From an optimization exercise on the open Yosys and OpenROAD flow, aimed at small area; shortcuts taken in it are not production practice.
In this exercise RTL edits were held to simulation tests only and were not proved equivalent to the original.
Some runs may be left out. An edit can pass the tests and still lose a function that they never use.

==> flow/design.v <==
`timescale 1ns / 1ps
module FlipFlop(clk, rst, en, qbar, d, q);
input wire d;
input clk;
input rst;
input en;
output reg q, qbar;
always @(posedge clk or posedge rst)begin
    if (rst) begin
        q <= 1'b0;
        qbar <= 1'b0;
    end
    else if (en) begin
        q <= d;
        qbar <= ~q;
    end
end
endmodule
`timescale 1ns / 1ps
module clockdivider(
    input clk,
    input rst,
    output reg newclk,
    output wire tick
    );
    integer num;
assign tick = (num == 15) & ~newclk;
always @(posedge clk or posedge rst) begin
    if (rst) begin
        num <= 0;
        newclk <= 1'b0;
    end
    else if (num == 15)begin
        num <= 0;
        newclk <= ~newclk;
    end
    else
        num <= num + 1;
end
endmodule
`timescale 1ns / 1ps
module Clockslow(
    input clk,
    input rst,
    output reg newclk,
    output wire tick
    );
    integer num;
assign tick = (num == 163) & ~newclk;
always @(posedge clk or posedge rst) begin
    if (rst) begin
        num <= 0;
        newclk <= 1'b0;
    end
    else if (num == 163)begin
        num <= 0;
        newclk <= ~newclk;
    end
    else
        num <= num + 1;
end
endmodule
`timescale 1ns / 1ps
module debouncer(
    input btn,
    input clk,
    input rst,
    input en,
    output wire btnsig,
    output wire press
    );
    wire q0, q1, q1d, q2;
    FlipFlop zero(
    .clk(clk),
    .rst(rst),
    .en(en),
    .d(btn),
    .q(q0),
    .qbar());
    FlipFlop one(
    .clk(clk),
    .rst(rst),
    .en(en),
    .d(q0),
    .q(q1),
    .qbar());
    FlipFlop two(
    .clk(clk),
    .rst(rst),
    .en(en),
    .d(q1),
    .q(q1d),
    .qbar(q2));
    assign btnsig = q2 & q1;
    assign press = en & q0 & ~q1d & ~btnsig;
endmodule
`timescale 1ns / 1ps
module scorekeeper(
    input wire clk,
    input wire [2:0] switch,
    input wire btn,
    input wire rst,
    output reg [3:0] ones,
    output reg [3:0] tens,
    output reg [3:0] hundreds
    );
    always @(posedge clk or posedge rst)begin
        if (rst)begin
            ones <= 4'd0;
            tens <= 4'd0;
            hundreds <= 4'd0;
        end   
        else if (btn) begin
        case(switch)
        3'b001 : begin
            if (ones == 9)begin
                ones <= 0;
                if (tens == 9)begin
                    tens <= 0;
                    hundreds <= hundreds + 1;
                end
                else
                    tens <= tens + 1;
            end
            else
                ones <= ones + 1;
        end
        3'b010 : begin
        if (ones == 8) begin
                ones <= 0;
                if (tens == 9)begin
                    tens <= 0;
                    hundreds <= hundreds + 1;
                end
                else
                    tens <= tens + 1;
        end
        else if (ones == 9) begin
                ones <= 1;
                if (tens == 9)begin
                    tens <= 0;
                    hundreds <= hundreds + 1;
                end
                else
                    tens <= tens + 1;
        end
        else
            ones <= ones + 2;
        end
        3'b100 : begin
            if (ones == 7) begin
                    ones <= 0;
                    if (tens == 9)begin
                        tens <= 0;
                        hundreds <= hundreds + 1;
                    end
                    else
                        tens <= tens + 1;
            end
            else if (ones == 8) begin
                    ones <= 1;
                    if (tens == 9)begin
                        tens <= 0;
                        hundreds <= hundreds + 1;
                    end
                    else
                        tens <= tens + 1;
            end
            else if (ones == 9) begin
                    ones <= 2;
                    if (tens == 9)begin
                        tens <= 0;
                        hundreds <= hundreds + 1;
                    end
                    else
                        tens <= tens + 1;
            end
            else
                ones <= ones + 3;
        end
        3'b111 : begin
            if (ones == 0)begin
                if (tens ^ hundreds) begin
                    ones <= 9;
                    if (tens == 0) begin
                        tens <= 9;
                        hundreds <= hundreds - 1;
                    end
                else
                    tens <= tens - 1;
                end
            end
            else
                ones <= ones -1;
        end
        default : ;
    endcase
    end
end
endmodule
`timescale 1ns / 1ps
module display(
    input clk,
    input rst,
    input en,
    input [3:0] ones,
    input [3:0] tens,
    input [3:0] hundreds,
    output reg [3:0] digit,
    output reg [6:0] number    
    );
    reg [1:0] digcontrol;
    wire [1:0] nextcontrol = digcontrol + 2'd1;
    reg [6:0] oneval, tenval, hunval;
    parameter digzero = 7'b1000000;
    parameter digone = 7'b1111001;
    parameter digtwo = 7'b0100100;
    parameter digthree = 7'b0110000;
    parameter digfour = 7'b0011001;
    parameter digfive = 7'b0010010;
    parameter digsix = 7'b0000010;
    parameter digseven = 7'b1111000;
    parameter digeight = 7'b0000000;
    parameter dignine = 7'b0011000;
    parameter digblank = 7'b1111111;
    always@ (ones)
    begin
        case(ones)
            4'd0 : oneval = digzero;
            4'd1 : oneval = digone;
            4'd2 : oneval = digtwo;
            4'd3 : oneval = digthree;
            4'd4 : oneval = digfour;
            4'd5 : oneval = digfive;
            4'd6 : oneval = digsix;
            4'd7 : oneval = digseven;
            4'd8 : oneval = digeight;
            4'd9 : oneval = dignine;
            default : oneval = digblank;
         endcase
     end
    always@ (tens)
    begin
        case(tens)
            4'd0 : tenval = digzero;
            4'd1 : tenval = digone;
            4'd2 : tenval = digtwo;
            4'd3 : tenval = digthree;
            4'd4 : tenval = digfour;
            4'd5 : tenval = digfive;
            4'd6 : tenval = digsix;
            4'd7 : tenval = digseven;
            4'd8 : tenval = digeight;
            4'd9 : tenval = dignine;
            default : tenval = digblank;
         endcase
     end
    always@ (hundreds)
    begin
        case(hundreds)
            4'd0 : hunval = digzero;
            4'd1 : hunval = digone;
            4'd2 : hunval = digtwo;
            4'd3 : hunval = digthree;
            4'd4 : hunval = digfour;
            4'd5 : hunval = digfive;
            4'd6 : hunval = digsix;
            4'd7 : hunval = digseven;
            4'd8 : hunval = digeight;
            4'd9 : hunval = dignine;
            default : hunval = digblank;
         endcase
     end
    always @(posedge clk or posedge rst)begin
        if (rst) begin
            digcontrol <= 2'b00;
            number <= 7'b0000000;
            digit <= 4'b0000;
        end
        else if (en) begin
            digcontrol <= nextcontrol;
            case(nextcontrol)
                2'b00 : begin number <= oneval; digit <= 4'b1110; end
                2'b01 : begin number <= tenval; digit <= 4'b1101; end
                2'b10 : begin number <= hunval; digit <= 4'b1011; end
                2'b11 : begin number <= 7'b1000000; digit <= 4'b0111; end
            endcase
        end
    end
endmodule
`timescale 1ns / 1ps
module top(
    input clk,
    input btnC,
    input [0:2] sw,
    input btnU,
    output [6:0] seg,
    output [3:0] an,
    output [0:2] led
    );
    wire newclk, slowclk, scantick, slowtick, press;
    wire [3:0] ones, tens, hundreds;
    wire b1, b2, b3;
    clockdivider NewClockGen(
    .clk(clk),
    .rst(btnU),
    .newclk(newclk),
    .tick(scantick)
    );
    Clockslow NewSlowClock(
    .clk(clk),
    .rst(btnU),
    .newclk(slowclk),
    .tick(slowtick));
    debouncer one(
    .btn(btnC),
    .clk(clk),
    .rst(btnU),
    .en(slowtick),
    .btnsig(b1),
    .press(press));
    scorekeeper Counter(
    .clk(clk),
    .switch(sw),
    .btn(press),
    .rst(btnU),
    .ones(ones),
    .tens(tens),
    .hundreds(hundreds)
    );
    display SegControl(
    .clk(clk),
    .rst(btnU),
    .en(scantick),
    .ones(ones),
    .tens(tens),
    .hundreds(hundreds),
    .digit(an),
    .number(seg)
    );
    assign led[0] = sw[0];
    assign led[1] = sw[1];
    assign led[2] = sw[2];
endmodule
==> flow/run.sh <==
#!/bin/bash
# synth_recipe.tcl (not shown) runs the flow's synth.tcl, then flattens the netlist and writes it again
# the make line also repeats each setting of config.mk as NAME=value (left out here)
make -C /OpenROAD-flow-scripts/flow DESIGN_CONFIG=/design/flow/config.mk WORK_HOME=/design/flow/orfs CLKGATE_MAP_FILE= SYNTH_SCRIPT=/design/flow/synth_recipe.tcl finish
==> flow/config.mk <==
export PLATFORM = sky130hd
export DESIGN_NAME = top
export DESIGN_NICKNAME = top
export VERILOG_FILES = /design/flow/design.v
export SDC_FILE = /design/flow/constraint.sdc
export NUM_CORES = 4
export LEC_CHECK = 0
export CAP_MARGIN = 20
export CORE_MARGIN = 2
export CORE_UTILIZATION = 40
export SLEW_MARGIN = 20
==> flow/constraint.sdc <==
create_clock -name core_clock -period 10.0 [get_ports {clk}]
set_input_delay 2.0000 -clock core_clock [delete_from_list [all_inputs] [get_ports {clk}]]
set_output_delay 2.0000 -clock core_clock [all_outputs]
set_load 0.01 [all_outputs]
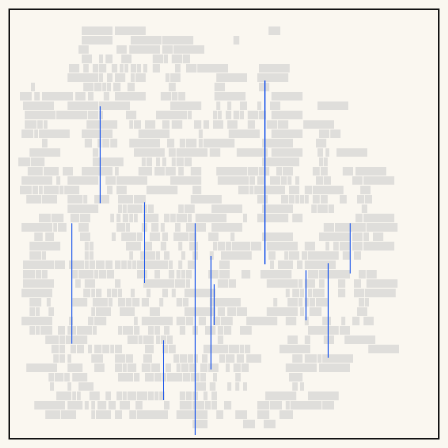
Run 1: signal wires on met4
Cells faint in the background.
longest straight run: 61.2 um
wire length on this layer: 317 um
share of all routed wire: 2.5%
nets with wire on the layer: 8
vias: 4626
Post-Route WL: 12800 um

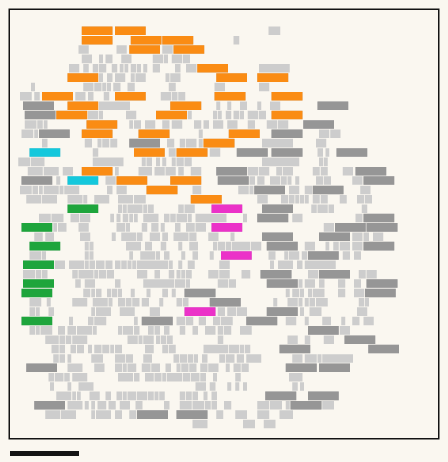
Run 1: register map, names as in the netlist
The bar under the picture is 20 um long. Other sequential cells in the stronger gray, the rest of the logic in the fainter gray.
legend:
  Counter.tens:
    color: magenta
    sequential_cells: 4
    where: center
  SegControl.digcontrol:
    color: cyan
    sequential_cells: 2
  NewClockGen.num:
    color: orange
    sequential_cells: 32
  SegControl.number:
    color: green
    sequential_cells: 7
    where: middle left
sequential standard cell area: 2380 um2
final core occ: 45.4%

==> run summary, run 1 <==
maximum operating frequency=about 0.18 GHz; initial core utilization=around two fifths; Setup crit end kind=output pin; PostCTS Resize Cnt=0; CP top delay family=buffers and inverters; Worst path max stage delay=0.80 ns; Clk Latency, worst-skew pair=0.35 ns; Iteration-0 DRC Markers=335; skew final=approximately 0.009 ns; CP max stage cell=clkdlybuf4s50_1; post-CTS setup buffer count=0; critical path class=input pin to output pin; R2R setup slack=7.27 ns; register area share after synthesis=41.0%; CTS root buf=clkbuf_16; synthesized cell area=~5800 um2; #FFs+latches synth=95; Hold Path Depth=1; first-pass GRT wire length=around 22000 um; Setup Viol. Count Final=0; worst-margin pin slew=around 0.86 ns; Post-synth EDFFs=0; count of cell types in the netlist=61; CP Launch Type=input pin; Max-cap violations=0; share of layout cells above drive strength 1=5.02%; die area=approximately 15000 um2; TritonCTS clock tree=yes; DRC Markers=0; minimum clock period=5.45 ns; fillers=1348; commonest non-fill, non-tap cells in the layout=95 x dfrtp_1, 74 x nand2_1, 45 x xnor2_1; H-Tree Depth=3; fin. max-slew vios=0; Max transition margin=42.3%; ant diodes=0; commonest non-fill, non-tap cell in the layout=dfrtp_1; multi-input logic area=3210 um2; biggest regs=NewClockGen.num (32), NewSlowClock.num (32), SegControl.number (7); Hold Fails Final Rpt=0; initial antenna violation count=0; setup TNS=0 ns; ys flop type=dfrtp_1; Worst EP required=~8.0 ns; number of port buffers=19; cts hold-fix bufs=0; crit path cell chain=clkdlybuf4s50_1 -> clkdlybuf4s50_1; number of cells on the worst reg-to-reg path=7; Die Wd=124 um; reg2reg start=NewSlowClock.num[0]$_DFF_PP0_; FFs w/ async S/R, synth=100%; HP Class=register to register; CTS Sinks=between 90 and 100; CP Buf/Inv Count=2; syn avg cell area=9.21 um2; Max clock buf depth=2; Post-DRT Antenna Nets=0; Worst-path clk slew=0.07 ns; status=timing/DRC/antenna clean; Area growth syn-to-layout=10.0%; Tcrit/Tclk final=54.5%; R2R Path End=Counter.hundreds[0]$_DFFE_PP0P_; Placer Congestion=0.932; Hold Path End=SegControl.number[4]$_DFFE_PP0P_; Worst path most repeated cell=clkdlybuf4s50_1; net count after synthesis=668; Final #Nets=672; min-delay src=SegControl.number[4]$_DFFE_PP0P_; crit path DAT=3.45 ns; worst-path fanout max=17; largest net degree at the start of global routing=57; grt ovf=0; Boundary Pins=20; estimated wirelength of the detail-placed design=9050 um; Detailed Routing Iterations Pass 1=5; DIE HEIGHT=about 120 um; Post-Syn Instances=629; vias in the first global route=about 4600; Rows=43; Place WS=4.56 ns; core area=14000 um2; final setup margin=4.55 ns; RSZ-0062 raised after global routing=no; via density per instance=about 5.7; total CTS buffers=9; yosys warns=5
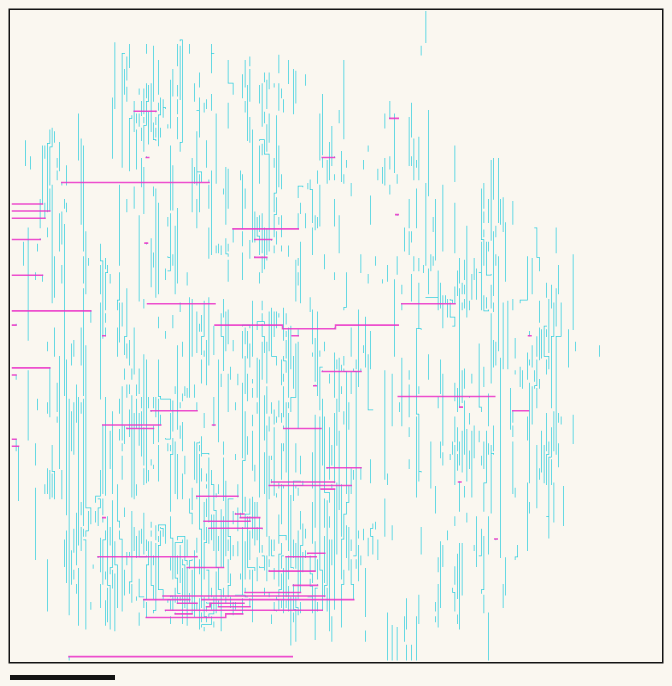
Run 1: metal layers overlaid
The bar under the picture is 20 um long. Only two layers are drawn.
legend:
  M2:
    color: cyan
    wire_length: 5840 um
  M3:
    color: magenta
    wire_length: 541 um
DR WL/cell: 15.7 um
gr usage total: 17.2%

[run 1: cell type report]
class / instances / share of cell area [%]
inverters: 19 / 1.14
multi-input cells: 488 / 50.3
clock buffers: 10 / 3.59
clock inverters: 6 / 1.08
flip-flops and latches: 95 / 37.3
repair buffers: 20 / 3.10
well taps: 180 / 3.53
[run 1: worst max-delay path by stage]
| stage | to | startpoint | cells after the start | slack (ns) |
|---|---|---|---|---|
| 5_1_grt | led[0] | sw[0] | 2 | 4.49 |
| 3_3_place_gp | led[0] | sw[0] | 2 | 4.61 |
| 2_1_floorplan | Counter.hundreds[0]$_DFFE_PP0P_ | btnU | 1 | 5.52 |
| 4_1_cts | led[0] | sw[0] | 2 | 4.56 |
| 3_5_place_dp | led[0] | sw[0] | 2 | 4.56 |
| 6_report | led[0] | sw[0] | 2 | 4.55 |
[run 1: per-layer routing]
metal / GRT usage, % / routed length, um
met1: 24.0 / 6140
met2: 26.4 / 5840
met3: 2.92 / 541
met4: 7.47 / 316
met5: 0 / 0
[run 1: per-stage QoR]
stage / hold slack [ns] / std cells / cell area [um2]
after floorplan: 0.435 / 629 / 5800
after global placement: 0.448 / 802 / 6080
after detailed placement: 0.457 / 802 / 6080
after CTS: 0.481 / 818 / 6380
after global routing: 0.493 / 818 / 6380
final: 0.480 / 818 / 6380
[run 1: Yosys cell counts, types with 3 or more instances]
master    instances  area (um2)
o22ai_1           7        43.8
inv_1            18        67.6
nor3_1           12        60.1
nor4_1           15        93.8
ha_1             33         413
buf_2             7        35.0
nand2_1          74         278
xor2_1           25         219
and3b_1           4        35.0
nand3_1          33         165
xnor2_1          45         394
mux2_2            5        56.3
o32ai_1           3        26.3
mux2i_1           4        40.0
dfrtp_1          95        2380
a21oi_1          31         155
and4_1            4        35.0
a31oi_1           9        56.3
and3_1           16         100
buf_4             4        30.0
nor2_1           43         161
clkbuf_1         14        52.6
nand2b_1          6        37.5
nor2b_1           7        43.8
o21ai_0          33         165
a221oi_1          3        26.3
o31ai_1           4        30.0
and2_1            6        37.5
a22oi_1           4        30.0
o21bai_1          4        30.0
o211ai_1          4        30.0
nand4_1          16         100
[run 1: logic make-up after synthesis]
group,share of synthesized area [%]
AOI/OAI and AO/OA,13.1
xor gates and xnor gates,10.6
adders and majority gates,7.12
buffers and inverters,3.65
DFF,41.0
muxes,1.66
and+or+nand+nor,22.8
Run 1, nets reached from selected ports:
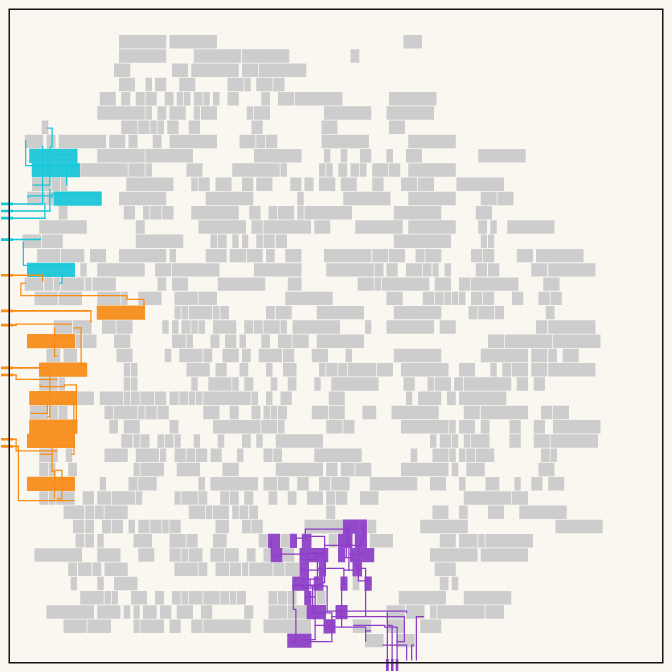

==> run 2: changes to the inputs <==
==> flow/design.v (replaced) <==
`timescale 1ns / 1ps
module top(
    input clk,
    input btnC,
    input [0:2] sw,
    input btnU,
    output [6:0] seg,
    output [3:0] an,
    output [0:2] led
    );
    reg [6:0] u;
    reg [5:0] c;
    reg q0, q1, q1d, b;
    reg [2:0] pend;
    reg valid;
    reg [3:0] O, T, H;
    wire scantick = &u[4:0];
    wire pre = (u[2:0] == 3'd3);
    wire slowtick = pre & c[5] & c[3];
    wire bn = q0 & ~q1d;
    wire press = slowtick & bn & ~b;
    always @(posedge clk or posedge btnU) begin
        if (btnU) begin
            u <= 7'd16;
            c <= 6'd20;
            q0 <= 1'b0;
            q1 <= 1'b0;
            q1d <= 1'b0;
            b <= 1'b0;
            pend <= 3'd0;
            valid <= 1'b0;
        end
        else begin
            u <= u + 7'd1;
            if (pre)
                c <= slowtick ? 6'd0 : c + 6'd1;
            if (slowtick) begin
                q0 <= btnC;
                q1 <= q0;
                q1d <= q1;
                b <= bn;
            end
            if (press)
                pend <= sw;
            else if (scantick)
                pend <= 3'd0;
            if (scantick)
                valid <= 1'b1;
        end
    end
    always @(posedge clk or posedge btnU) begin
        if (btnU) begin
            O <= 4'd0;
            T <= 4'd0;
            H <= 4'd0;
        end
        else if (scantick) begin
            case (pend)
            3'b001, 3'b010, 3'b100 : begin
                if (O + {2'b00, pend[2] | pend[1], pend[2] | pend[0]} > 4'd9) begin
                    O <= O + {2'b00, pend[2] | pend[1], pend[2] | pend[0]} - 4'd10;
                    if (T == 4'd9) begin
                        T <= 4'd0;
                        H <= H + 4'd1;
                    end
                    else
                        T <= T + 4'd1;
                end
                else
                    O <= O + {2'b00, pend[2] | pend[1], pend[2] | pend[0]};
            end
            3'b111 : begin
                if (O != 4'd0)
                    O <= O - 4'd1;
                else if (T != H) begin
                    O <= 4'd9;
                    if (T == 4'd0) begin
                        T <= 4'd9;
                        H <= H - 4'd1;
                    end
                    else
                        T <= T - 4'd1;
                end
            end
            default : ;
            endcase
        end
    end
    wire [1:0] d = u[6:5];
    reg [3:0] v;
    always @(*) begin
        if (!valid)
            v = 4'd8;
        else case (d)
            2'd0 : v = O;
            2'd1 : v = T;
            2'd2 : v = H;
            default : v = 4'd0;
        endcase
    end
    reg [6:0] pat;
    always @(*) begin
        case (v)
            4'd0 : pat = 7'b1000000;
            4'd1 : pat = 7'b1111001;
            4'd2 : pat = 7'b0100100;
            4'd3 : pat = 7'b0110000;
            4'd4 : pat = 7'b0011001;
            4'd5 : pat = 7'b0010010;
            4'd6 : pat = 7'b0000010;
            4'd7 : pat = 7'b1111000;
            4'd8 : pat = 7'b0000000;
            4'd9 : pat = 7'b0011000;
            default : pat = 7'b1111111;
        endcase
    end
    assign seg = pat;
    assign an = valid ? ~(4'b0001 << d) : 4'b0000;
    assign led = sw;
endmodule
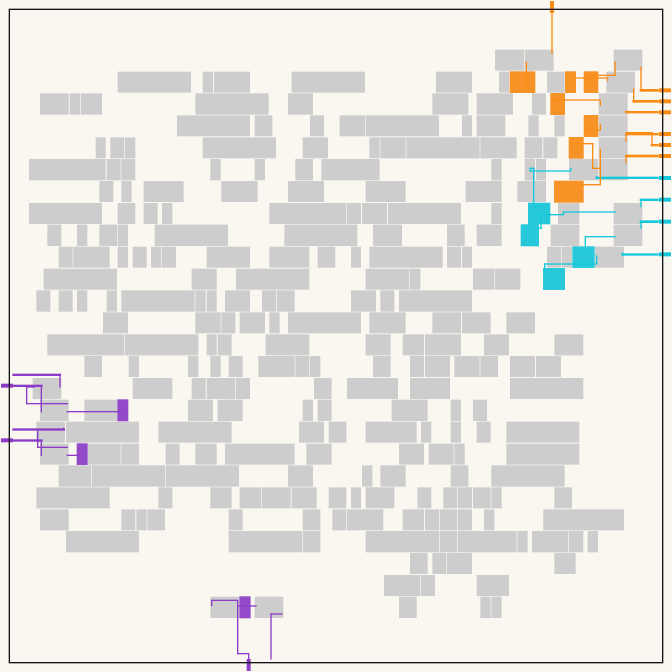
Run 2: nets reached from selected ports
legend:
  seg:
    color: orange
    direction: output
    edge: 6 right, 1 top
    end_cells: 7
    buffers: 7
    wire: 69.3 um
    color: purple
    direction: input
    edge: 2 left, 1 bottom
    end_cells: 3
    buffers: 6
    wire: 69.5 um
  an:
    color: cyan
    direction: output
    edge: right
    end_cells: 4
    buffers: 4
    wire: 55.9 um
Boundary Pins: 20
number of port buffers: 19

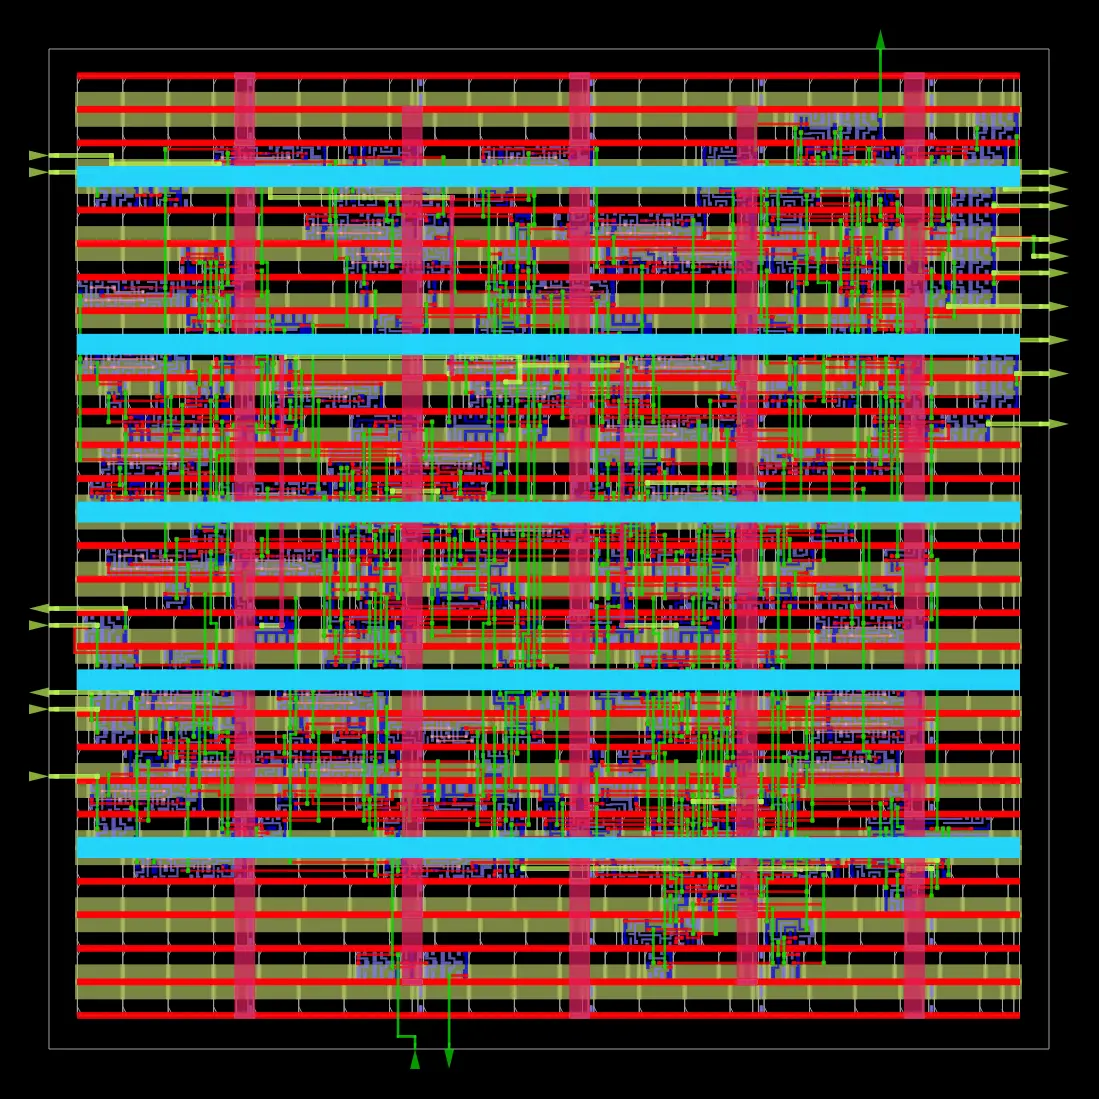
Run 2: finished layout with every layer on
final non-filler cell area: 2680 um2
Final Non-Filler Cells: 342
final core occ: 46.1%

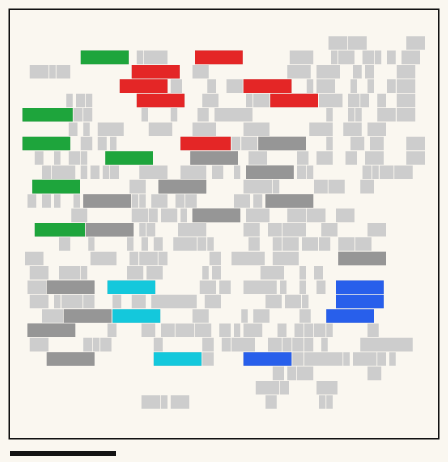
Run 2: register map, names as in the netlist
The bar under the picture is 20 um long. Other sequential cells in the stronger gray, the rest of the logic in the fainter gray.
legend:
  u:
    color: red
    sequential_cells: 7
    where: top center
  O:
    color: blue
    sequential_cells: 4
  pend:
    color: cyan
    sequential_cells: 3
  c:
    color: green
    sequential_cells: 6
Seq area share: 31.0%
sequential standard cell area: 830 um2

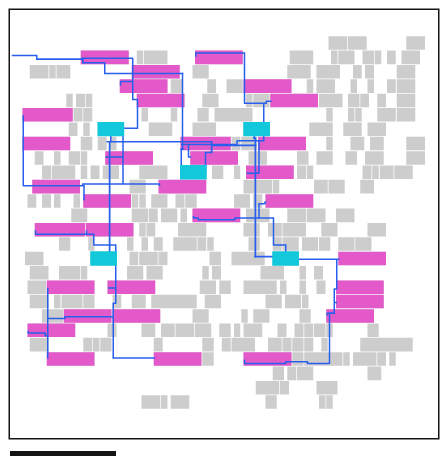
Run 2: clock wires, drivers and flops
The bar under the picture is 20 um long.
legend:
  clock wires:
    color: blue
    length: 458 um
  clock-net drivers:
    color: cyan
    count: 5
  flip-flops:
    color: magenta
    count: 33
routed clock nets: 6
Clk Latency, worst-skew pair: 0.29 ns
skew final: 0.00609 ns

==> run summary, run 2 <==
DP Area=2600 um2; DRT met1 WL=2170 um; Max-cap violations=0; DRC Markers=0; Worst path most repeated cell=clkdlybuf4s50_1; Stages on worst setup path=2; PostCTS Resize Cnt=0; yosys warns=1; maximum operating frequency=0.199 GHz; Synth Area in Compound Gates=16.9%; HP Class=register to register; top cells by area, synth=dfrtp_1 32%, ha_1 7.4%, xnor2_1 5.2%; cts hold-fix bufs=0; number of cells on the worst reg-to-reg path=8; Worst path max stage delay=0.54 ns; main combinational cell family by area after synthesis=simple AND/OR/NAND/NOR gates; critical path class=input pin to output pin; setup TNS=0 ns; Max transition margin=70.2%; count leader, synth=dfrtp_1; net count after synthesis=~270; ys flop type=dfrtp_1; initial core utilization=40.8%; Iteration-0 DRC Markers=62; Setup crit end kind=output pin; count of cell types in the netlist=57; DIE HEIGHT=81.1 um; Hold Path Depth=1; simple-gate share of the synthesized area=18.0%; post-synthesis adder-cell area fraction=9.06%; synthesized cell area=2370 um2; FFs w/ async S/R, synth=100%; CTS root buf=clkbuf_8; commonest non-fill, non-tap cells in the layout=30 x dfrtp_1, 20 x inv_1, 20 x nand2_1; Setup Viol. Count Final=0; CP Launch Type=input pin; ant diodes=0; top cells by count, synth=30 x dfrtp_1, 20 x inv_1, 20 x nand2_1; min-delay src=u[0]$_DFF_PP0_; status=timing/DRC/antenna clean; met3 wire length=about 180 um; worst-path fanout max=2; Yosys top cell by area=dfrtp_1; gr usage total=15.6%; Area growth syn-to-layout=12.9%; Worst EP required=~8 ns; CTS Sinks=33; TritonCTS clock tree=yes; Synth Area in XOR/XNOR=7.27%; crit path cell chain=clkdlybuf4s50_1 -> clkdlybuf4s50_1; Post-synth EDFFs=0; vias in the first global route=1669; largest net degree at the start of global routing=34; die area=6570 um2; Worst-path clk slew=0.07 ns; CP max stage cell=clkdlybuf4s50_1; post-CTS setup buffer count=0; commonest non-fill, non-tap cell in the layout=dfrtp_1; post-synthesis mux area share=7.59%; Final #Nets=288; RSZ-0062 raised after global routing=no; Hold Fails Final Rpt=0; Rows=28; vias=~1800; initial antenna violation count=0; Tcrit/Tclk final=between 50% and 60%
run 2: cell families (layout without fill, tap and decap cells):
logic type      after synthesis  in the layout
fa+ha+maj                    16             16
xor+xnor                     18             18
buf+inv                      33             49
simple gates                 79             79
compound gates               56             56
flops                        33             33
mux                          16             16
run 2: worst paths after layout:
kind	end	slack [ns]
max	led[2]	4.98
min in group asynchronous	c[5]$_DFFE_PP0N_	2.10
min	u[0]$_DFF_PP0_	0.44
max reg2reg	T[3]$_DFFE_PP0P_	7.34
max in group asynchronous	u[4]$_DFF_PP1_	7.56
min reg2reg	u[0]$_DFF_PP0_	0.44
run 2: through the flow:
stage	hold slack [ns]	worst slack, ns
6_report	0.438	4.98
5_1_grt	0.471	4.94
4_1_cts	0.446	4.98
3_5_place_dp	0.436	4.99
3_3_place_gp	0.438	4.99
2_1_floorplan	0.415	5.88
run 2: cell type report:
| type | count | area [um2] |
|---|---|---|
| flip-flops and latches | 33 | 830 |
| fillers | 599 | 3140 |
| well taps | 75 | 93.8 |
| clock inverters | 2 | 10.0 |
| multi-input cells | 185 | 1400 |
| clock buffers | 6 | 72.6 |
| inverters | 21 | 81.3 |
| repair buffers | 20 | 198 |
run 2: metal layers:
layer	vias to the layer above	track usage, %
li1	915	-
met1	847	21.1
met2	34	24.6
met3	6	4.33
met4	0	4.07
met5	-	0
Run 2, metal layers overlaid:
The bar under the picture is 20 um long. Only two layers are drawn.
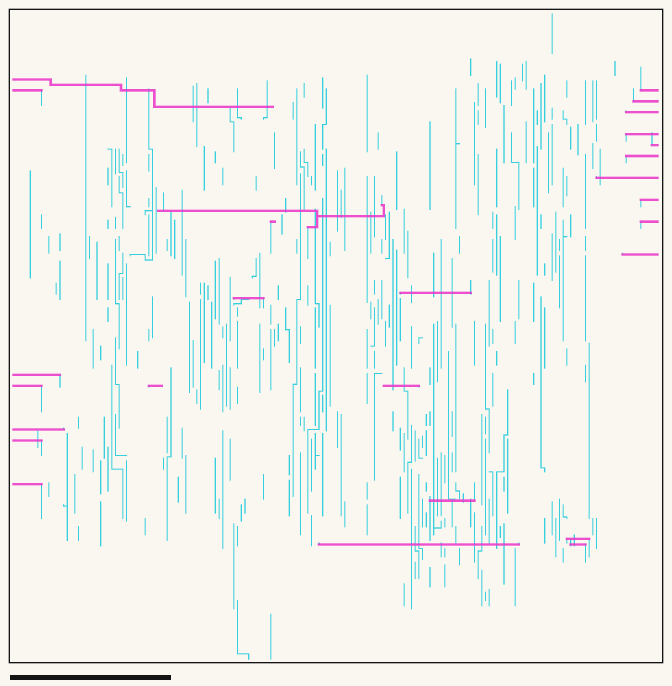

==> run 3: changes to the inputs <==
==> flow/design.v (replaced) <==
`timescale 1ns / 1ps
module top(
    input clk,
    input btnC,
    input [0:2] sw,
    input btnU,
    output [6:0] seg,
    output [3:0] an,
    output [0:2] led
    );
    reg [6:0] u;
    reg [5:0] c;
    reg q0, q1, q1d, b;
    reg [2:0] p;
    reg [3:0] O, T, H;
    wire scantick = &u[4:0];
    wire pre = ~u[2] & u[1] & u[0];
    wire slowtick = pre & c[5] & c[3];
    wire bn = q0 & ~q1d;
    wire press = slowtick & bn & ~b;
    wire w2 = sw[0], w1 = sw[1], w0 = sw[2];
    wire [2:0] op;
    assign op[2] = w2 & w1 & w0;
    assign op[1] = ~w0 & (w2 ^ w1);
    assign op[0] = ~w1 & (w2 ^ w0);
    wire dec = p[2];
    wire [4:0] s = {1'b0, O} + {1'b0, dec, dec, dec | p[1], dec | p[0]};
    wire carryO = ~dec & s[3] & (s[2] | s[1]);     
    wire zeroDec = dec & ~s[4];                     
    wire ne = |(T ^ H);
    wire borrowO = zeroDec & ne;
    wire [3:0] On;
    assign On[3] = ~carryO & (zeroDec ? ne : s[3]);
    assign On[2] = ~carryO & ~zeroDec & s[2];
    assign On[1] = carryO ? s[2] : (~zeroDec & s[1]);
    assign On[0] = zeroDec ? ne : s[0];
    wire T9 = T[3] & T[0];
    wire T0 = ~(T[3] | T[2] | T[1] | T[0]);
    wire [3:0] Tn = carryO ? (T9 ? 4'd0 : T + 4'd1) :
                    borrowO ? (T0 ? 4'd9 : T - 4'd1) : T;
    wire [3:0] Hn = (carryO & T9) ? H + 4'd1 :
                    (borrowO & T0) ? H - 4'd1 : H;
    always @(posedge clk or posedge btnU) begin
        if (btnU) begin
            u <= 7'd16;
            c <= 6'd20;
            q0 <= 1'b0;
            q1 <= 1'b0;
            q1d <= 1'b0;
            b <= 1'b0;
            p <= 3'b111;
            O <= 4'd0;
            T <= 4'd0;
            H <= 4'd0;
        end
        else begin
            u <= u + 7'd1;
            if (pre)
                c <= slowtick ? 6'd0 : c + 6'd1;
            if (slowtick) begin
                q0 <= btnC;
                q1 <= q0;
                q1d <= q1;
                b <= bn;
            end
            if (press)
                p <= op;
            else if (scantick)
                p <= 3'b000;
            if (scantick) begin
                O <= On;
                T <= Tn;
                H <= Hn;
            end
        end
    end
    wire valid = ~(p[2] & p[1]);
    wire [1:0] d = u[6:5];
    reg [3:0] v;
    always @(*) begin
        if (!valid)
            v = 4'd8;
        else case (d)
            2'd0 : v = O;
            2'd1 : v = T;
            2'd2 : v = H;
            default : v = 4'd0;
        endcase
    end
    reg [6:0] pat;
    always @(*) begin
        case (v)
            4'd0 : pat = 7'b1000000;
            4'd1 : pat = 7'b1111001;
            4'd2 : pat = 7'b0100100;
            4'd3 : pat = 7'b0110000;
            4'd4 : pat = 7'b0011001;
            4'd5 : pat = 7'b0010010;
            4'd6 : pat = 7'b0000010;
            4'd7 : pat = 7'b1111000;
            4'd8 : pat = 7'b0000000;
            4'd9 : pat = 7'b0011000;
            default : pat = 7'b1111111;
        endcase
    end
    assign seg = pat;
    assign an = valid ? ~(4'b0001 << d) : 4'b0000;
    assign led = sw;
endmodule
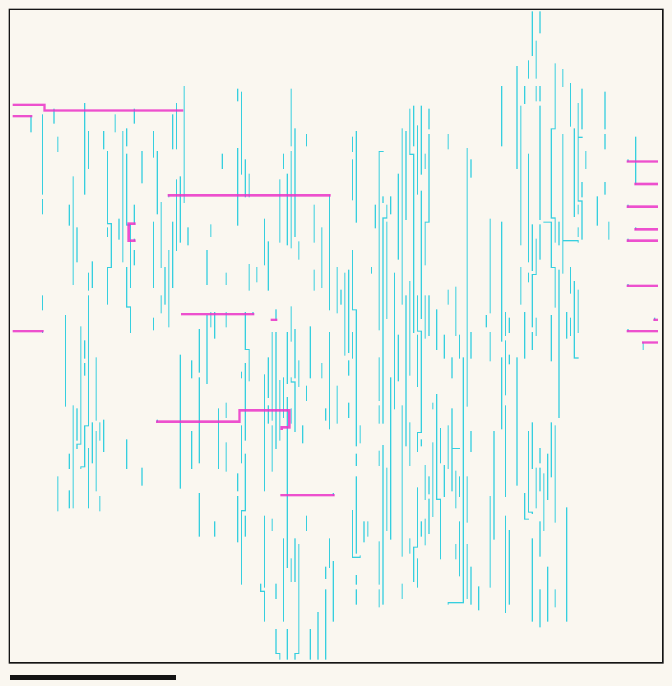
Run 3: metal layers overlaid
The bar under the picture is 20 um long. Only two layers are drawn.
legend:
  M3:
    color: magenta
    wire_length: 109 um
  M2:
    color: cyan
    wire_length: 2010 um
vias: 1671
Post-Route WL: 4230 um
DR WL/cell: 12.9 um

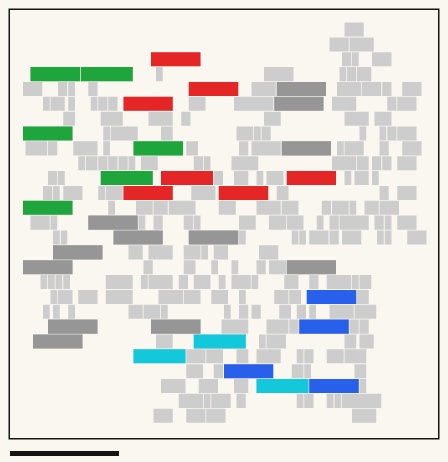
Run 3: register map, names as in the netlist
The bar under the picture is 20 um long. Other sequential cells in the stronger gray, the rest of the logic in the fainter gray.
legend:
  u:
    color: red
    sequential_cells: 7
  O:
    color: blue
    sequential_cells: 4
    where: lower right
  c:
    color: green
    sequential_cells: 6
  p:
    color: cyan
    sequential_cells: 3
not colored: 12
Seq area share: 32.1%
final core occ: 46.3%
sequential standard cell area: 808 um2

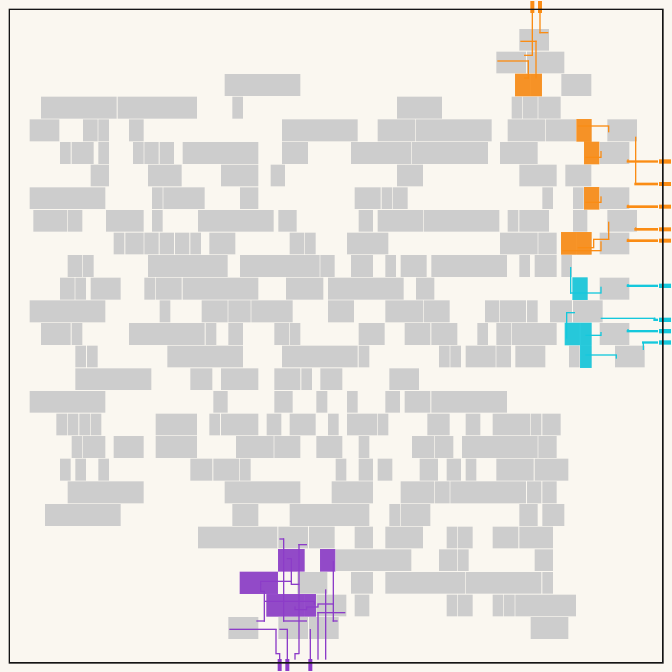
Run 3: nets reached from selected ports
legend:
  seg:
    color: orange
    direction: output
    edge: 5 right, 2 top
    end_cells: 7
    buffers: 7
    wire: 65.4 um
    color: purple
    direction: input
    edge: bottom
    end_cells: 5
    buffers: 6
    wire: 96.8 um
  an:
    color: cyan
    direction: output
    edge: right
    end_cells: 4
    buffers: 4
    wire: 34.1 um

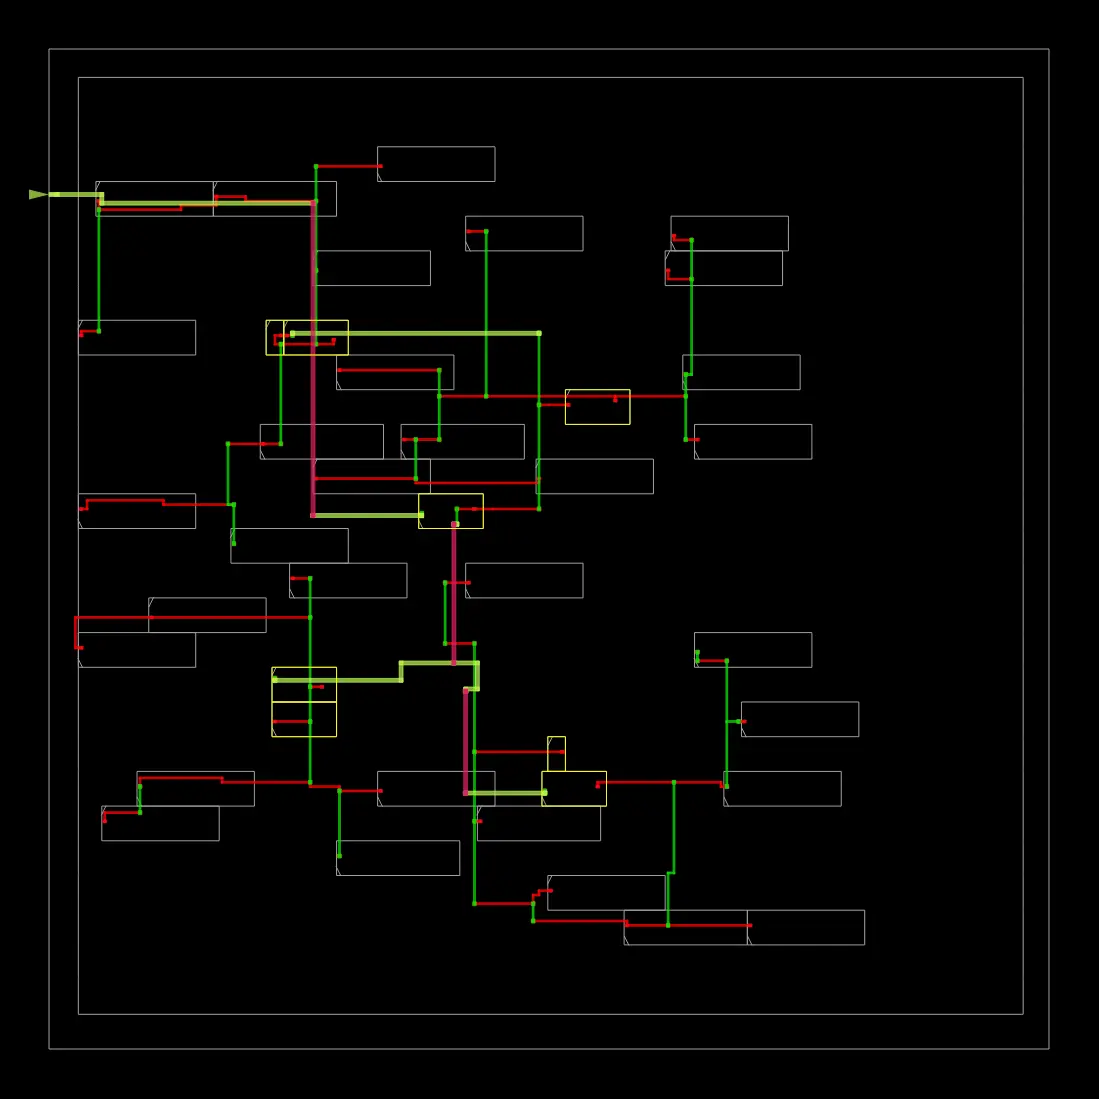
Run 3: clock nets
seq_cells: 32
CTS Sinks: 32

==> run summary, run 3 <==
status=timing/DRC/antenna clean; largest net degree at the start of global routing=33; synthesized cell area=2210 um2; #FFs+latches synth=32; Iteration-0 DRC Markers=82; critical path class=input pin to output pin; RSZ-0062 raised after global routing=no; DIE HEIGHT=slightly below 80 um; crit path cell chain=clkdlybuf4s50_1 -> clkdlybuf4s50_1; Detailed Routing Iterations Pass 1=4; Tcrit/Tclk final=51.2%; number of cells on the worst reg-to-reg path=16; ys flop type=dfrtp_1; biggest regs=u (7), c (6); ant diodes=0; H-Tree Depth=2; initial core utilization=between 40 and 50%; register area share after synthesis=a little over a third; crit path DAT=3.12 ns; yosys warns=1; CP Buf/Inv Count=2; commonest non-fill, non-tap cells in the layout=30 x nand2_1, 26 x dfrtp_1, 19 x clkdlybuf4s50_1; commonest non-fill, non-tap cell in the layout=nand2_1; via density per instance=approximately 5; Worst path max stage delay=between 0.5 and 0.6 ns; placed cells=320; CP max stage cell=clkdlybuf4s50_1; vias in the first global route=1668; number of port buffers=19; Worst Setup SP=sw[2]; CP Launch Type=input pin; R2R Path End=H[3]$_DFFE_PP0P_; Hold Fails Final Rpt=0; total CTS buffers=5; Hold Path Depth=2; Worst EP required=roughly 8.0 ns; Rows=27; FFs w/ async S/R, synth=100%; Max transition margin=roughly three fifths; setup TNS=0 ns; Post-DRT Antenna Nets=0; PostCTS Resize Cnt=0; Clk Latency, worst-skew pair=0.28 ns; R2R setup slack=6.48 ns; Boundary Pins=20; maximum operating frequency=between 0.15 and 0.2 GHz; Area growth syn-to-layout=13.7%; gr usage total=15.4%; top cells by area, synth=dfrtp_1 29%, ha_1 9.6%, dfstp_2 7.1%; HP Class=register to register; net count after synthesis=266; estimated wirelength of the detail-placed design=~3200 um; DP Area=between 2000 and 2500 um2; grt ovf=0; final non-filler cell area=2520 um2; Max-cap violations=0; worst-path fanout max=4; Yosys top cell by area=dfrtp_1; initial antenna violation count=0; minimum clock period=5.12 ns; share of layout cells above drive strength 1=a little over a tenth; TritonCTS clock tree=yes; Max clock buf depth=2; core area=5440 um2; fin. max-slew vios=0; reg2reg start=p[2]$_DFFE_PP1P_; Post-synth EDFFs=0; die area=6140 um2; Hold Path End=q1d$_DFFE_PP0P_; first-pass GRT wire length=7560 um; share of the synthesized area in the top cell type=29.4%; worst-margin pin slew=roughly 0.59 ns; count of cell types in the netlist=55; cts hold-fix bufs=0; Worst path most repeated cell=clkdlybuf4s50_1; CTS root buf=clkbuf_8; CP top delay family=buffers and inverters; Setup crit end kind=output pin; skew final=0.00768 ns; Largest register FFs=7; Post-Syn Instances=241; Die Wd=78.4 um; Setup Viol. Count Final=0; min-delay src=q1$_DFFE_PP0P_; syn avg cell area=around 9 um2; post-CTS setup buffer count=0; DRC Markers=0; Placer Congestion=0.784; Final Non-Filler Cells=328; Final #Nets=280; Worst-path clk slew=0.06 ns; count leader, synth=nand2_1; Top reg by flops=u; top cells by count, synth=30 x nand2_1, 26 x dfrtp_1, 17 x a21oi_1, 17 x ha_1, 16 x inv_1
## run 3: cell count changes after synthesis, sizes merged, moves of 4 or more
cell   before  now
a21oi      12   17
and2        5    1
dfrtp      30   26
inv        21   16
mux2        7    3
mux2i       9    5
nand2      20   31
nor2       12   16
o21ai      20   14
xnor2      14    6
xor2        3   10
## run 3: worst min-delay path, cell delays in order (launching register included)
cell and delay [ns]:
dfrtp_1 0.35, nand2_1 0.05, nand2_1 0.05
## run 3: cells by family (layout without fill, tap and decap cells)
| kind of cell | Yosys count | count (layout) | synth area share [%] |
|---|---|---|---|
| adders and majority gates | 19 | 19 | 11.4 |
| AOI/OAI and AO/OA | 50 | 50 | 14.3 |
| and+or+nand+nor | 87 | 87 | 21.2 |
| buffers and inverters | 29 | 44 | 6.11 |
| xor gates and xnor gates | 16 | 16 | 6.33 |
| muxes | 8 | 8 | 4.13 |
| DFF | 32 | 32 | 36.5 |
## run 3: layout make-up
cell class	instances	area, um2
Tap cell	72	90.1
Fill cell	524	2920
Timing Repair Buffer	20	198
Sequential cell	32	808
Inverter	16	60.1
Multi-Input combinational cell	180	1270
Clock buffer	8	90.1
## run 3: how the worst max path moves through the flow
| stage | to | slack, ns | depth (start not counted) |
|---|---|---|---|
| after detailed placement | led[2] | 4.87 | 2 |
| after global placement | led[2] | 4.89 | 2 |
| after global routing | led[2] | 4.85 | 2 |
| after CTS | led[2] | 4.88 | 2 |
| after floorplan | led[0] | 5.88 | 1 |
| final | led[2] | 4.88 | 2 |
## run 3: per-layer routing
layer | track usage [%] | vias to the layer above | routed length (um)
met5 | 0 | - | 0
met4 | 4.74 | 0 | 43
met3 | 3.45 | 6 | 108
met2 | 25.9 | 19 | 2010
met1 | 19.9 | 788 | 2080
li1 | - | 858 | -
## run 3: per-stage QoR
stage / worst slack, ns / hold WS [ns]
finish: 4.88 / 0.479
global route: 4.85 / 0.506
CTS: 4.88 / 0.481
detailed placement: 4.87 / 0.468
global placement: 4.89 / 0.456
floorplan: 5.88 / 0.439
Run 3, clock wires, drivers and flops:
The bar under the picture is 20 um long.
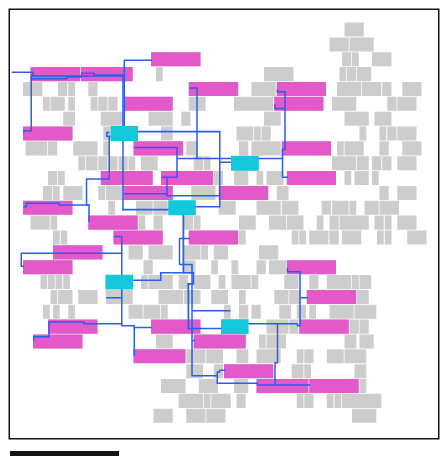

==> run 4: a larger rewrite; changed files in full <==
removed: flow/run.sh
==> flow/design.v <==
`timescale 1ns / 1ps
module top(
    input clk,
    input btnC,
    input [0:2] sw,
    input btnU,
    output [6:0] seg,
    output [3:0] an,
    output [0:2] led
    );
    reg [6:0] u;
    reg [5:0] c;
    reg q0, q1, q1d, b;
    reg [2:0] p;
    reg [3:0] O, T, H;
    wire scantick = &u[4:0];
    wire pre = ~u[2] & u[1] & u[0];
    wire slowtick = pre & c[5] & c[3];
    wire bn = q0 & ~q1d;
    wire press = slowtick & bn & ~b;
    wire w2 = sw[0], w1 = sw[1], w0 = sw[2];
    wire [2:0] op;
    assign op[2] = w2 & w1 & w0;
    assign op[1] = ~w0 & (w2 ^ w1);
    assign op[0] = ~w1 & (w2 ^ w0);
    wire [2:0] e = p & {3{scantick}};
    wire dec = e[2];
    wire [4:0] s = {1'b0, O} + {1'b0, dec, dec, dec | e[1], dec | e[0]};
    wire carryO = ~dec & s[3] & (s[2] | s[1]);     
    wire zeroDec = dec & ~s[4];                     
    wire ne = |(T ^ H);
    wire borrowO = zeroDec & ne;
    wire [3:0] On;
    assign On[3] = ~carryO & (zeroDec ? ne : s[3]);
    assign On[2] = ~carryO & ~zeroDec & s[2];
    assign On[1] = carryO ? s[2] : (~zeroDec & s[1]);
    assign On[0] = zeroDec ? ne : s[0];
    wire T9 = T[3] & T[0];
    wire T0 = ~(T[3] | T[2] | T[1] | T[0]);
    wire ci = carryO & T9;                           
    wire bi = borrowO & T0;                          
    wire [3:0] st = T + {borrowO, borrowO, borrowO, carryO | borrowO};
    wire [3:0] Tn = {st[3] & ~ci, st[2] & ~bi, st[1] & ~ci & ~bi, st[0]};
    wire [3:0] Hn = H + {bi, bi, bi, ci | bi};
    always @(posedge clk or posedge btnU) begin
        if (btnU) begin
            u <= 7'd16;
            c <= 6'd20;
            q0 <= 1'b0;
            q1 <= 1'b0;
            q1d <= 1'b0;
            b <= 1'b0;
            p <= 3'b110;
            O <= 4'd0;
            T <= 4'd0;
            H <= 4'd0;
        end
        else begin
            u <= u + 7'd1;
            if (pre)
                c <= slowtick ? 6'd0 : c + 6'd1;
            if (slowtick) begin
                q0 <= btnC;
                q1 <= q0;
                q1d <= q1;
                b <= bn;
            end
            if (press)
                p <= op;
            else if (scantick)
                p <= 3'b000;
            O <= On;
            T <= Tn;
            H <= Hn;
        end
    end
    wire valid = ~(p[2] & p[1]);
    wire [1:0] d = u[6:5];
    wire [3:0] v = d[1] ? (d[0] ? 4'd0 : H) : (d[0] ? T : O);
    wire blank = d[1] & ~d[0] & H[3] & (H[2] | H[1]);
    wire [6:0] pat;
    assign pat[0] = ~v[3] & ~v[2] & ~v[1] & v[0] | v[2] & ~v[1] & ~v[0];
    assign pat[1] = v[2] & (v[1] ^ v[0]);
    assign pat[2] = ~v[2] & v[1] & ~v[0];
    assign pat[3] = ~v[2] & ~v[1] & v[0] | v[2] & ~v[1] & ~v[0] | v[2] & v[1] & v[0];
    assign pat[4] = v[0] | v[2] & ~v[1];
    assign pat[5] = ~v[3] & ~v[2] & v[0] | ~v[2] & v[1] | v[1] & v[0];
    assign pat[6] = ~v[3] & ~v[2] & ~v[1] | v[2] & v[1] & v[0];
    assign seg = {7{valid}} & ({7{blank}} | pat);
    assign an = valid ? ~(4'b0001 << d) : 4'b0000;
    assign led = sw;
endmodule
==> flow/flow/run.sh <==
#!/bin/bash
# Own layout flow: the standard flow, with
#  - synthesis mapped for area (flow/area.abc, no half/full-adder cells),
#  - port buffers of the smallest buffer cell,
#  - a smaller clock tree (one level of clkbuf cells, no dummy loads).
# Each tool's output goes to a log file in the work folder.
set -euo pipefail
W=$PWD
R=$W/orfs/results/$FLOW_PLATFORM/top/base

bash standard.sh synth > std_synth.log 2>&1
cp $R/1_2_yosys.v std_1_2_yosys.v
grep -oE "sky130_fd_sc_hd__(df|sdf|edf)[a-z]+_[0-9]+ +[^ ]+" std_1_2_yosys.v \
  | sed -E 's/_[0-9]+ / /' | sort > std_regs.txt

# 2. the same flow with the area synthesis
sed -e "s#SYNTH_SCRIPT=[^ ]*#SYNTH_SCRIPT=$W/flow/my_synth.tcl ADDER_MAP_FILE=#" standard.sh > own.sh
rm -f $R/1_2_yosys.v $R/1_2_yosys.sdc $R/1_synth.odb $R/1_synth.sdc
export OWN_ABC_SCRIPT=$W/flow/area.abc
bash own.sh synth > own_synth.log 2>&1
grep -oE "sky130_fd_sc_hd__(df|sdf|edf)[a-z]+_[0-9]+ +[^ ]+" $R/1_2_yosys.v \
  | sed -E 's/_[0-9]+ / /' | sort > own_regs.txt
if ! cmp -s std_regs.txt own_regs.txt; then
  echo "registers differ from the standard synthesis" >&2
  exit 1
fi

# 3. the rest of the standard flow
export BUFFER_PORTS_ARGS="-buffer_cell sky130_fd_sc_hd__buf_1"
export CTS_ARGS="-sink_clustering_enable -repair_clock_nets -dont_use_dummy_load -buf_list sky130_fd_sc_hd__clkbuf_4 -root_buf sky130_fd_sc_hd__clkbuf_4"
bash own.sh finish > own_finish.log 2>&1
test -s out/final.def
==> flow/flow/area.abc <==
strash
dch
amap
mfs2
strash
dch
amap
mfs2
strash
dch
amap
==> flow/flow/my_synth.tcl <==
# The standard synthesis (synth_recipe.tcl), except that abc maps with
# flow/area.abc instead of ORFS's speed script.  Registers are untouched.
proc synth {args} { yosys synth -nofsm -noshare {*}$args }
proc abc {args} {
  set i [lsearch -exact $args -script]
  if {$i >= 0} { set args [lreplace $args $i [expr {$i + 1}] -script $::env(OWN_ABC_SCRIPT)] }
  yosys abc {*}$args
}
source $::env(SCRIPTS_DIR)/synth.tcl
# left out here: clear keep_hierarchy, flatten, clean up, hide names made inside functions, write 1_2_yosys.v
==> flow/standard.sh <==
#!/bin/bash
# synth_recipe.tcl (not shown) runs the flow's synth.tcl, then flattens the netlist and writes it again
# the make line also repeats each setting of config.mk as NAME=value (left out here)
make -C /OpenROAD-flow-scripts/flow DESIGN_CONFIG=/design/flow/config.mk WORK_HOME=/design/flow/orfs CLKGATE_MAP_FILE= SYNTH_SCRIPT=/design/flow/synth_recipe.tcl "${@:-finish}"
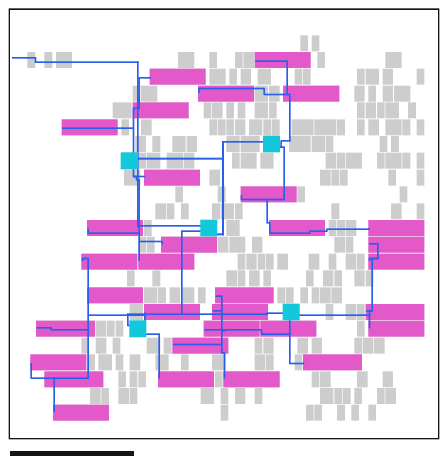
Run 4: clock wires, drivers and flops
The bar under the picture is 20 um long.
legend:
  clock-net drivers:
    color: cyan
    count: 5
  clock wires:
    color: blue
    length: 432 um
  flip-flops:
    color: magenta
    count: 32
routed clock nets: 6
Clk Latency, worst-skew pair: 0.34 ns
skew final: 0.0241 ns

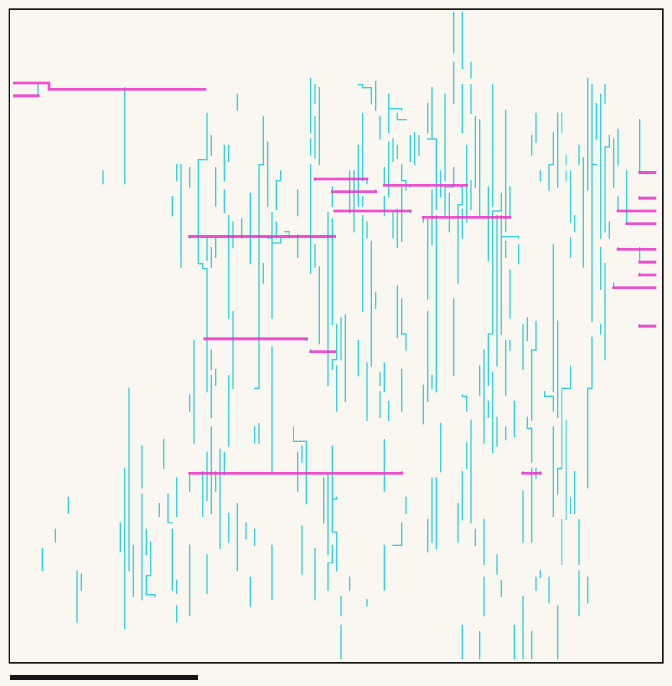
Run 4: metal layers overlaid
The bar under the picture is 20 um long. Only two layers are drawn.
legend:
  M2:
    color: cyan
    wire_length: 1410 um
  M3:
    color: magenta
    wire_length: 136 um
gr usage total: 15.8%
vias: 1473
Post-Route WL: 3380 um
DR WL/cell: 11.6 um

==> run summary, run 4 <==
Boundary Pins=20; met3 wire length=approximately 140 um; register area share after synthesis=between 40 and 50%; top cells by count, synth=41 x nor2_1, 35 x clkinv_1, 27 x dfrtp_1; initial core utilization=42.0%; syn avg cell area=7.82 um2; commonest non-fill, non-tap cell in the layout=nor2_1; top cells by area, synth=dfrtp_1 40%, nor2_1 9.0%, clkinv_1 7.7%; count of cell types in the netlist=25; ant diodes=0; Final #Nets=249; DRC Markers=0; CP Buf/Inv Count=2; CP top delay family=compound AO/OA/AOI/OAI gates; commonest non-fill, non-tap cells in the layout=41 x nor2_1, 35 x clkinv_1, 27 x dfrtp_1; status=timing/DRC/antenna clean; synthesized cell area=1710 um2; worst-margin pin slew=around 0.75 ns; count leader, synth=nor2_1; PostCTS Resize Cnt=0; number of port buffers=19; initial antenna violation count=0; share of layout cells above drive strength 1=4.98%; max layer used=met4; estimated wirelength of the detail-placed design=2590 um; multi-input logic area=around 740 um2; CP Launch Type=register; biggest regs=u (7), c (6); Hold Fails Final Rpt=0; DRT met1 WL=roughly 1800 um; Max transition margin=49.9%; met2 WL=1410 um; largest net degree at the start of global routing=33; critical path class=register to output pin; Iteration-0 DRC Markers=107; fin. max-slew vios=0; minimum clock period=4.37 ns; Setup crit end kind=output pin; vias in the first global route=1400; Largest register FFs=7; M2 GR Usage=about 23%; yosys warns=1; global routing usage on met3=5.23%; Post-Syn Instances=218; worst-path fanout max=7; Tcrit/Tclk final=a little over two fifths; placed cells=286; Die Wd=between 60 and 70 um; Worst-path clk slew=0.08 ns; Detailed Routing Iterations Pass 1=4; crit path DAT=2.37 ns; Worst EP required=8.00 ns; core area=4060 um2; ys flop type=dfrtp_1; first-pass GRT wire length=6190 um; Final Non-Filler Cells=291; CTS root buf=clkbuf_4; share of the synthesized area in the top cell type=39.6%; CP max stage cell=a222oi_1; Placer Congestion=0.762; die area=4800 um2; R2R setup slack=6.02 ns; Setup Viol. Count Final=0; crit path cell chain=clkinv_1 -> nor2_1 -> a222oi_1 -> nand2_1 -> o21ai_0 -> a21oi_1 -> o31ai_1 -> buf_1; #FFs+latches synth=32; RSZ-0062 raised after global routing=no; via density per instance=5.06; setup TNS=0 ns; maximum operating frequency=0.229 GHz; cts hold-fix bufs=0; FFs w/ async S/R, synth=100%; H-Tree Depth=2; TritonCTS clock tree=yes; Post-DRT Antenna Nets=0; Max-cap violations=0; Post-synth EDFFs=0; post-CTS setup buffer count=0; Area growth syn-to-layout=9.61%; met1 Usage GRT=between 20 and 25%; Top reg by flops=u; DIE HEIGHT=just under 70 um; CTS Sinks=32; net count after synthesis=around 220; Top Usage Layer GRT=met2; grt ovf=0; fillers=416; Yosys top cell by area=dfrtp_1; Worst path max stage delay=roughly 0.57 ns; HP Class=register to register
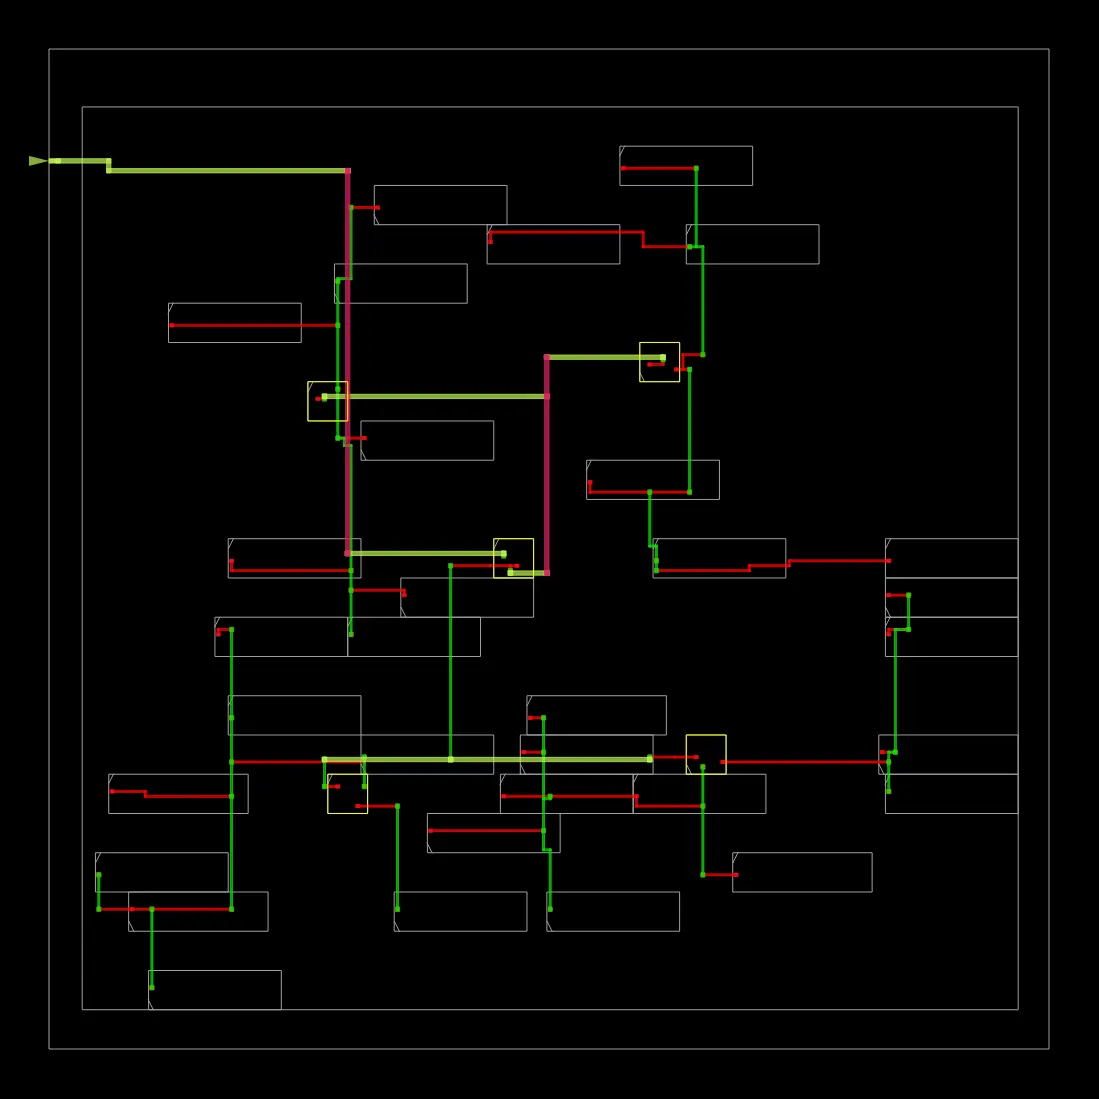
Run 4: clock nets
total CTS buffers: 5
clock buf count: 5

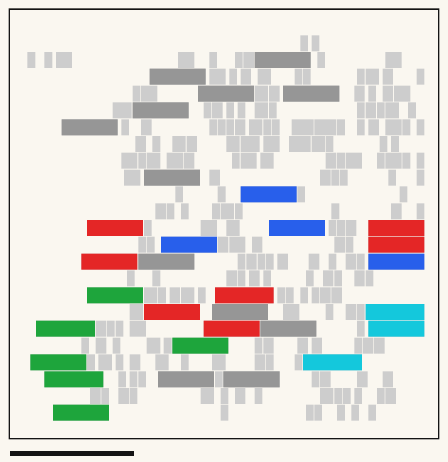
Run 4: register map, names as in the netlist
The bar under the picture is 20 um long. Other sequential cells in the stronger gray, the rest of the logic in the fainter gray.
legend:
  p:
    color: cyan
    sequential_cells: 3
  u:
    color: red
    sequential_cells: 7
  c:
    color: green
    sequential_cells: 6
    where: lower left
  O:
    color: blue
    sequential_cells: 4
not colored: 12
Seq area share: 43.2%
final core occ: 46.1%
sequential standard cell area: 807 um2

[run 4: cell count changes after synthesis, moves of 6 or more]
cell      change
buf_2         -6
clkinv_1     +35
ha_1         -17
inv_1        -16
nand2_1      -12
nor2_1       +26
o21ai_0      +12
o22ai_1      +12
xnor2_1       -6
xor2_1       -10
[run 4: metrics by stage]
| stage | cell area, um2 | hold slack (ns) | setup WS (ns) | util [%] |
|---|---|---|---|---|
| 2_1_floorplan | 1710 | 0.443 | 5.88 | - |
| 3_3_place_gp | 1830 | 0.460 | 5.70 | 45.1 |
| 3_5_place_dp | 1830 | 0.456 | 5.69 | 45.1 |
| 4_1_cts | 1870 | 0.477 | 5.63 | 46.1 |
| 5_1_grt | 1870 | 0.498 | 5.37 | 46.1 |
| 6_report | 1870 | 0.472 | 5.63 | 46.1 |
[run 4: area by class of cell]
cell class	count	area share [%]
flip-flops and latches	32	43.2
multi-input cells	148	39.8
inverters	35	7.03
repair buffers	21	4.62
well taps	50	3.35
clock buffers	5	2.01
[run 4: worst paths after layout]
check	cells past startpoint	from	endpoint
setup reg to reg	22	u[0]$_DFF_PP0_	H[3]$_DFF_PP0_
min in group asynchronous	3	btnU	c[0]$_DFFE_PP0P_
max in group asynchronous	3	btnU	c[2]$_DFFE_PP1P_
hold reg to reg	1	u[0]$_DFF_PP0_	u[0]$_DFF_PP0_
setup / recovery	8	u[5]$_DFF_PP0_	seg[5]
hold / removal	1	u[0]$_DFF_PP0_	u[0]$_DFF_PP0_
[run 4: cell families (layout without fill, tap and decap cells)]
logic type / count (synthesis) / count (layout) / synth area share [%]
buffers and inverters: 38 / 61 / 9.02
and+or+nand+nor: 78 / 78 / 19.1
DFF: 32 / 32 / 47.3
AOI/OAI and AO/OA: 70 / 70 / 24.6
Run 4, nets reached from selected ports:
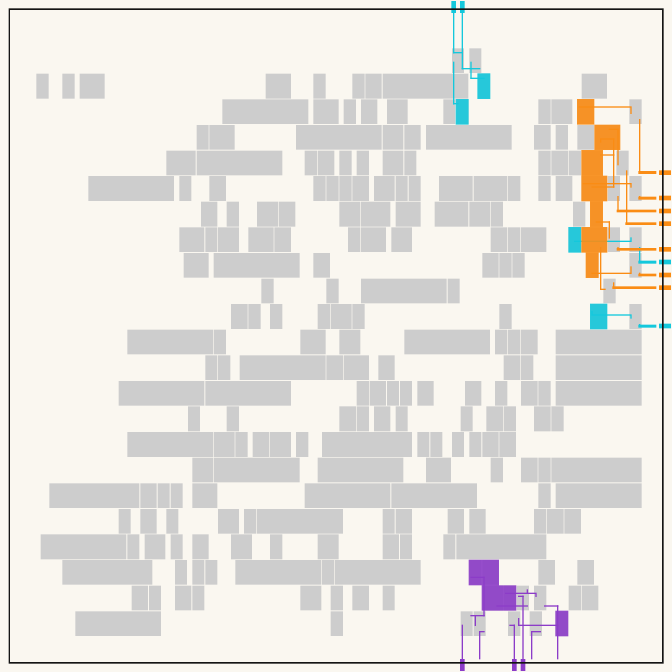

==> run 5: changes to the inputs <==
--- a/flow/design.v
+++ b/flow/design.v
@@ -17,3 +17,4 @@
     wire pre = ~u[2] & u[1] & u[0];
-    wire slowtick = pre & c[5] & c[3];
+    wire slowtick = pre & c[0] & c[2] & ~c[3] & ~c[5];
+    wire cfb = c[5] ^ ~(c[4] | (c[3] & c[1]));
     wire bn = q0 & ~q1d;
@@ -47,3 +48,3 @@
             u <= 7'd16;
-            c <= 6'd20;
+            c <= 6'b001111;
             q0 <= 1'b0;
@@ -59,4 +60,3 @@
             u <= u + 7'd1;
-            if (pre)
-                c <= slowtick ? 6'd0 : c + 6'd1;
+            c <= {c[4:0], cfb};
             if (slowtick) begin
--- a/flow/flow/run.sh
+++ b/flow/flow/run.sh
@@ -4,3 +4,4 @@
 #  - port buffers of the smallest buffer cell,
-#  - a smaller clock tree (one level of clkbuf cells, no dummy loads).
+#  - a smaller clock tree (clkbuf_4 cells, no dummy loads),
+#  - placement that is not timing driven (the design has slack to spare).
 # Each tool's output goes to a log file in the work folder.
@@ -28,2 +29,4 @@
 # 3. the rest of the standard flow
+export GPL_TIMING_DRIVEN=0
+export PRE_GLOBAL_PLACE_TCL=$W/flow/pre_place.tcl
 export BUFFER_PORTS_ARGS="-buffer_cell sky130_fd_sc_hd__buf_1"
==> flow/flow/pre_place.tcl (new file) <==
# Remove the buffers synthesis put on the pass-through wires (led = sw);
# global_place.tcl then buffers every port, as in the standard flow.
remove_buffers
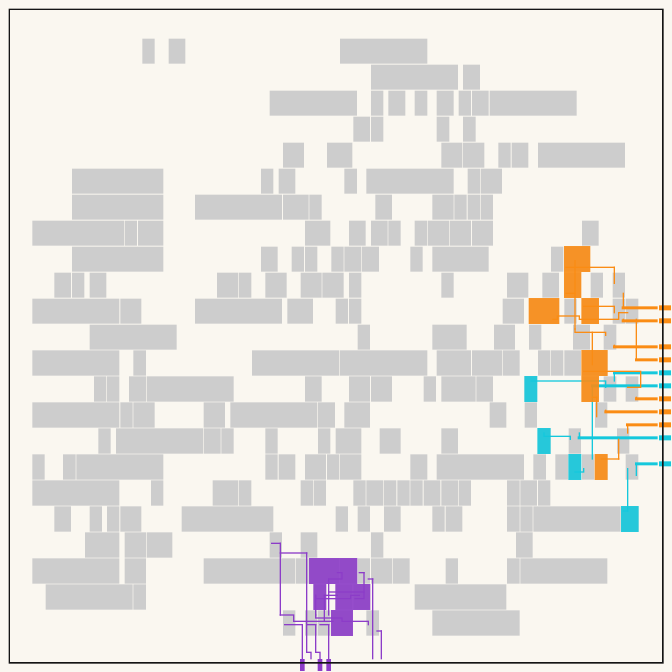
Run 5: nets reached from selected ports
legend:
    color: purple
    direction: input
    edge: bottom
    end_cells: 6
    buffers: 6
    wire: 87.9 um
  seg:
    color: orange
    direction: output
    edge: right
    end_cells: 7
    buffers: 7
    wire: 81.6 um
  an:
    color: cyan
    direction: output
    edge: right
    end_cells: 4
    buffers: 4
    wire: 49.4 um

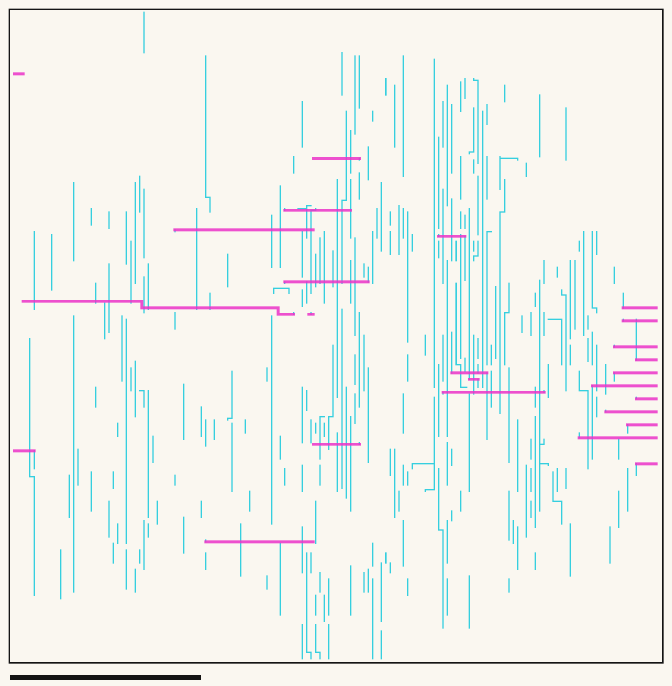
Run 5: metal layers overlaid
The bar under the picture is 20 um long. Only two layers are drawn.
legend:
  M3:
    color: magenta
    wire_length: 147 um
  M2:
    color: cyan
    wire_length: 1450 um
gr usage total: 15.8%
DR WL/cell: 12.0 um

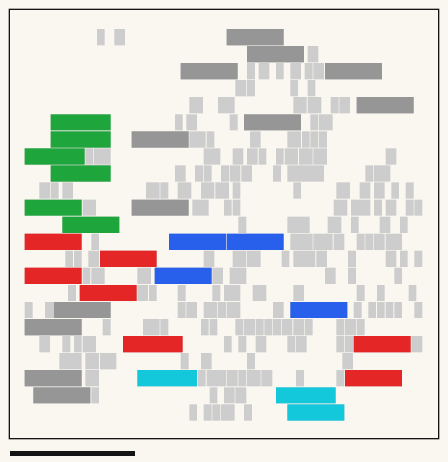
Run 5: register map, names as in the netlist
The bar under the picture is 20 um long. Other sequential cells in the stronger gray, the rest of the logic in the fainter gray.
legend:
  p:
    color: cyan
    sequential_cells: 3
  O:
    color: blue
    sequential_cells: 4
    where: center
  u:
    color: red
    sequential_cells: 7
  c:
    color: green
    sequential_cells: 6
not colored: 12
sequential standard cell area: 810 um2

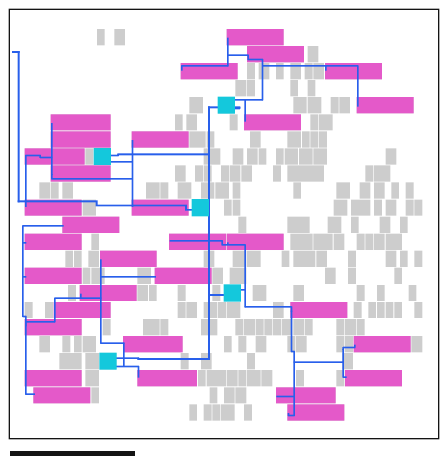
Run 5: clock wires, drivers and flops
The bar under the picture is 20 um long.
legend:
  clock-net drivers:
    color: cyan
    count: 5
  clock wires:
    color: blue
    length: 407 um
  flip-flops:
    color: magenta
    count: 32
flops lie: spread over the die
routed clock nets: 6
skew final: 0.0318 ns
Clk Latency, worst-skew pair: 0.35 ns

==> run summary, run 5 <==
status=timing/DRC/antenna clean; setup TNS=0 ns; worst-margin pin slew=0.878 ns; total CTS buffers=5; share of layout cells above drive strength 1=6.31%; crit path cell chain=clkinv_1 -> nor2b_1 -> and3_1 -> nand2_1 -> nor2_1 -> clkinv_1 -> o21ai_0 -> nand2_1 -> o21ai_0 -> clkinv_1 -> o22ai_1 -> a21oi_1 -> a211oi_1 -> clkinv_1 -> nor3_1 -> nor2_1 -> nor2_1 -> clkinv_1 -> nor2_1 -> a21oi_1 -> o22ai_1 -> nor2_1 -> a21oi_1; Largest register FFs=7; critical path class=register to register; cts hold-fix bufs=0; Worst-path clk slew=0.11 ns; reg2reg start=u[0]$_DFF_PP0_; estimated wirelength of the detail-placed design=between 2000 and 2500 um; largest net degree at the start of global routing=33; Top Usage Layer GRT=met2; HP Class=register to register; count of cell types in the netlist=25; syn avg cell area=8.21 um2; Setup crit end kind=register; initial antenna violation count=0; fin. max-slew vios=0; Rows=23; maximum operating frequency=0.225 GHz; Top reg by flops=u; commonest non-fill, non-tap cells in the layout=32 x clkinv_1, 31 x nor2_1, 25 x dfrtp_1; minimum clock period=4.45 ns; top cells by area, synth=dfrtp_1 38%, dfstp_2 11%, clkinv_1 7.5%; die area=4660 um2; Post-DRT Antenna Nets=0; final non-filler cell area=roughly 1800 um2; met1 Usage GRT=20.3%; Post-synth EDFFs=0; PostCTS Resize Cnt=0; via density per instance=between 5 and 6; share of the synthesized area in the top cell type=37.9%; Area growth syn-to-layout=9.55%; crit path DAT=between 4 and 5 ns; global routing usage on met3=4.44%; Worst EP required=10.25 ns; CTS Sinks=32; Max transition margin=41.5%; DRC Markers=0; vias in the first global route=1248; M2 GR Usage=approximately a quarter; #FFs+latches synth=32; ys flop type=dfrtp_1; post-CTS setup buffer count=0; biggest regs=u (7), c (6); Max clock buf depth=2; commonest non-fill, non-tap cell in the layout=clkinv_1; DIE HEIGHT=68.2 um; Post-Syn Instances=201; Iteration-0 DRC Markers=just over 100; Final #Nets=230; first-pass GRT wire length=approximately 5400 um; Boundary Pins=20; ant diodes=0; yosys warns=1; Worst path max stage delay=0.36 ns; Tcrit/Tclk final=~44%; CP max stage cell=dfrtp_1; Setup Viol. Count Final=0; min-delay src=c[4]$_DFF_PP0_; Worst Setup SP=u[0]$_DFF_PP0_; Yosys top cell by area=dfrtp_1; Post-Route WL=3260 um; Die Wd=slightly below 70 um; worst-path fanout max=8; synthesized cell area=1650 um2; CP Launch Type=register; net count after synthesis=207; count leader, synth=clkinv_1; TritonCTS clock tree=yes; Hold Slack=~0.34 ns; core area=3970 um2; Detailed Routing Iterations Pass 1=4; Hold Fails Final Rpt=0; initial core utilization=roughly 42%; fillers=415; FFs w/ async S/R, synth=100%; register area share after synthesis=roughly half; grt ovf=0; Placer Congestion=0.773; CTS root buf=clkbuf_4
## run 5: worst paths after layout
path	end	slack, ns	cells after the start
max in group asynchronous	p[2]$_DFFE_PP1P_	7.96	2
setup reg to reg	H[3]$_DFF_PP0_	5.55	23
hold reg to reg	c[5]$_DFF_PP0_	0.34	0
min in group asynchronous	c[5]$_DFF_PP0_	1.65	2
setup / recovery	H[3]$_DFF_PP0_	5.55	23
hold / removal	c[5]$_DFF_PP0_	0.34	0
## run 5: per-stage QoR
stage          setup WS (ns)  cells  util, %
2_1_floorplan           5.88    201        -
3_3_place_gp            5.59    267     44.4
3_5_place_dp            5.66    267     44.6
4_1_cts                 5.56    272     45.5
5_1_grt                 4.95    272     45.5
6_report                5.55    272     45.5
## run 5: kinds of logic after synthesis
kind of cell | count (synthesis) | synth area share [%]
AO/OA/AOI/OAI | 67 | 24.6
flip-flops | 32 | 49.1
buffers and inverters | 36 | 8.87
AND/OR/NAND/NOR | 66 | 17.5
## run 5: metal layers
metal | wire (um) | part of all wire, % | vias to the layer above
met5 | 0 | 0 | -
met4 | 63 | 1.9 | 0
met3 | 146 | 4.5 | 7
met2 | 1450 | 44 | 32
met1 | 1600 | 49 | 643
li1 | - | - | 748
## run 5: area by class of cell
class	instances	area [um2]	share of cell area (%)
Tap cell	50	62.6	3.46
Timing Repair Buffer	19	71.3	3.94
Clock buffer	5	37.5	2.08
Multi-Input combinational cell	133	702	38.8
Inverter	33	125	6.92
Sequential cell	32	810	44.8
## run 5: critical path: cells and delay by family (launching register included)
kind / cells / cell delay (ns)
AND/OR/NAND/NOR: 10 / 1.80
AO/OA/AOI/OAI: 8 / 1.47
buffers and inverters: 5 / 0.73
flip-flops: 1 / 0.36
Run 5, finished layout with every layer on:
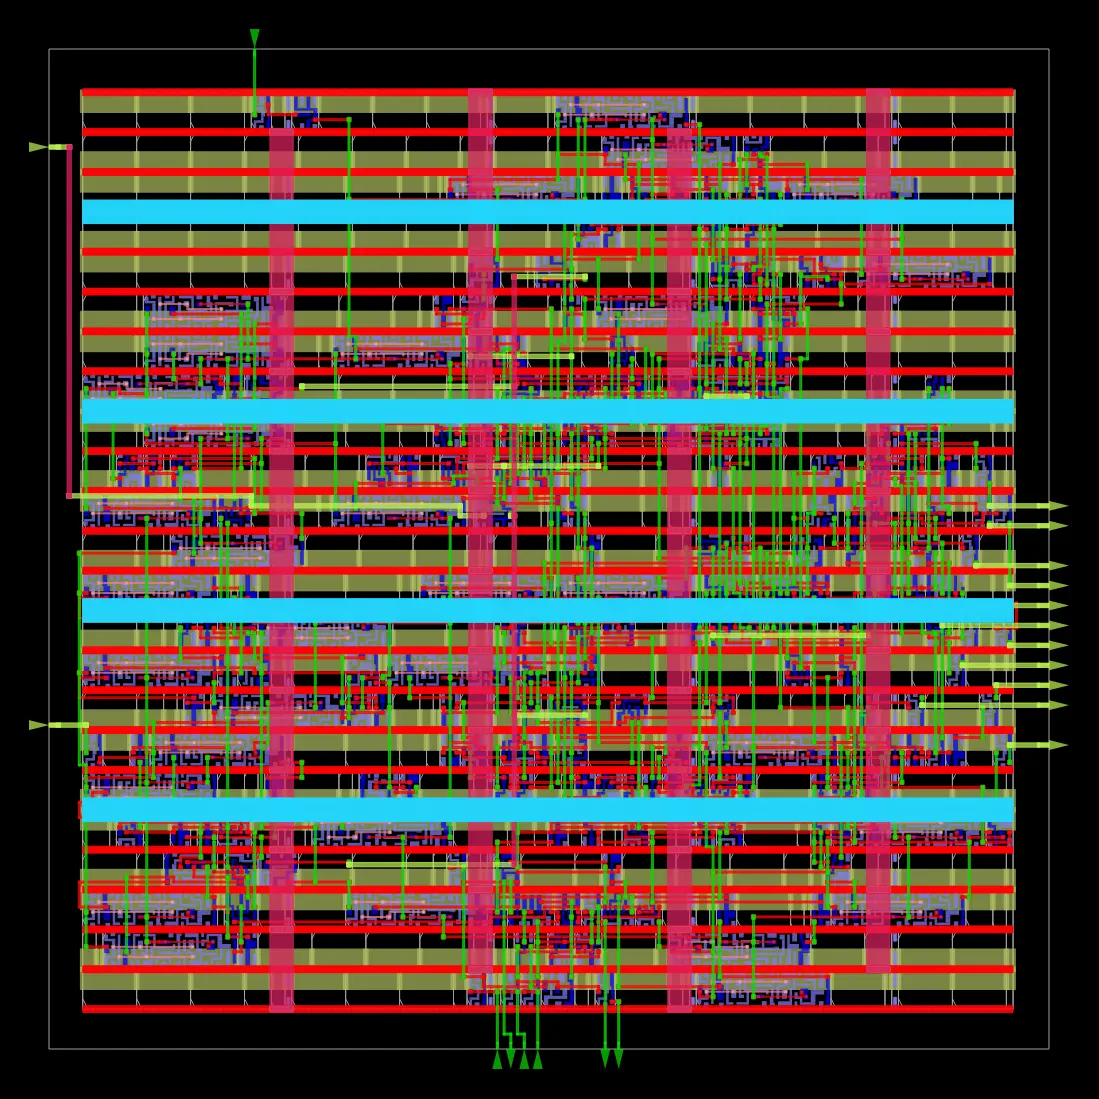

==> run 6: changes to the inputs <==
==> flow/flow/area.abc (replaced) <==
strash
&get -n
&deepsyn -T 10
&put
dch
amap
mfs2
strash
dch
amap
mfs2
strash
dch
amap
--- a/flow/flow/my_synth.tcl
+++ b/flow/flow/my_synth.tcl
@@ -1,3 +1,4 @@
 # The standard synthesis (synth_recipe.tcl), except that abc maps with
-# flow/area.abc instead of ORFS's speed script.  Registers are untouched.
+# flow/area.abc instead of ORFS's speed script, and with ripple-carry adders.
+# Registers are untouched.
 proc synth {args} { yosys synth -nofsm -noshare {*}$args }
@@ -8,2 +9,5 @@
 }
+# Without this, ORFS maps carry chains with a Kogge-Stone adder (extra-map
+# lcu_kogge_stone.v), which is larger than a ripple carry.
+set ::env(SYNTH_OPERATIONS_ARGS) "-noshare"
 source $::env(SCRIPTS_DIR)/synth.tcl
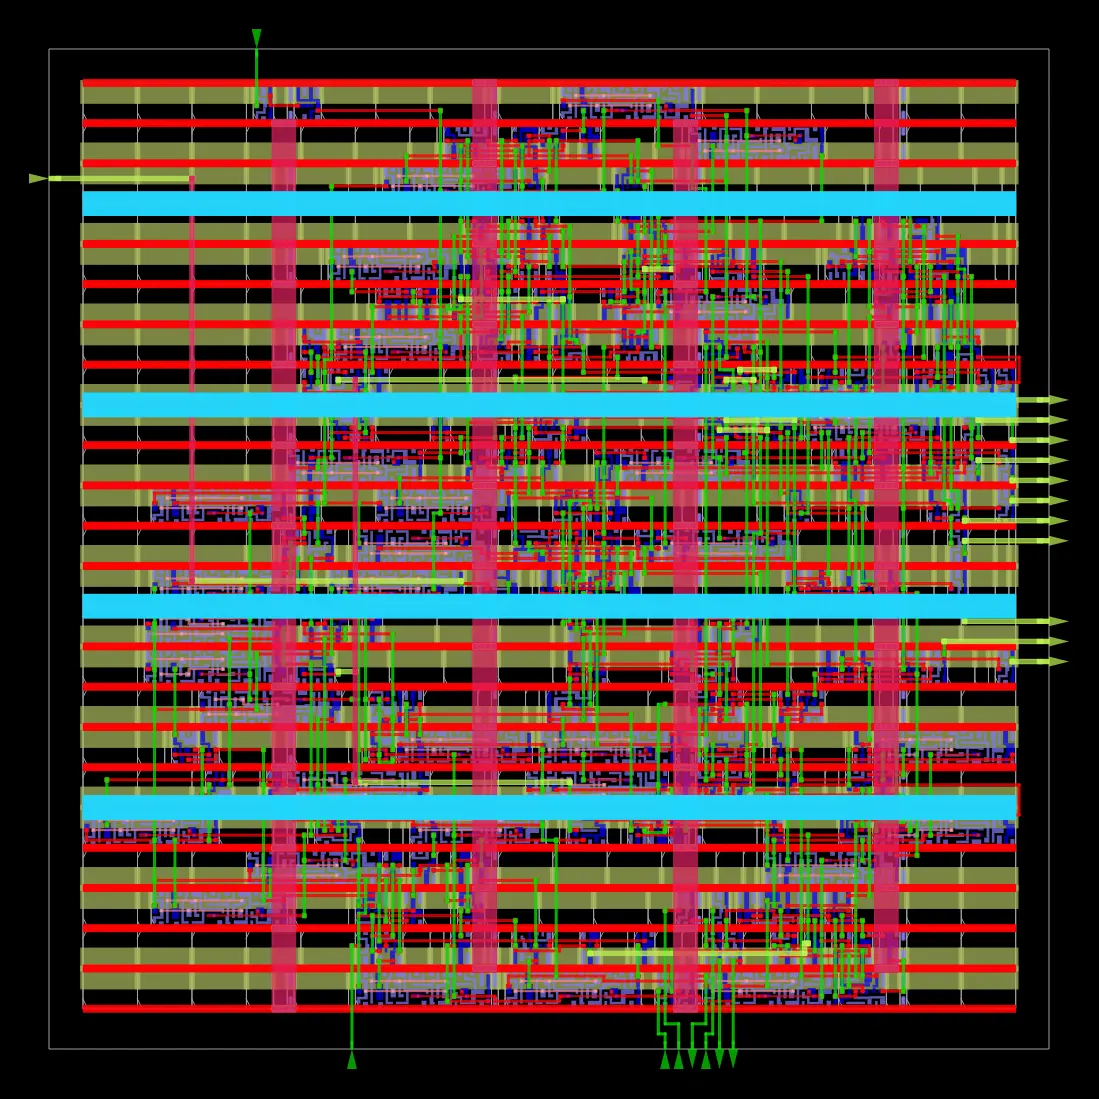
Run 6: finished layout with every layer on
Post-Route WL: 3090 um
Die Wd: 67.6 um
die area: 4570 um2
final core occ: 44.8%

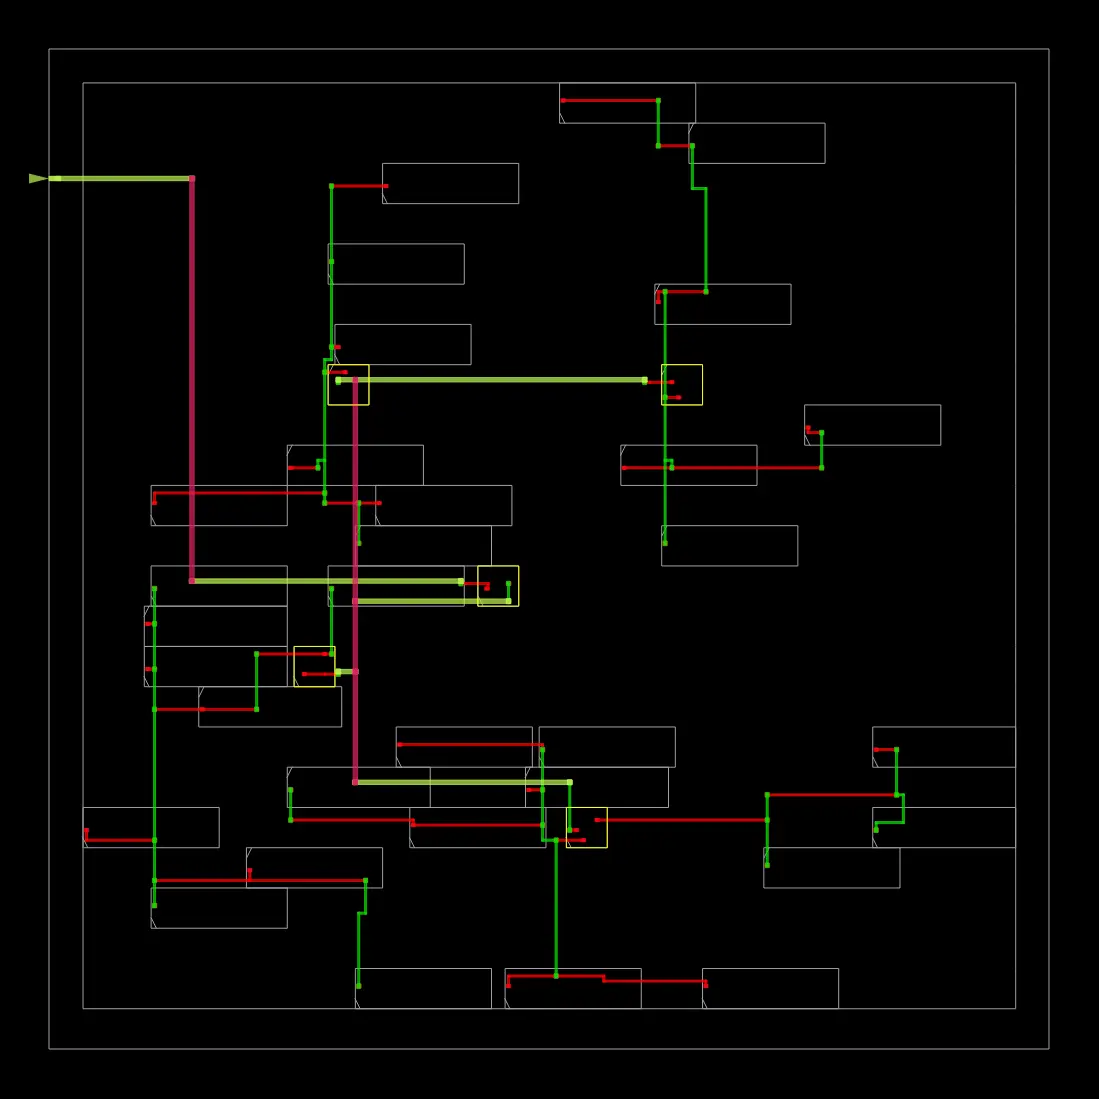
Run 6: clock nets
Clk Latency, worst-skew pair: 0.34 ns
skew final: 0.0267 ns

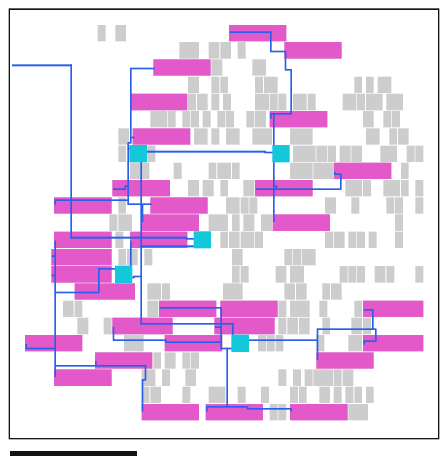
Run 6: clock wires, drivers and flops
The bar under the picture is 20 um long.
legend:
  clock wires:
    color: blue
    length: 419 um
  flip-flops:
    color: magenta
    count: 32
  clock-net drivers:
    color: cyan
    count: 5
routed clock nets: 6
flops lie: spread over the die

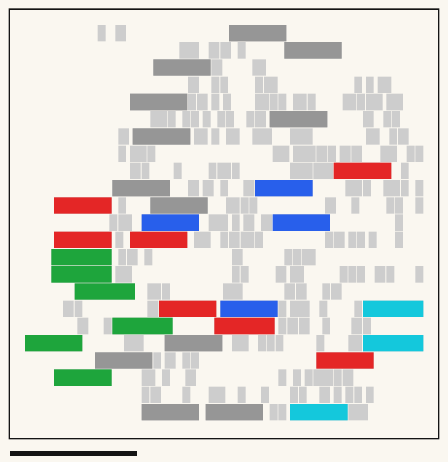
Run 6: register map, names as in the netlist
The bar under the picture is 20 um long. Other sequential cells in the stronger gray, the rest of the logic in the fainter gray.
legend:
  O:
    color: blue
    sequential_cells: 4
    where: center
  u:
    color: red
    sequential_cells: 7
  p:
    color: cyan
    sequential_cells: 3
  c:
    color: green
    sequential_cells: 6
not colored: 12
Seq area share: 45.8%

==> run summary, run 6 <==
Hold Fails Final Rpt=0; crit path DAT=2.89 ns; count of cell types in the netlist=27; via density per instance=5.13; Yosys top cell by area=dfrtp_1; ant diodes=0; Max-cap violations=0; grt ovf=0; Boundary Pins=20; maximum operating frequency=0.205 GHz; #FFs+latches synth=32; vias=1364; Max transition margin=48.2%; post-CTS setup buffer count=0; initial antenna violation count=0; core area=between 3000 and 4000 um2; critical path class=register to output pin; estimated wirelength of the detail-placed design=roughly 2400 um; status=timing/DRC/antenna clean; vias in the first global route=1200; Placer Congestion=a little over 0.8; Worst EP required=8.00 ns; FFs w/ async S/R, synth=100%; yosys warns=1; cts hold-fix bufs=0; Post-Syn Instances=195; Place WS=5.46 ns; Post-DRT Antenna Nets=0; Max clock buf depth=2; share of layout cells above drive strength 1=6.02%; top cells by count, synth=37 x clkinv_1, 29 x nor2_1, 25 x dfrtp_1; register area share after synthesis=50.1%; CP max stage cell=a222oi_1; commonest non-fill, non-tap cell in the layout=clkinv_1; placed cells=261; Detailed Routing Iterations Pass 1=4; Final #Nets=about 220; HP Class=register to register; total CTS buffers=5; share of the synthesized area in the top cell type=38.7%; CTS Sinks=32; first-pass GRT wire length=5200 um; Tcrit/Tclk final=48.9%; final non-filler cell area=1770 um2; Rows=23; DP Area=1730 um2; RSZ-0062 raised after global routing=no; CP Buf/Inv Count=2; setup TNS=0 ns; Iteration-0 DRC Markers=152; gr usage total=15.7%; Worst-path clk slew=between 0.1 and 0.15 ns; top cells by area, synth=dfrtp_1 39%, dfstp_2 11%, clkinv_1 8.6%; PostCTS Resize Cnt=0; Setup Viol. Count Final=0; syn avg cell area=8.29 um2; Post-synth EDFFs=0; Setup crit end kind=output pin; biggest regs=u (7), c (6); Final Non-Filler Cells=266; Area growth syn-to-layout=9.29%; crit path cell chain=clkinv_1 -> nor2_1 -> a222oi_1 -> or2_0 -> nand2_1 -> or3_1 -> o211ai_1 -> o21bai_1 -> o21a_1 -> buf_1; commonest non-fill, non-tap cells in the layout=36 x clkinv_1, 29 x nor2_1, 25 x dfrtp_1; ys flop type=dfrtp_1; number of port buffers=19; synthesized cell area=1620 um2; worst-margin pin slew=about 0.78 ns; Top reg by flops=u; net count after synthesis=201; Largest register FFs=7; initial core utilization=41.0%; largest net degree at the start of global routing=33; Worst path max stage delay=0.73 ns; CTS root buf=clkbuf_4; count leader, synth=clkinv_1; CP Launch Type=register; fin. max-slew vios=0; CP top delay family=compound AO/OA/AOI/OAI gates; worst-path fanout max=6; DR WL/cell=11.6 um; minimum clock period=4.89 ns; H-Tree Depth=2; DRC Markers=0; fillers=388; final setup margin=approximately 5 ns; TritonCTS clock tree=yes
==> run 6: worst paths after layout <==
| path | cells after the start | startpoint | end | slack, ns |
|---|---|---|---|---|
| setup / recovery | 10 | u[6]$_DFF_PP0_ | seg[0] | 5.11 |
| setup reg to reg | 21 | u[0]$_DFF_PP0_ | H[3]$_DFF_PP0_ | 5.82 |
| hold / removal | 0 | c[2]$_DFF_PP1_ | c[3]$_DFF_PP1_ | 0.36 |
| max in group asynchronous | 2 | btnU | c[2]$_DFF_PP1_ | 7.97 |
| min in group asynchronous | 2 | btnU | u[3]$_DFF_PP0_ | 1.66 |
| hold reg to reg | 0 | c[2]$_DFF_PP1_ | c[3]$_DFF_PP1_ | 0.36 |
==> run 6: metrics by stage <==
step                hold WS, ns
global route              0.371
finish                    0.357
floorplan                 0.354
global placement          0.357
CTS                       0.362
detailed placement        0.360
==> run 6: routing by layer <==
layer,track usage [%],wire (um),vias to the layer above
li1,-,-,711
met1,18.9,1490,616
met2,24.5,1400,31
met3,6.83,153,6
met4,6.38,54,0
met5,0,0,-
==> run 6: cells by family after synthesis <==
family                 after synthesis  share of synthesized area, %
buffers and inverters               40                          9.98
AND/OR/NAND/NOR                     62                          16.3
AO/OA/AOI/OAI                       60                          23.1
flip-flops                          32                          50.1
XOR/XNOR                             1                         0.542
==> run 6: final cells by class <==
cell class / count / area [um2] / share of cell area [%]
multi-input combinational: 123 / 646 / 36.5
inverter: 37 / 140 / 7.93
timing repair buffer: 19 / 71.3 / 4.04
clock buffer: 5 / 37.5 / 2.12
sequential: 32 / 810 / 45.8
tap: 50 / 62.6 / 3.54
Run 6, nets reached from selected ports:
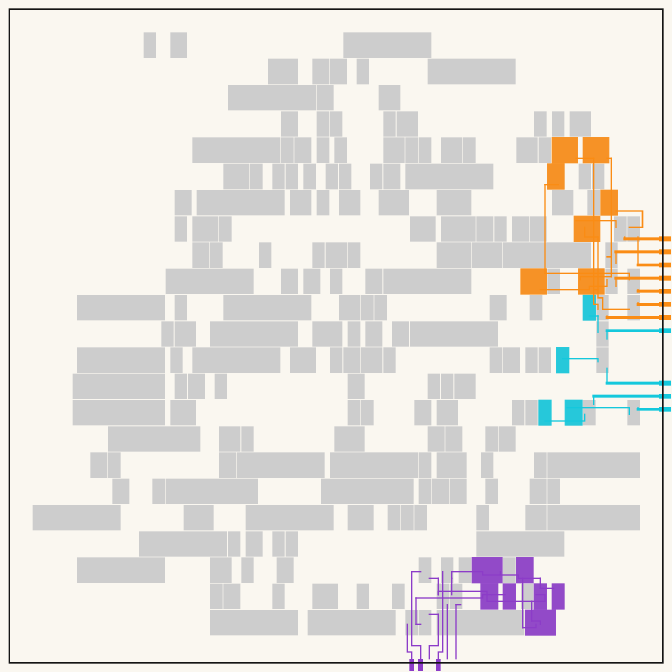

==> run 7: changes to the inputs <==
--- a/flow/design.v
+++ b/flow/design.v
@@ -88,4 +88,4 @@
     assign pat[6] = ~v[3] & ~v[2] & ~v[1] | v[2] & v[1] & v[0];
-    assign seg = {7{valid}} & ({7{blank}} | pat);
-    assign an = valid ? ~(4'b0001 << d) : 4'b0000;
+    assign seg = {valid & (blank | pat[6]), {6{blank}} | pat[5:0]};
+    assign an = {valid, valid, valid, 1'b1} & ~(4'b0001 << d);
     assign led = sw;
--- a/flow/flow/run.sh
+++ b/flow/flow/run.sh
@@ -2,3 +2,4 @@
 # Own layout flow: the standard flow, with
-#  - synthesis mapped for area (flow/area.abc, no half/full-adder cells),
+#  - synthesis mapped for area: the best of the flow/abc_*.script mappings,
+#    with ripple-carry adders and no half/full-adder cells,
 #  - port buffers of the smallest buffer cell,
@@ -19,3 +20,3 @@
 rm -f $R/1_2_yosys.v $R/1_2_yosys.sdc $R/1_synth.odb $R/1_synth.sdc
-export OWN_ABC_SCRIPT=$W/flow/area.abc
+export OWN_FLOW_DIR=$W/flow
 bash own.sh synth > own_synth.log 2>&1
==> flow/flow/abc_n1.script (new file) <==
strash
dch
amap
mfs2
strash
dch
amap
mfs2
strash
dch
amap
==> flow/flow/abc_n7.script (new file) <==
strash
dch
amap
mfs2
strash
dch
amap
mfs2
strash
dch
amap
mfs2
strash
dch
amap
mfs2
strash
dch
amap
==> flow/flow/abc_s1.script (new file) <==
strash
&get -n
&deepsyn -T 5 -S 1
&put
dch
amap
mfs2
strash
dch
amap
mfs2
strash
dch
amap
==> flow/flow/abc_s2.script (new file) <==
strash
&get -n
&deepsyn -T 5 -S 2
&put
dch
amap
mfs2
strash
dch
amap
mfs2
strash
dch
amap
==> flow/flow/abc_s3.script (new file) <==
strash
&get -n
&deepsyn -T 5 -S 3
&put
dch
amap
mfs2
strash
dch
amap
mfs2
strash
dch
amap
==> flow/flow/abc_s4.script (new file) <==
strash
&get -n
&deepsyn -T 5 -S 4
&put
dch
amap
mfs2
strash
dch
amap
mfs2
strash
dch
amap
==> flow/flow/abc_s5.script (new file) <==
strash
&get -n
&deepsyn -T 5 -S 5
&put
dch
amap
mfs2
strash
dch
amap
mfs2
strash
dch
amap
==> flow/flow/abc_s6.script (new file) <==
strash
&get -n
&deepsyn -T 5 -S 6
&put
dch
amap
mfs2
strash
dch
amap
mfs2
strash
dch
amap
==> flow/flow/abc_s7.script (new file) <==
strash
&get -n
&deepsyn -T 5 -S 7
&put
dch
amap
mfs2
strash
dch
amap
mfs2
strash
dch
amap
==> flow/flow/abc_s8.script (new file) <==
strash
&get -n
&deepsyn -T 5 -S 8
&put
dch
amap
mfs2
strash
dch
amap
mfs2
strash
dch
amap
==> flow/flow/my_synth.tcl (replaced) <==
# The standard synthesis (synth_recipe.tcl), except for how abc maps the
# logic: it is mapped once with each script flow/abc_*.script (ripple-carry
# adders, no Kogge-Stone) and the mapping with the least cell area is kept.
# Registers are untouched: abc only sees the logic between them.
proc synth {args} { yosys synth -nofsm -noshare {*}$args }
proc abc {args} {
  set scripts [lsort [glob $::env(OWN_FLOW_DIR)/abc_*.script]]
  set i [lsearch -exact $args -script]
  yosys design -save own_pre_abc
  set best_area ""
  set best_script ""
  foreach script $scripts {
    yosys design -load own_pre_abc
    set a [lreplace $args $i [expr {$i + 1}] -script $script]
    yosys abc {*}$a
    set f $::env(OBJECTS_DIR)/own_abc_stat.txt
    yosys tee -q -o $f stat {*}$::own_lib_args
    set fh [open $f r]
    set txt [read $fh]
    close $fh
    if {![regexp {Chip area for module[^:]*:\s*([0-9.]+)} $txt -> area]} { continue }
    if {[regexp {\$lut|\$_} $txt]} { puts "own abc: $script left unmapped cells"; continue }
    puts "own abc: [file tail $script] area $area"
    if {$best_area eq "" || $area < $best_area} {
      set best_area $area
      set best_script $script
      yosys design -save own_best_abc
    }
  }
  if {$best_area eq ""} { error "no abc script mapped the design" }
  puts "own abc: kept [file tail $best_script] with area $best_area"
  yosys design -load own_best_abc
}
set ::own_lib_args {}
foreach lib $::env(LIB_FILES) { lappend ::own_lib_args -liberty $lib }
# Without this, ORFS maps carry chains with a Kogge-Stone adder (extra-map
# lcu_kogge_stone.v), which is larger than a ripple carry.
set ::env(SYNTH_OPERATIONS_ARGS) "-noshare"
source $::env(SCRIPTS_DIR)/synth.tcl
# left out here: clear keep_hierarchy, flatten, clean up, hide names made inside functions, write 1_2_yosys.v
removed: flow/flow/area.abc
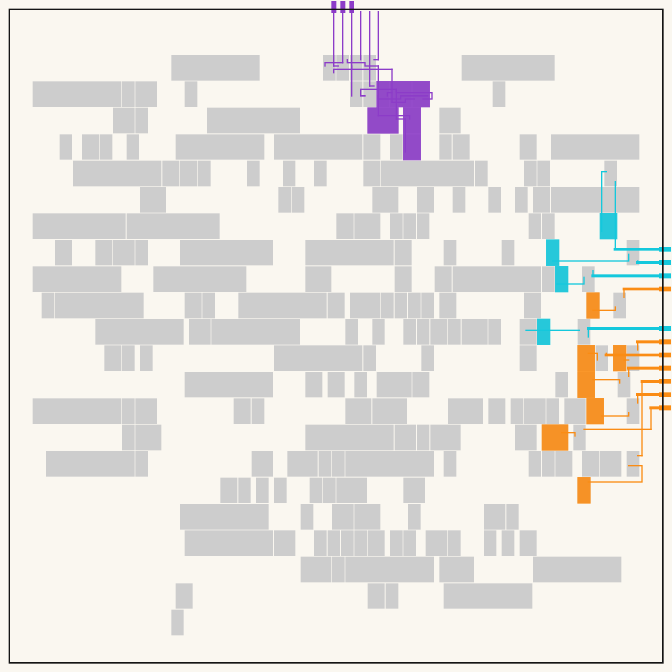
Run 7: nets reached from selected ports
legend:
  seg:
    color: orange
    direction: output
    edge: right
    end_cells: 7
    buffers: 7
    wire: 60.2 um
    color: purple
    direction: input
    edge: top
    end_cells: 6
    buffers: 6
    wire: 90.2 um
  an:
    color: cyan
    direction: output
    edge: right
    end_cells: 4
    buffers: 4
    wire: 52.8 um

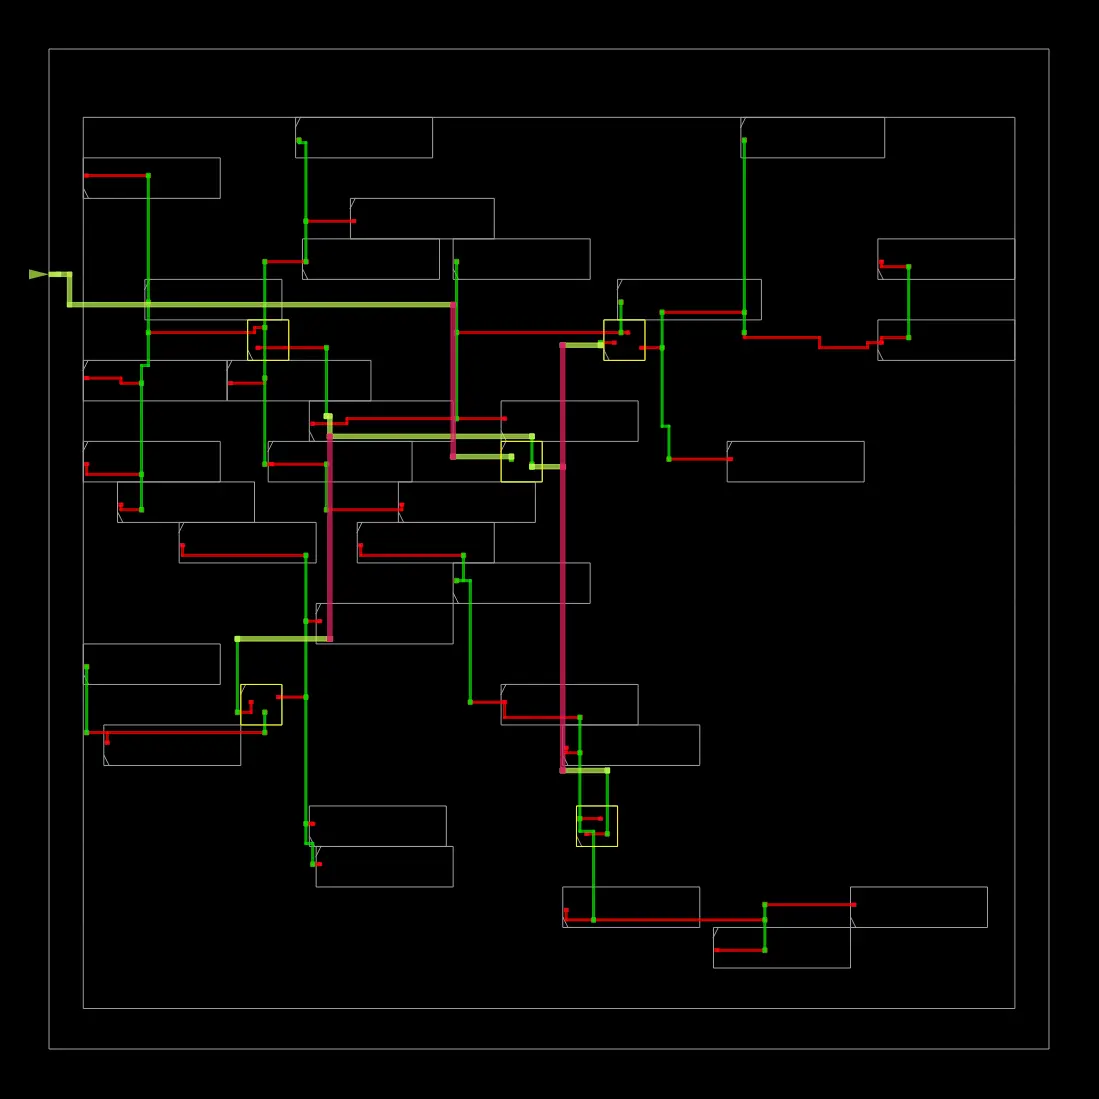
Run 7: clock nets
skew final: 0.0289 ns

==> run summary, run 7 <==
worst-margin pin slew=between 0.8 and 0.9 ns; ant diodes=0; Top reg by flops=u; Max-cap violations=0; Worst EP required=about 8.0 ns; Hold Path Depth=0; share of the synthesized area in the top cell type=roughly two fifths; R2R Path End=H[3]$_DFF_PP0_; gr usage total=16.0%; placed cells=258; DRC Markers=0; CTS root buf=clkbuf_4; fillers=380; critical path class=register to output pin; biggest regs=u (7), c (6); via density per instance=5.11; initial antenna violation count=0; status=timing/DRC/antenna clean; DIE HEIGHT=67.2 um; Max clock buf depth=2; Die Wd=67.2 um; minimum clock period=roughly 4.6 ns; worst-path fanout max=5; Iteration-0 DRC Markers=46; register area share after synthesis=between 50% and 60%; Boundary Pins=20; number of port buffers=19; Hold Fails Final Rpt=0; core area=3740 um2; DR WL/cell=11.8 um; fin. max-slew vios=0; total CTS buffers=5; top cells by count, synth=37 x nor2_1, 35 x clkinv_1, 25 x dfrtp_1; setup TNS=0 ns; die area=4510 um2; R2R setup slack=5.70 ns; synthesized cell area=around 1600 um2; count leader, synth=nor2_1; Tcrit/Tclk final=45.6%; crit path DAT=2.56 ns; Final #Nets=roughly 220; post-CTS setup buffer count=0; Area growth syn-to-layout=9.25%; vias in the first global route=around 1200; Placer Congestion=0.818; Max transition margin=41.1%; cts hold-fix bufs=0; first-pass GRT wire length=5420 um; Post-Syn Instances=~190; Setup Viol. Count Final=0; PostCTS Resize Cnt=0; maximum operating frequency=0.219 GHz; commonest non-fill, non-tap cell in the layout=nor2_1; Post-synth EDFFs=0; Worst-path clk slew=0.11 ns; #FFs+latches synth=32; Setup crit end kind=output pin; Rows=22; Post-Route WL=3110 um; number of cells on the worst reg-to-reg path=22; syn avg cell area=8.22 um2; Hold Path End=c[3]$_DFF_PP1_; top cells by area, synth=dfrtp_1 39%, dfstp_2 12%, nor2_1 8.7%; H-Tree Depth=2; largest net degree at the start of global routing=33; CTS Sinks=32; Clk Latency, worst-skew pair=between 0.3 and 0.4 ns; Post-DRT Antenna Nets=0; RSZ-0062 raised after global routing=no; grt ovf=0; min-delay src=c[2]$_DFF_PP1_; initial core utilization=42.6%; Final Non-Filler Cells=263; Largest register FFs=7; TritonCTS clock tree=yes; FFs w/ async S/R, synth=100%; estimated wirelength of the detail-placed design=2330 um; HP Class=register to register; CP Launch Type=register; reg2reg start=u[0]$_DFF_PP0_; yosys warns=1; Detailed Routing Iterations Pass 1=5; commonest non-fill, non-tap cells in the layout=37 x nor2_1, 34 x clkinv_1, 25 x dfrtp_1; vias=1343; count of cell types in the netlist=28; net count after synthesis=200; ys flop type=dfrtp_1; share of layout cells above drive strength 1=6.05%; Yosys top cell by area=dfrtp_1
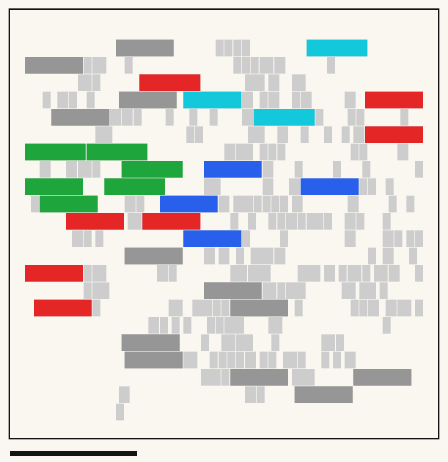
Run 7: register map, names as in the netlist
The bar under the picture is 20 um long. Other sequential cells in the stronger gray, the rest of the logic in the fainter gray.
legend:
  c:
    color: green
    sequential_cells: 6
    where: middle left
  O:
    color: blue
    sequential_cells: 4
    where: center
  u:
    color: red
    sequential_cells: 7
  p:
    color: cyan
    sequential_cells: 3
not colored: 12
Seq area share: 46.4%

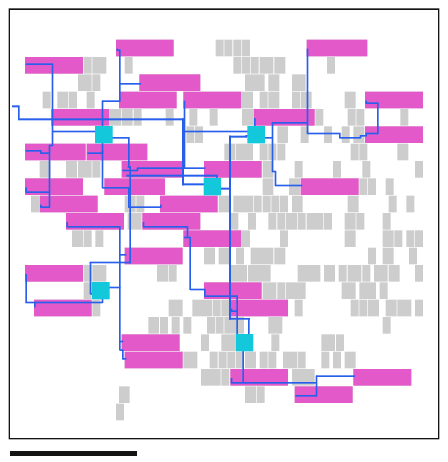
Run 7: clock wires, drivers and flops
The bar under the picture is 20 um long.
legend:
  clock wires:
    color: blue
    length: 441 um
  clock-net drivers:
    color: cyan
    count: 5
  flip-flops:
    color: magenta
    count: 32
flops lie: spread over the die

[run 7: how the worst max path moves through the flow]
stage / from / endpoint
after global placement: sw[1] / led[1]
after floorplan: sw[0] / led[0]
after global routing: u[0]$_DFF_PP0_ / H[3]$_DFF_PP0_
after CTS: u[6]$_DFF_PP0_ / seg[5]
after detailed placement: sw[1] / led[1]
final: u[5]$_DFF_PP0_ / seg[5]
[run 7: kinds of logic (layout without fill, tap and decap cells)]
| logic type | Yosys count | after routing | synth area share (%) |
|---|---|---|---|
| and+or+nand+nor | 67 | 67 | 17.7 |
| AOI/OAI and AO/OA | 57 | 57 | 21.9 |
| DFF | 32 | 32 | 50.7 |
| buffers and inverters | 38 | 59 | 9.65 |
[run 7: per-layer routing]
layer / wire length [um] / GRT usage, % / part of all wire [%]
met4: 52 / 6.89 / 1.7
met2: 1330 / 24.0 / 43
met5: 0 / 0 / 0
met1: 1600 / 22.0 / 51
met3: 124 / 4.00 / 4.0
[run 7: stage by stage]
stage	hold WS, ns	setup slack [ns]	cell area (um2)	utilization (%)
5_1_grt	0.380	5.07	1740	46.6
3_5_place_dp	0.357	5.67	1710	45.6
6_report	0.366	5.44	1740	46.6
3_3_place_gp	0.356	5.67	1700	45.5
2_1_floorplan	0.354	5.88	1600	-
4_1_cts	0.364	5.41	1740	46.6
[run 7: area by class of cell]
cell class / count / area (um2) / share of cell area (%)
Sequential cell: 32 / 810 / 46.4
Multi-Input combinational cell: 124 / 632 / 36.3
Inverter: 35 / 133 / 7.61
Timing Repair Buffer: 19 / 71.3 / 4.09
Tap cell: 48 / 60.1 / 3.45
Clock buffer: 5 / 37.5 / 2.15
[run 7: critical path: stages (launching register included)]
cell and delay, ns:
dfrtp_1 0.44, nor2_1 0.13, a222oi_1 0.64, clkinv_1 0.18, a31oi_1 0.29, nand2b_1 0.10
a31oi_1 0.20, o21ai_0 0.11, buf_1 0.13

## Gallery

Finished layout with every layer on.
picture 1
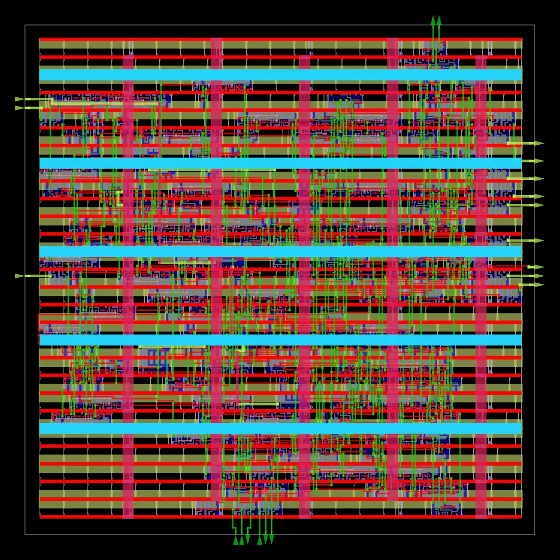
picture 2
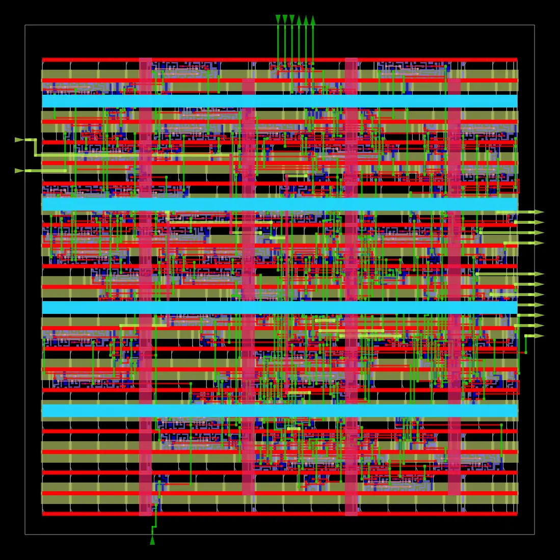
picture 3
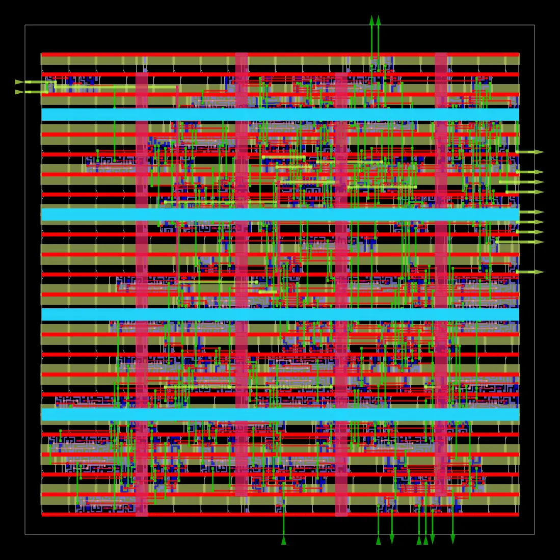
picture 4
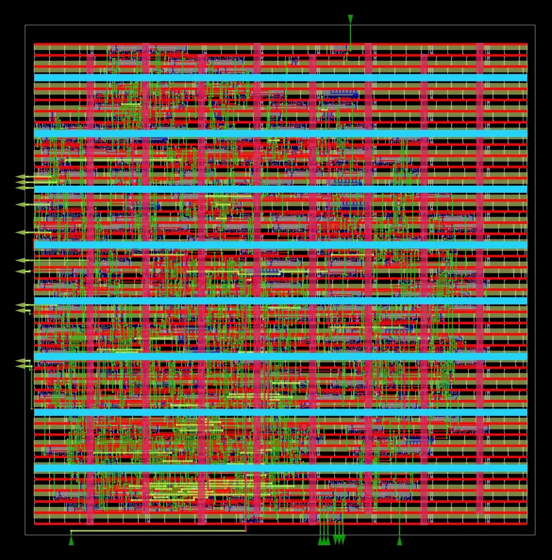
- picture 1 = run 3
- picture 3 = run 4
- picture 2 = run 7
- picture 4 = run 1
- most wire: picture 4
- most cells: picture 4


==> gallery <==
Clock nets.
Plate I
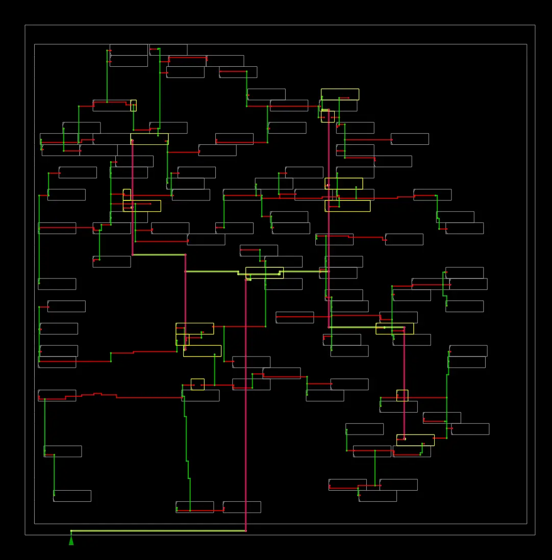
Plate II
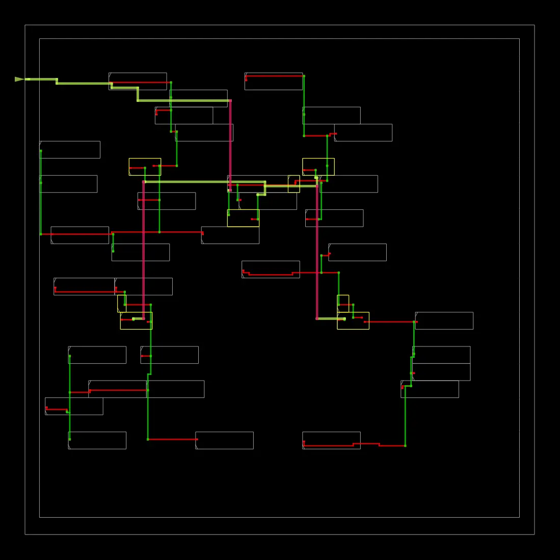
Plate III
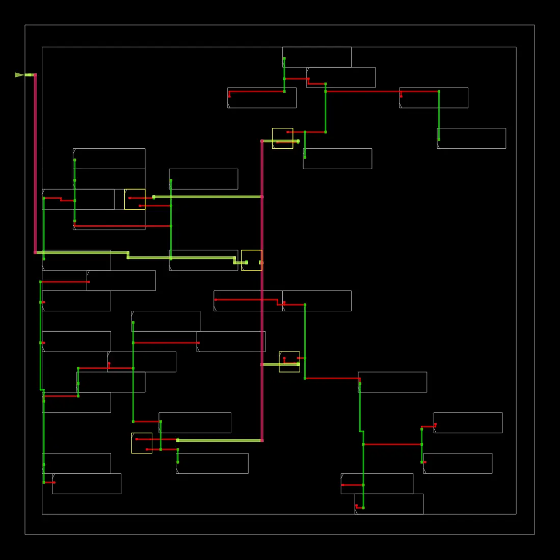
Of these, most clock buffers: Plate I
Of these, most sequential cells: Plate I
run 1 -> Plate I
run 5 -> Plate III
run 2 -> Plate II

==> static timing again, ports no longer ideal <==
How much do the figures lean on ideal ports? The routed layouts below were timed once more, with nothing changed but the port constraints.
Step 1 (the two cells are an assumption about what drives the block):
set clk [get_ports {clk}]
set_driving_cell -lib_cell sky130_fd_sc_hd__clkbuf_16 $clk
set_driving_cell -lib_cell sky130_fd_sc_hd__buf_2 [delete_from_list [all_inputs] $clk]
Step 2 also shifts input and output timing later by t, the mid clock arrival at the registers, as if the neighbouring blocks saw the same clock.
Slacks: ideal / step 1 / step 2; pairs: ideal / step 1.
| run | t (ns) | setup WS [ns] | latest minus earliest clock arrival (ns) | worst register clock-pin slew, ns |
|---|---|---|---|---|
| run 1 | 0.384 | 4.554 / 4.529 / 4.529 | 0.009 / 0.009 | 0.07 / 0.07 |
| run 2 | 0.309 | 4.983 / 4.959 / 4.959 | 0.007 / 0.006 | 0.07 / 0.07 |
| run 3 | 0.307 | 4.882 / 4.857 / 4.857 | 0.008 / 0.008 | 0.07 / 0.07 |
| run 4 | 0.353 | 5.631 / 5.606 / 5.679 | 0.024 / 0.024 | 0.11 / 0.11 |
| run 5 | 0.352 | 5.554 / 5.554 / 5.554 | 0.032 / 0.032 | 0.11 / 0.11 |
| run 6 | 0.346 | 5.110 / 5.088 / 5.434 | 0.027 / 0.026 | 0.11 / 0.11 |
| run 7 | 0.351 | 5.436 / 5.414 / 5.647 | 0.028 / 0.029 | 0.11 / 0.11 |
After both steps setup and hold are still met in every run listed.
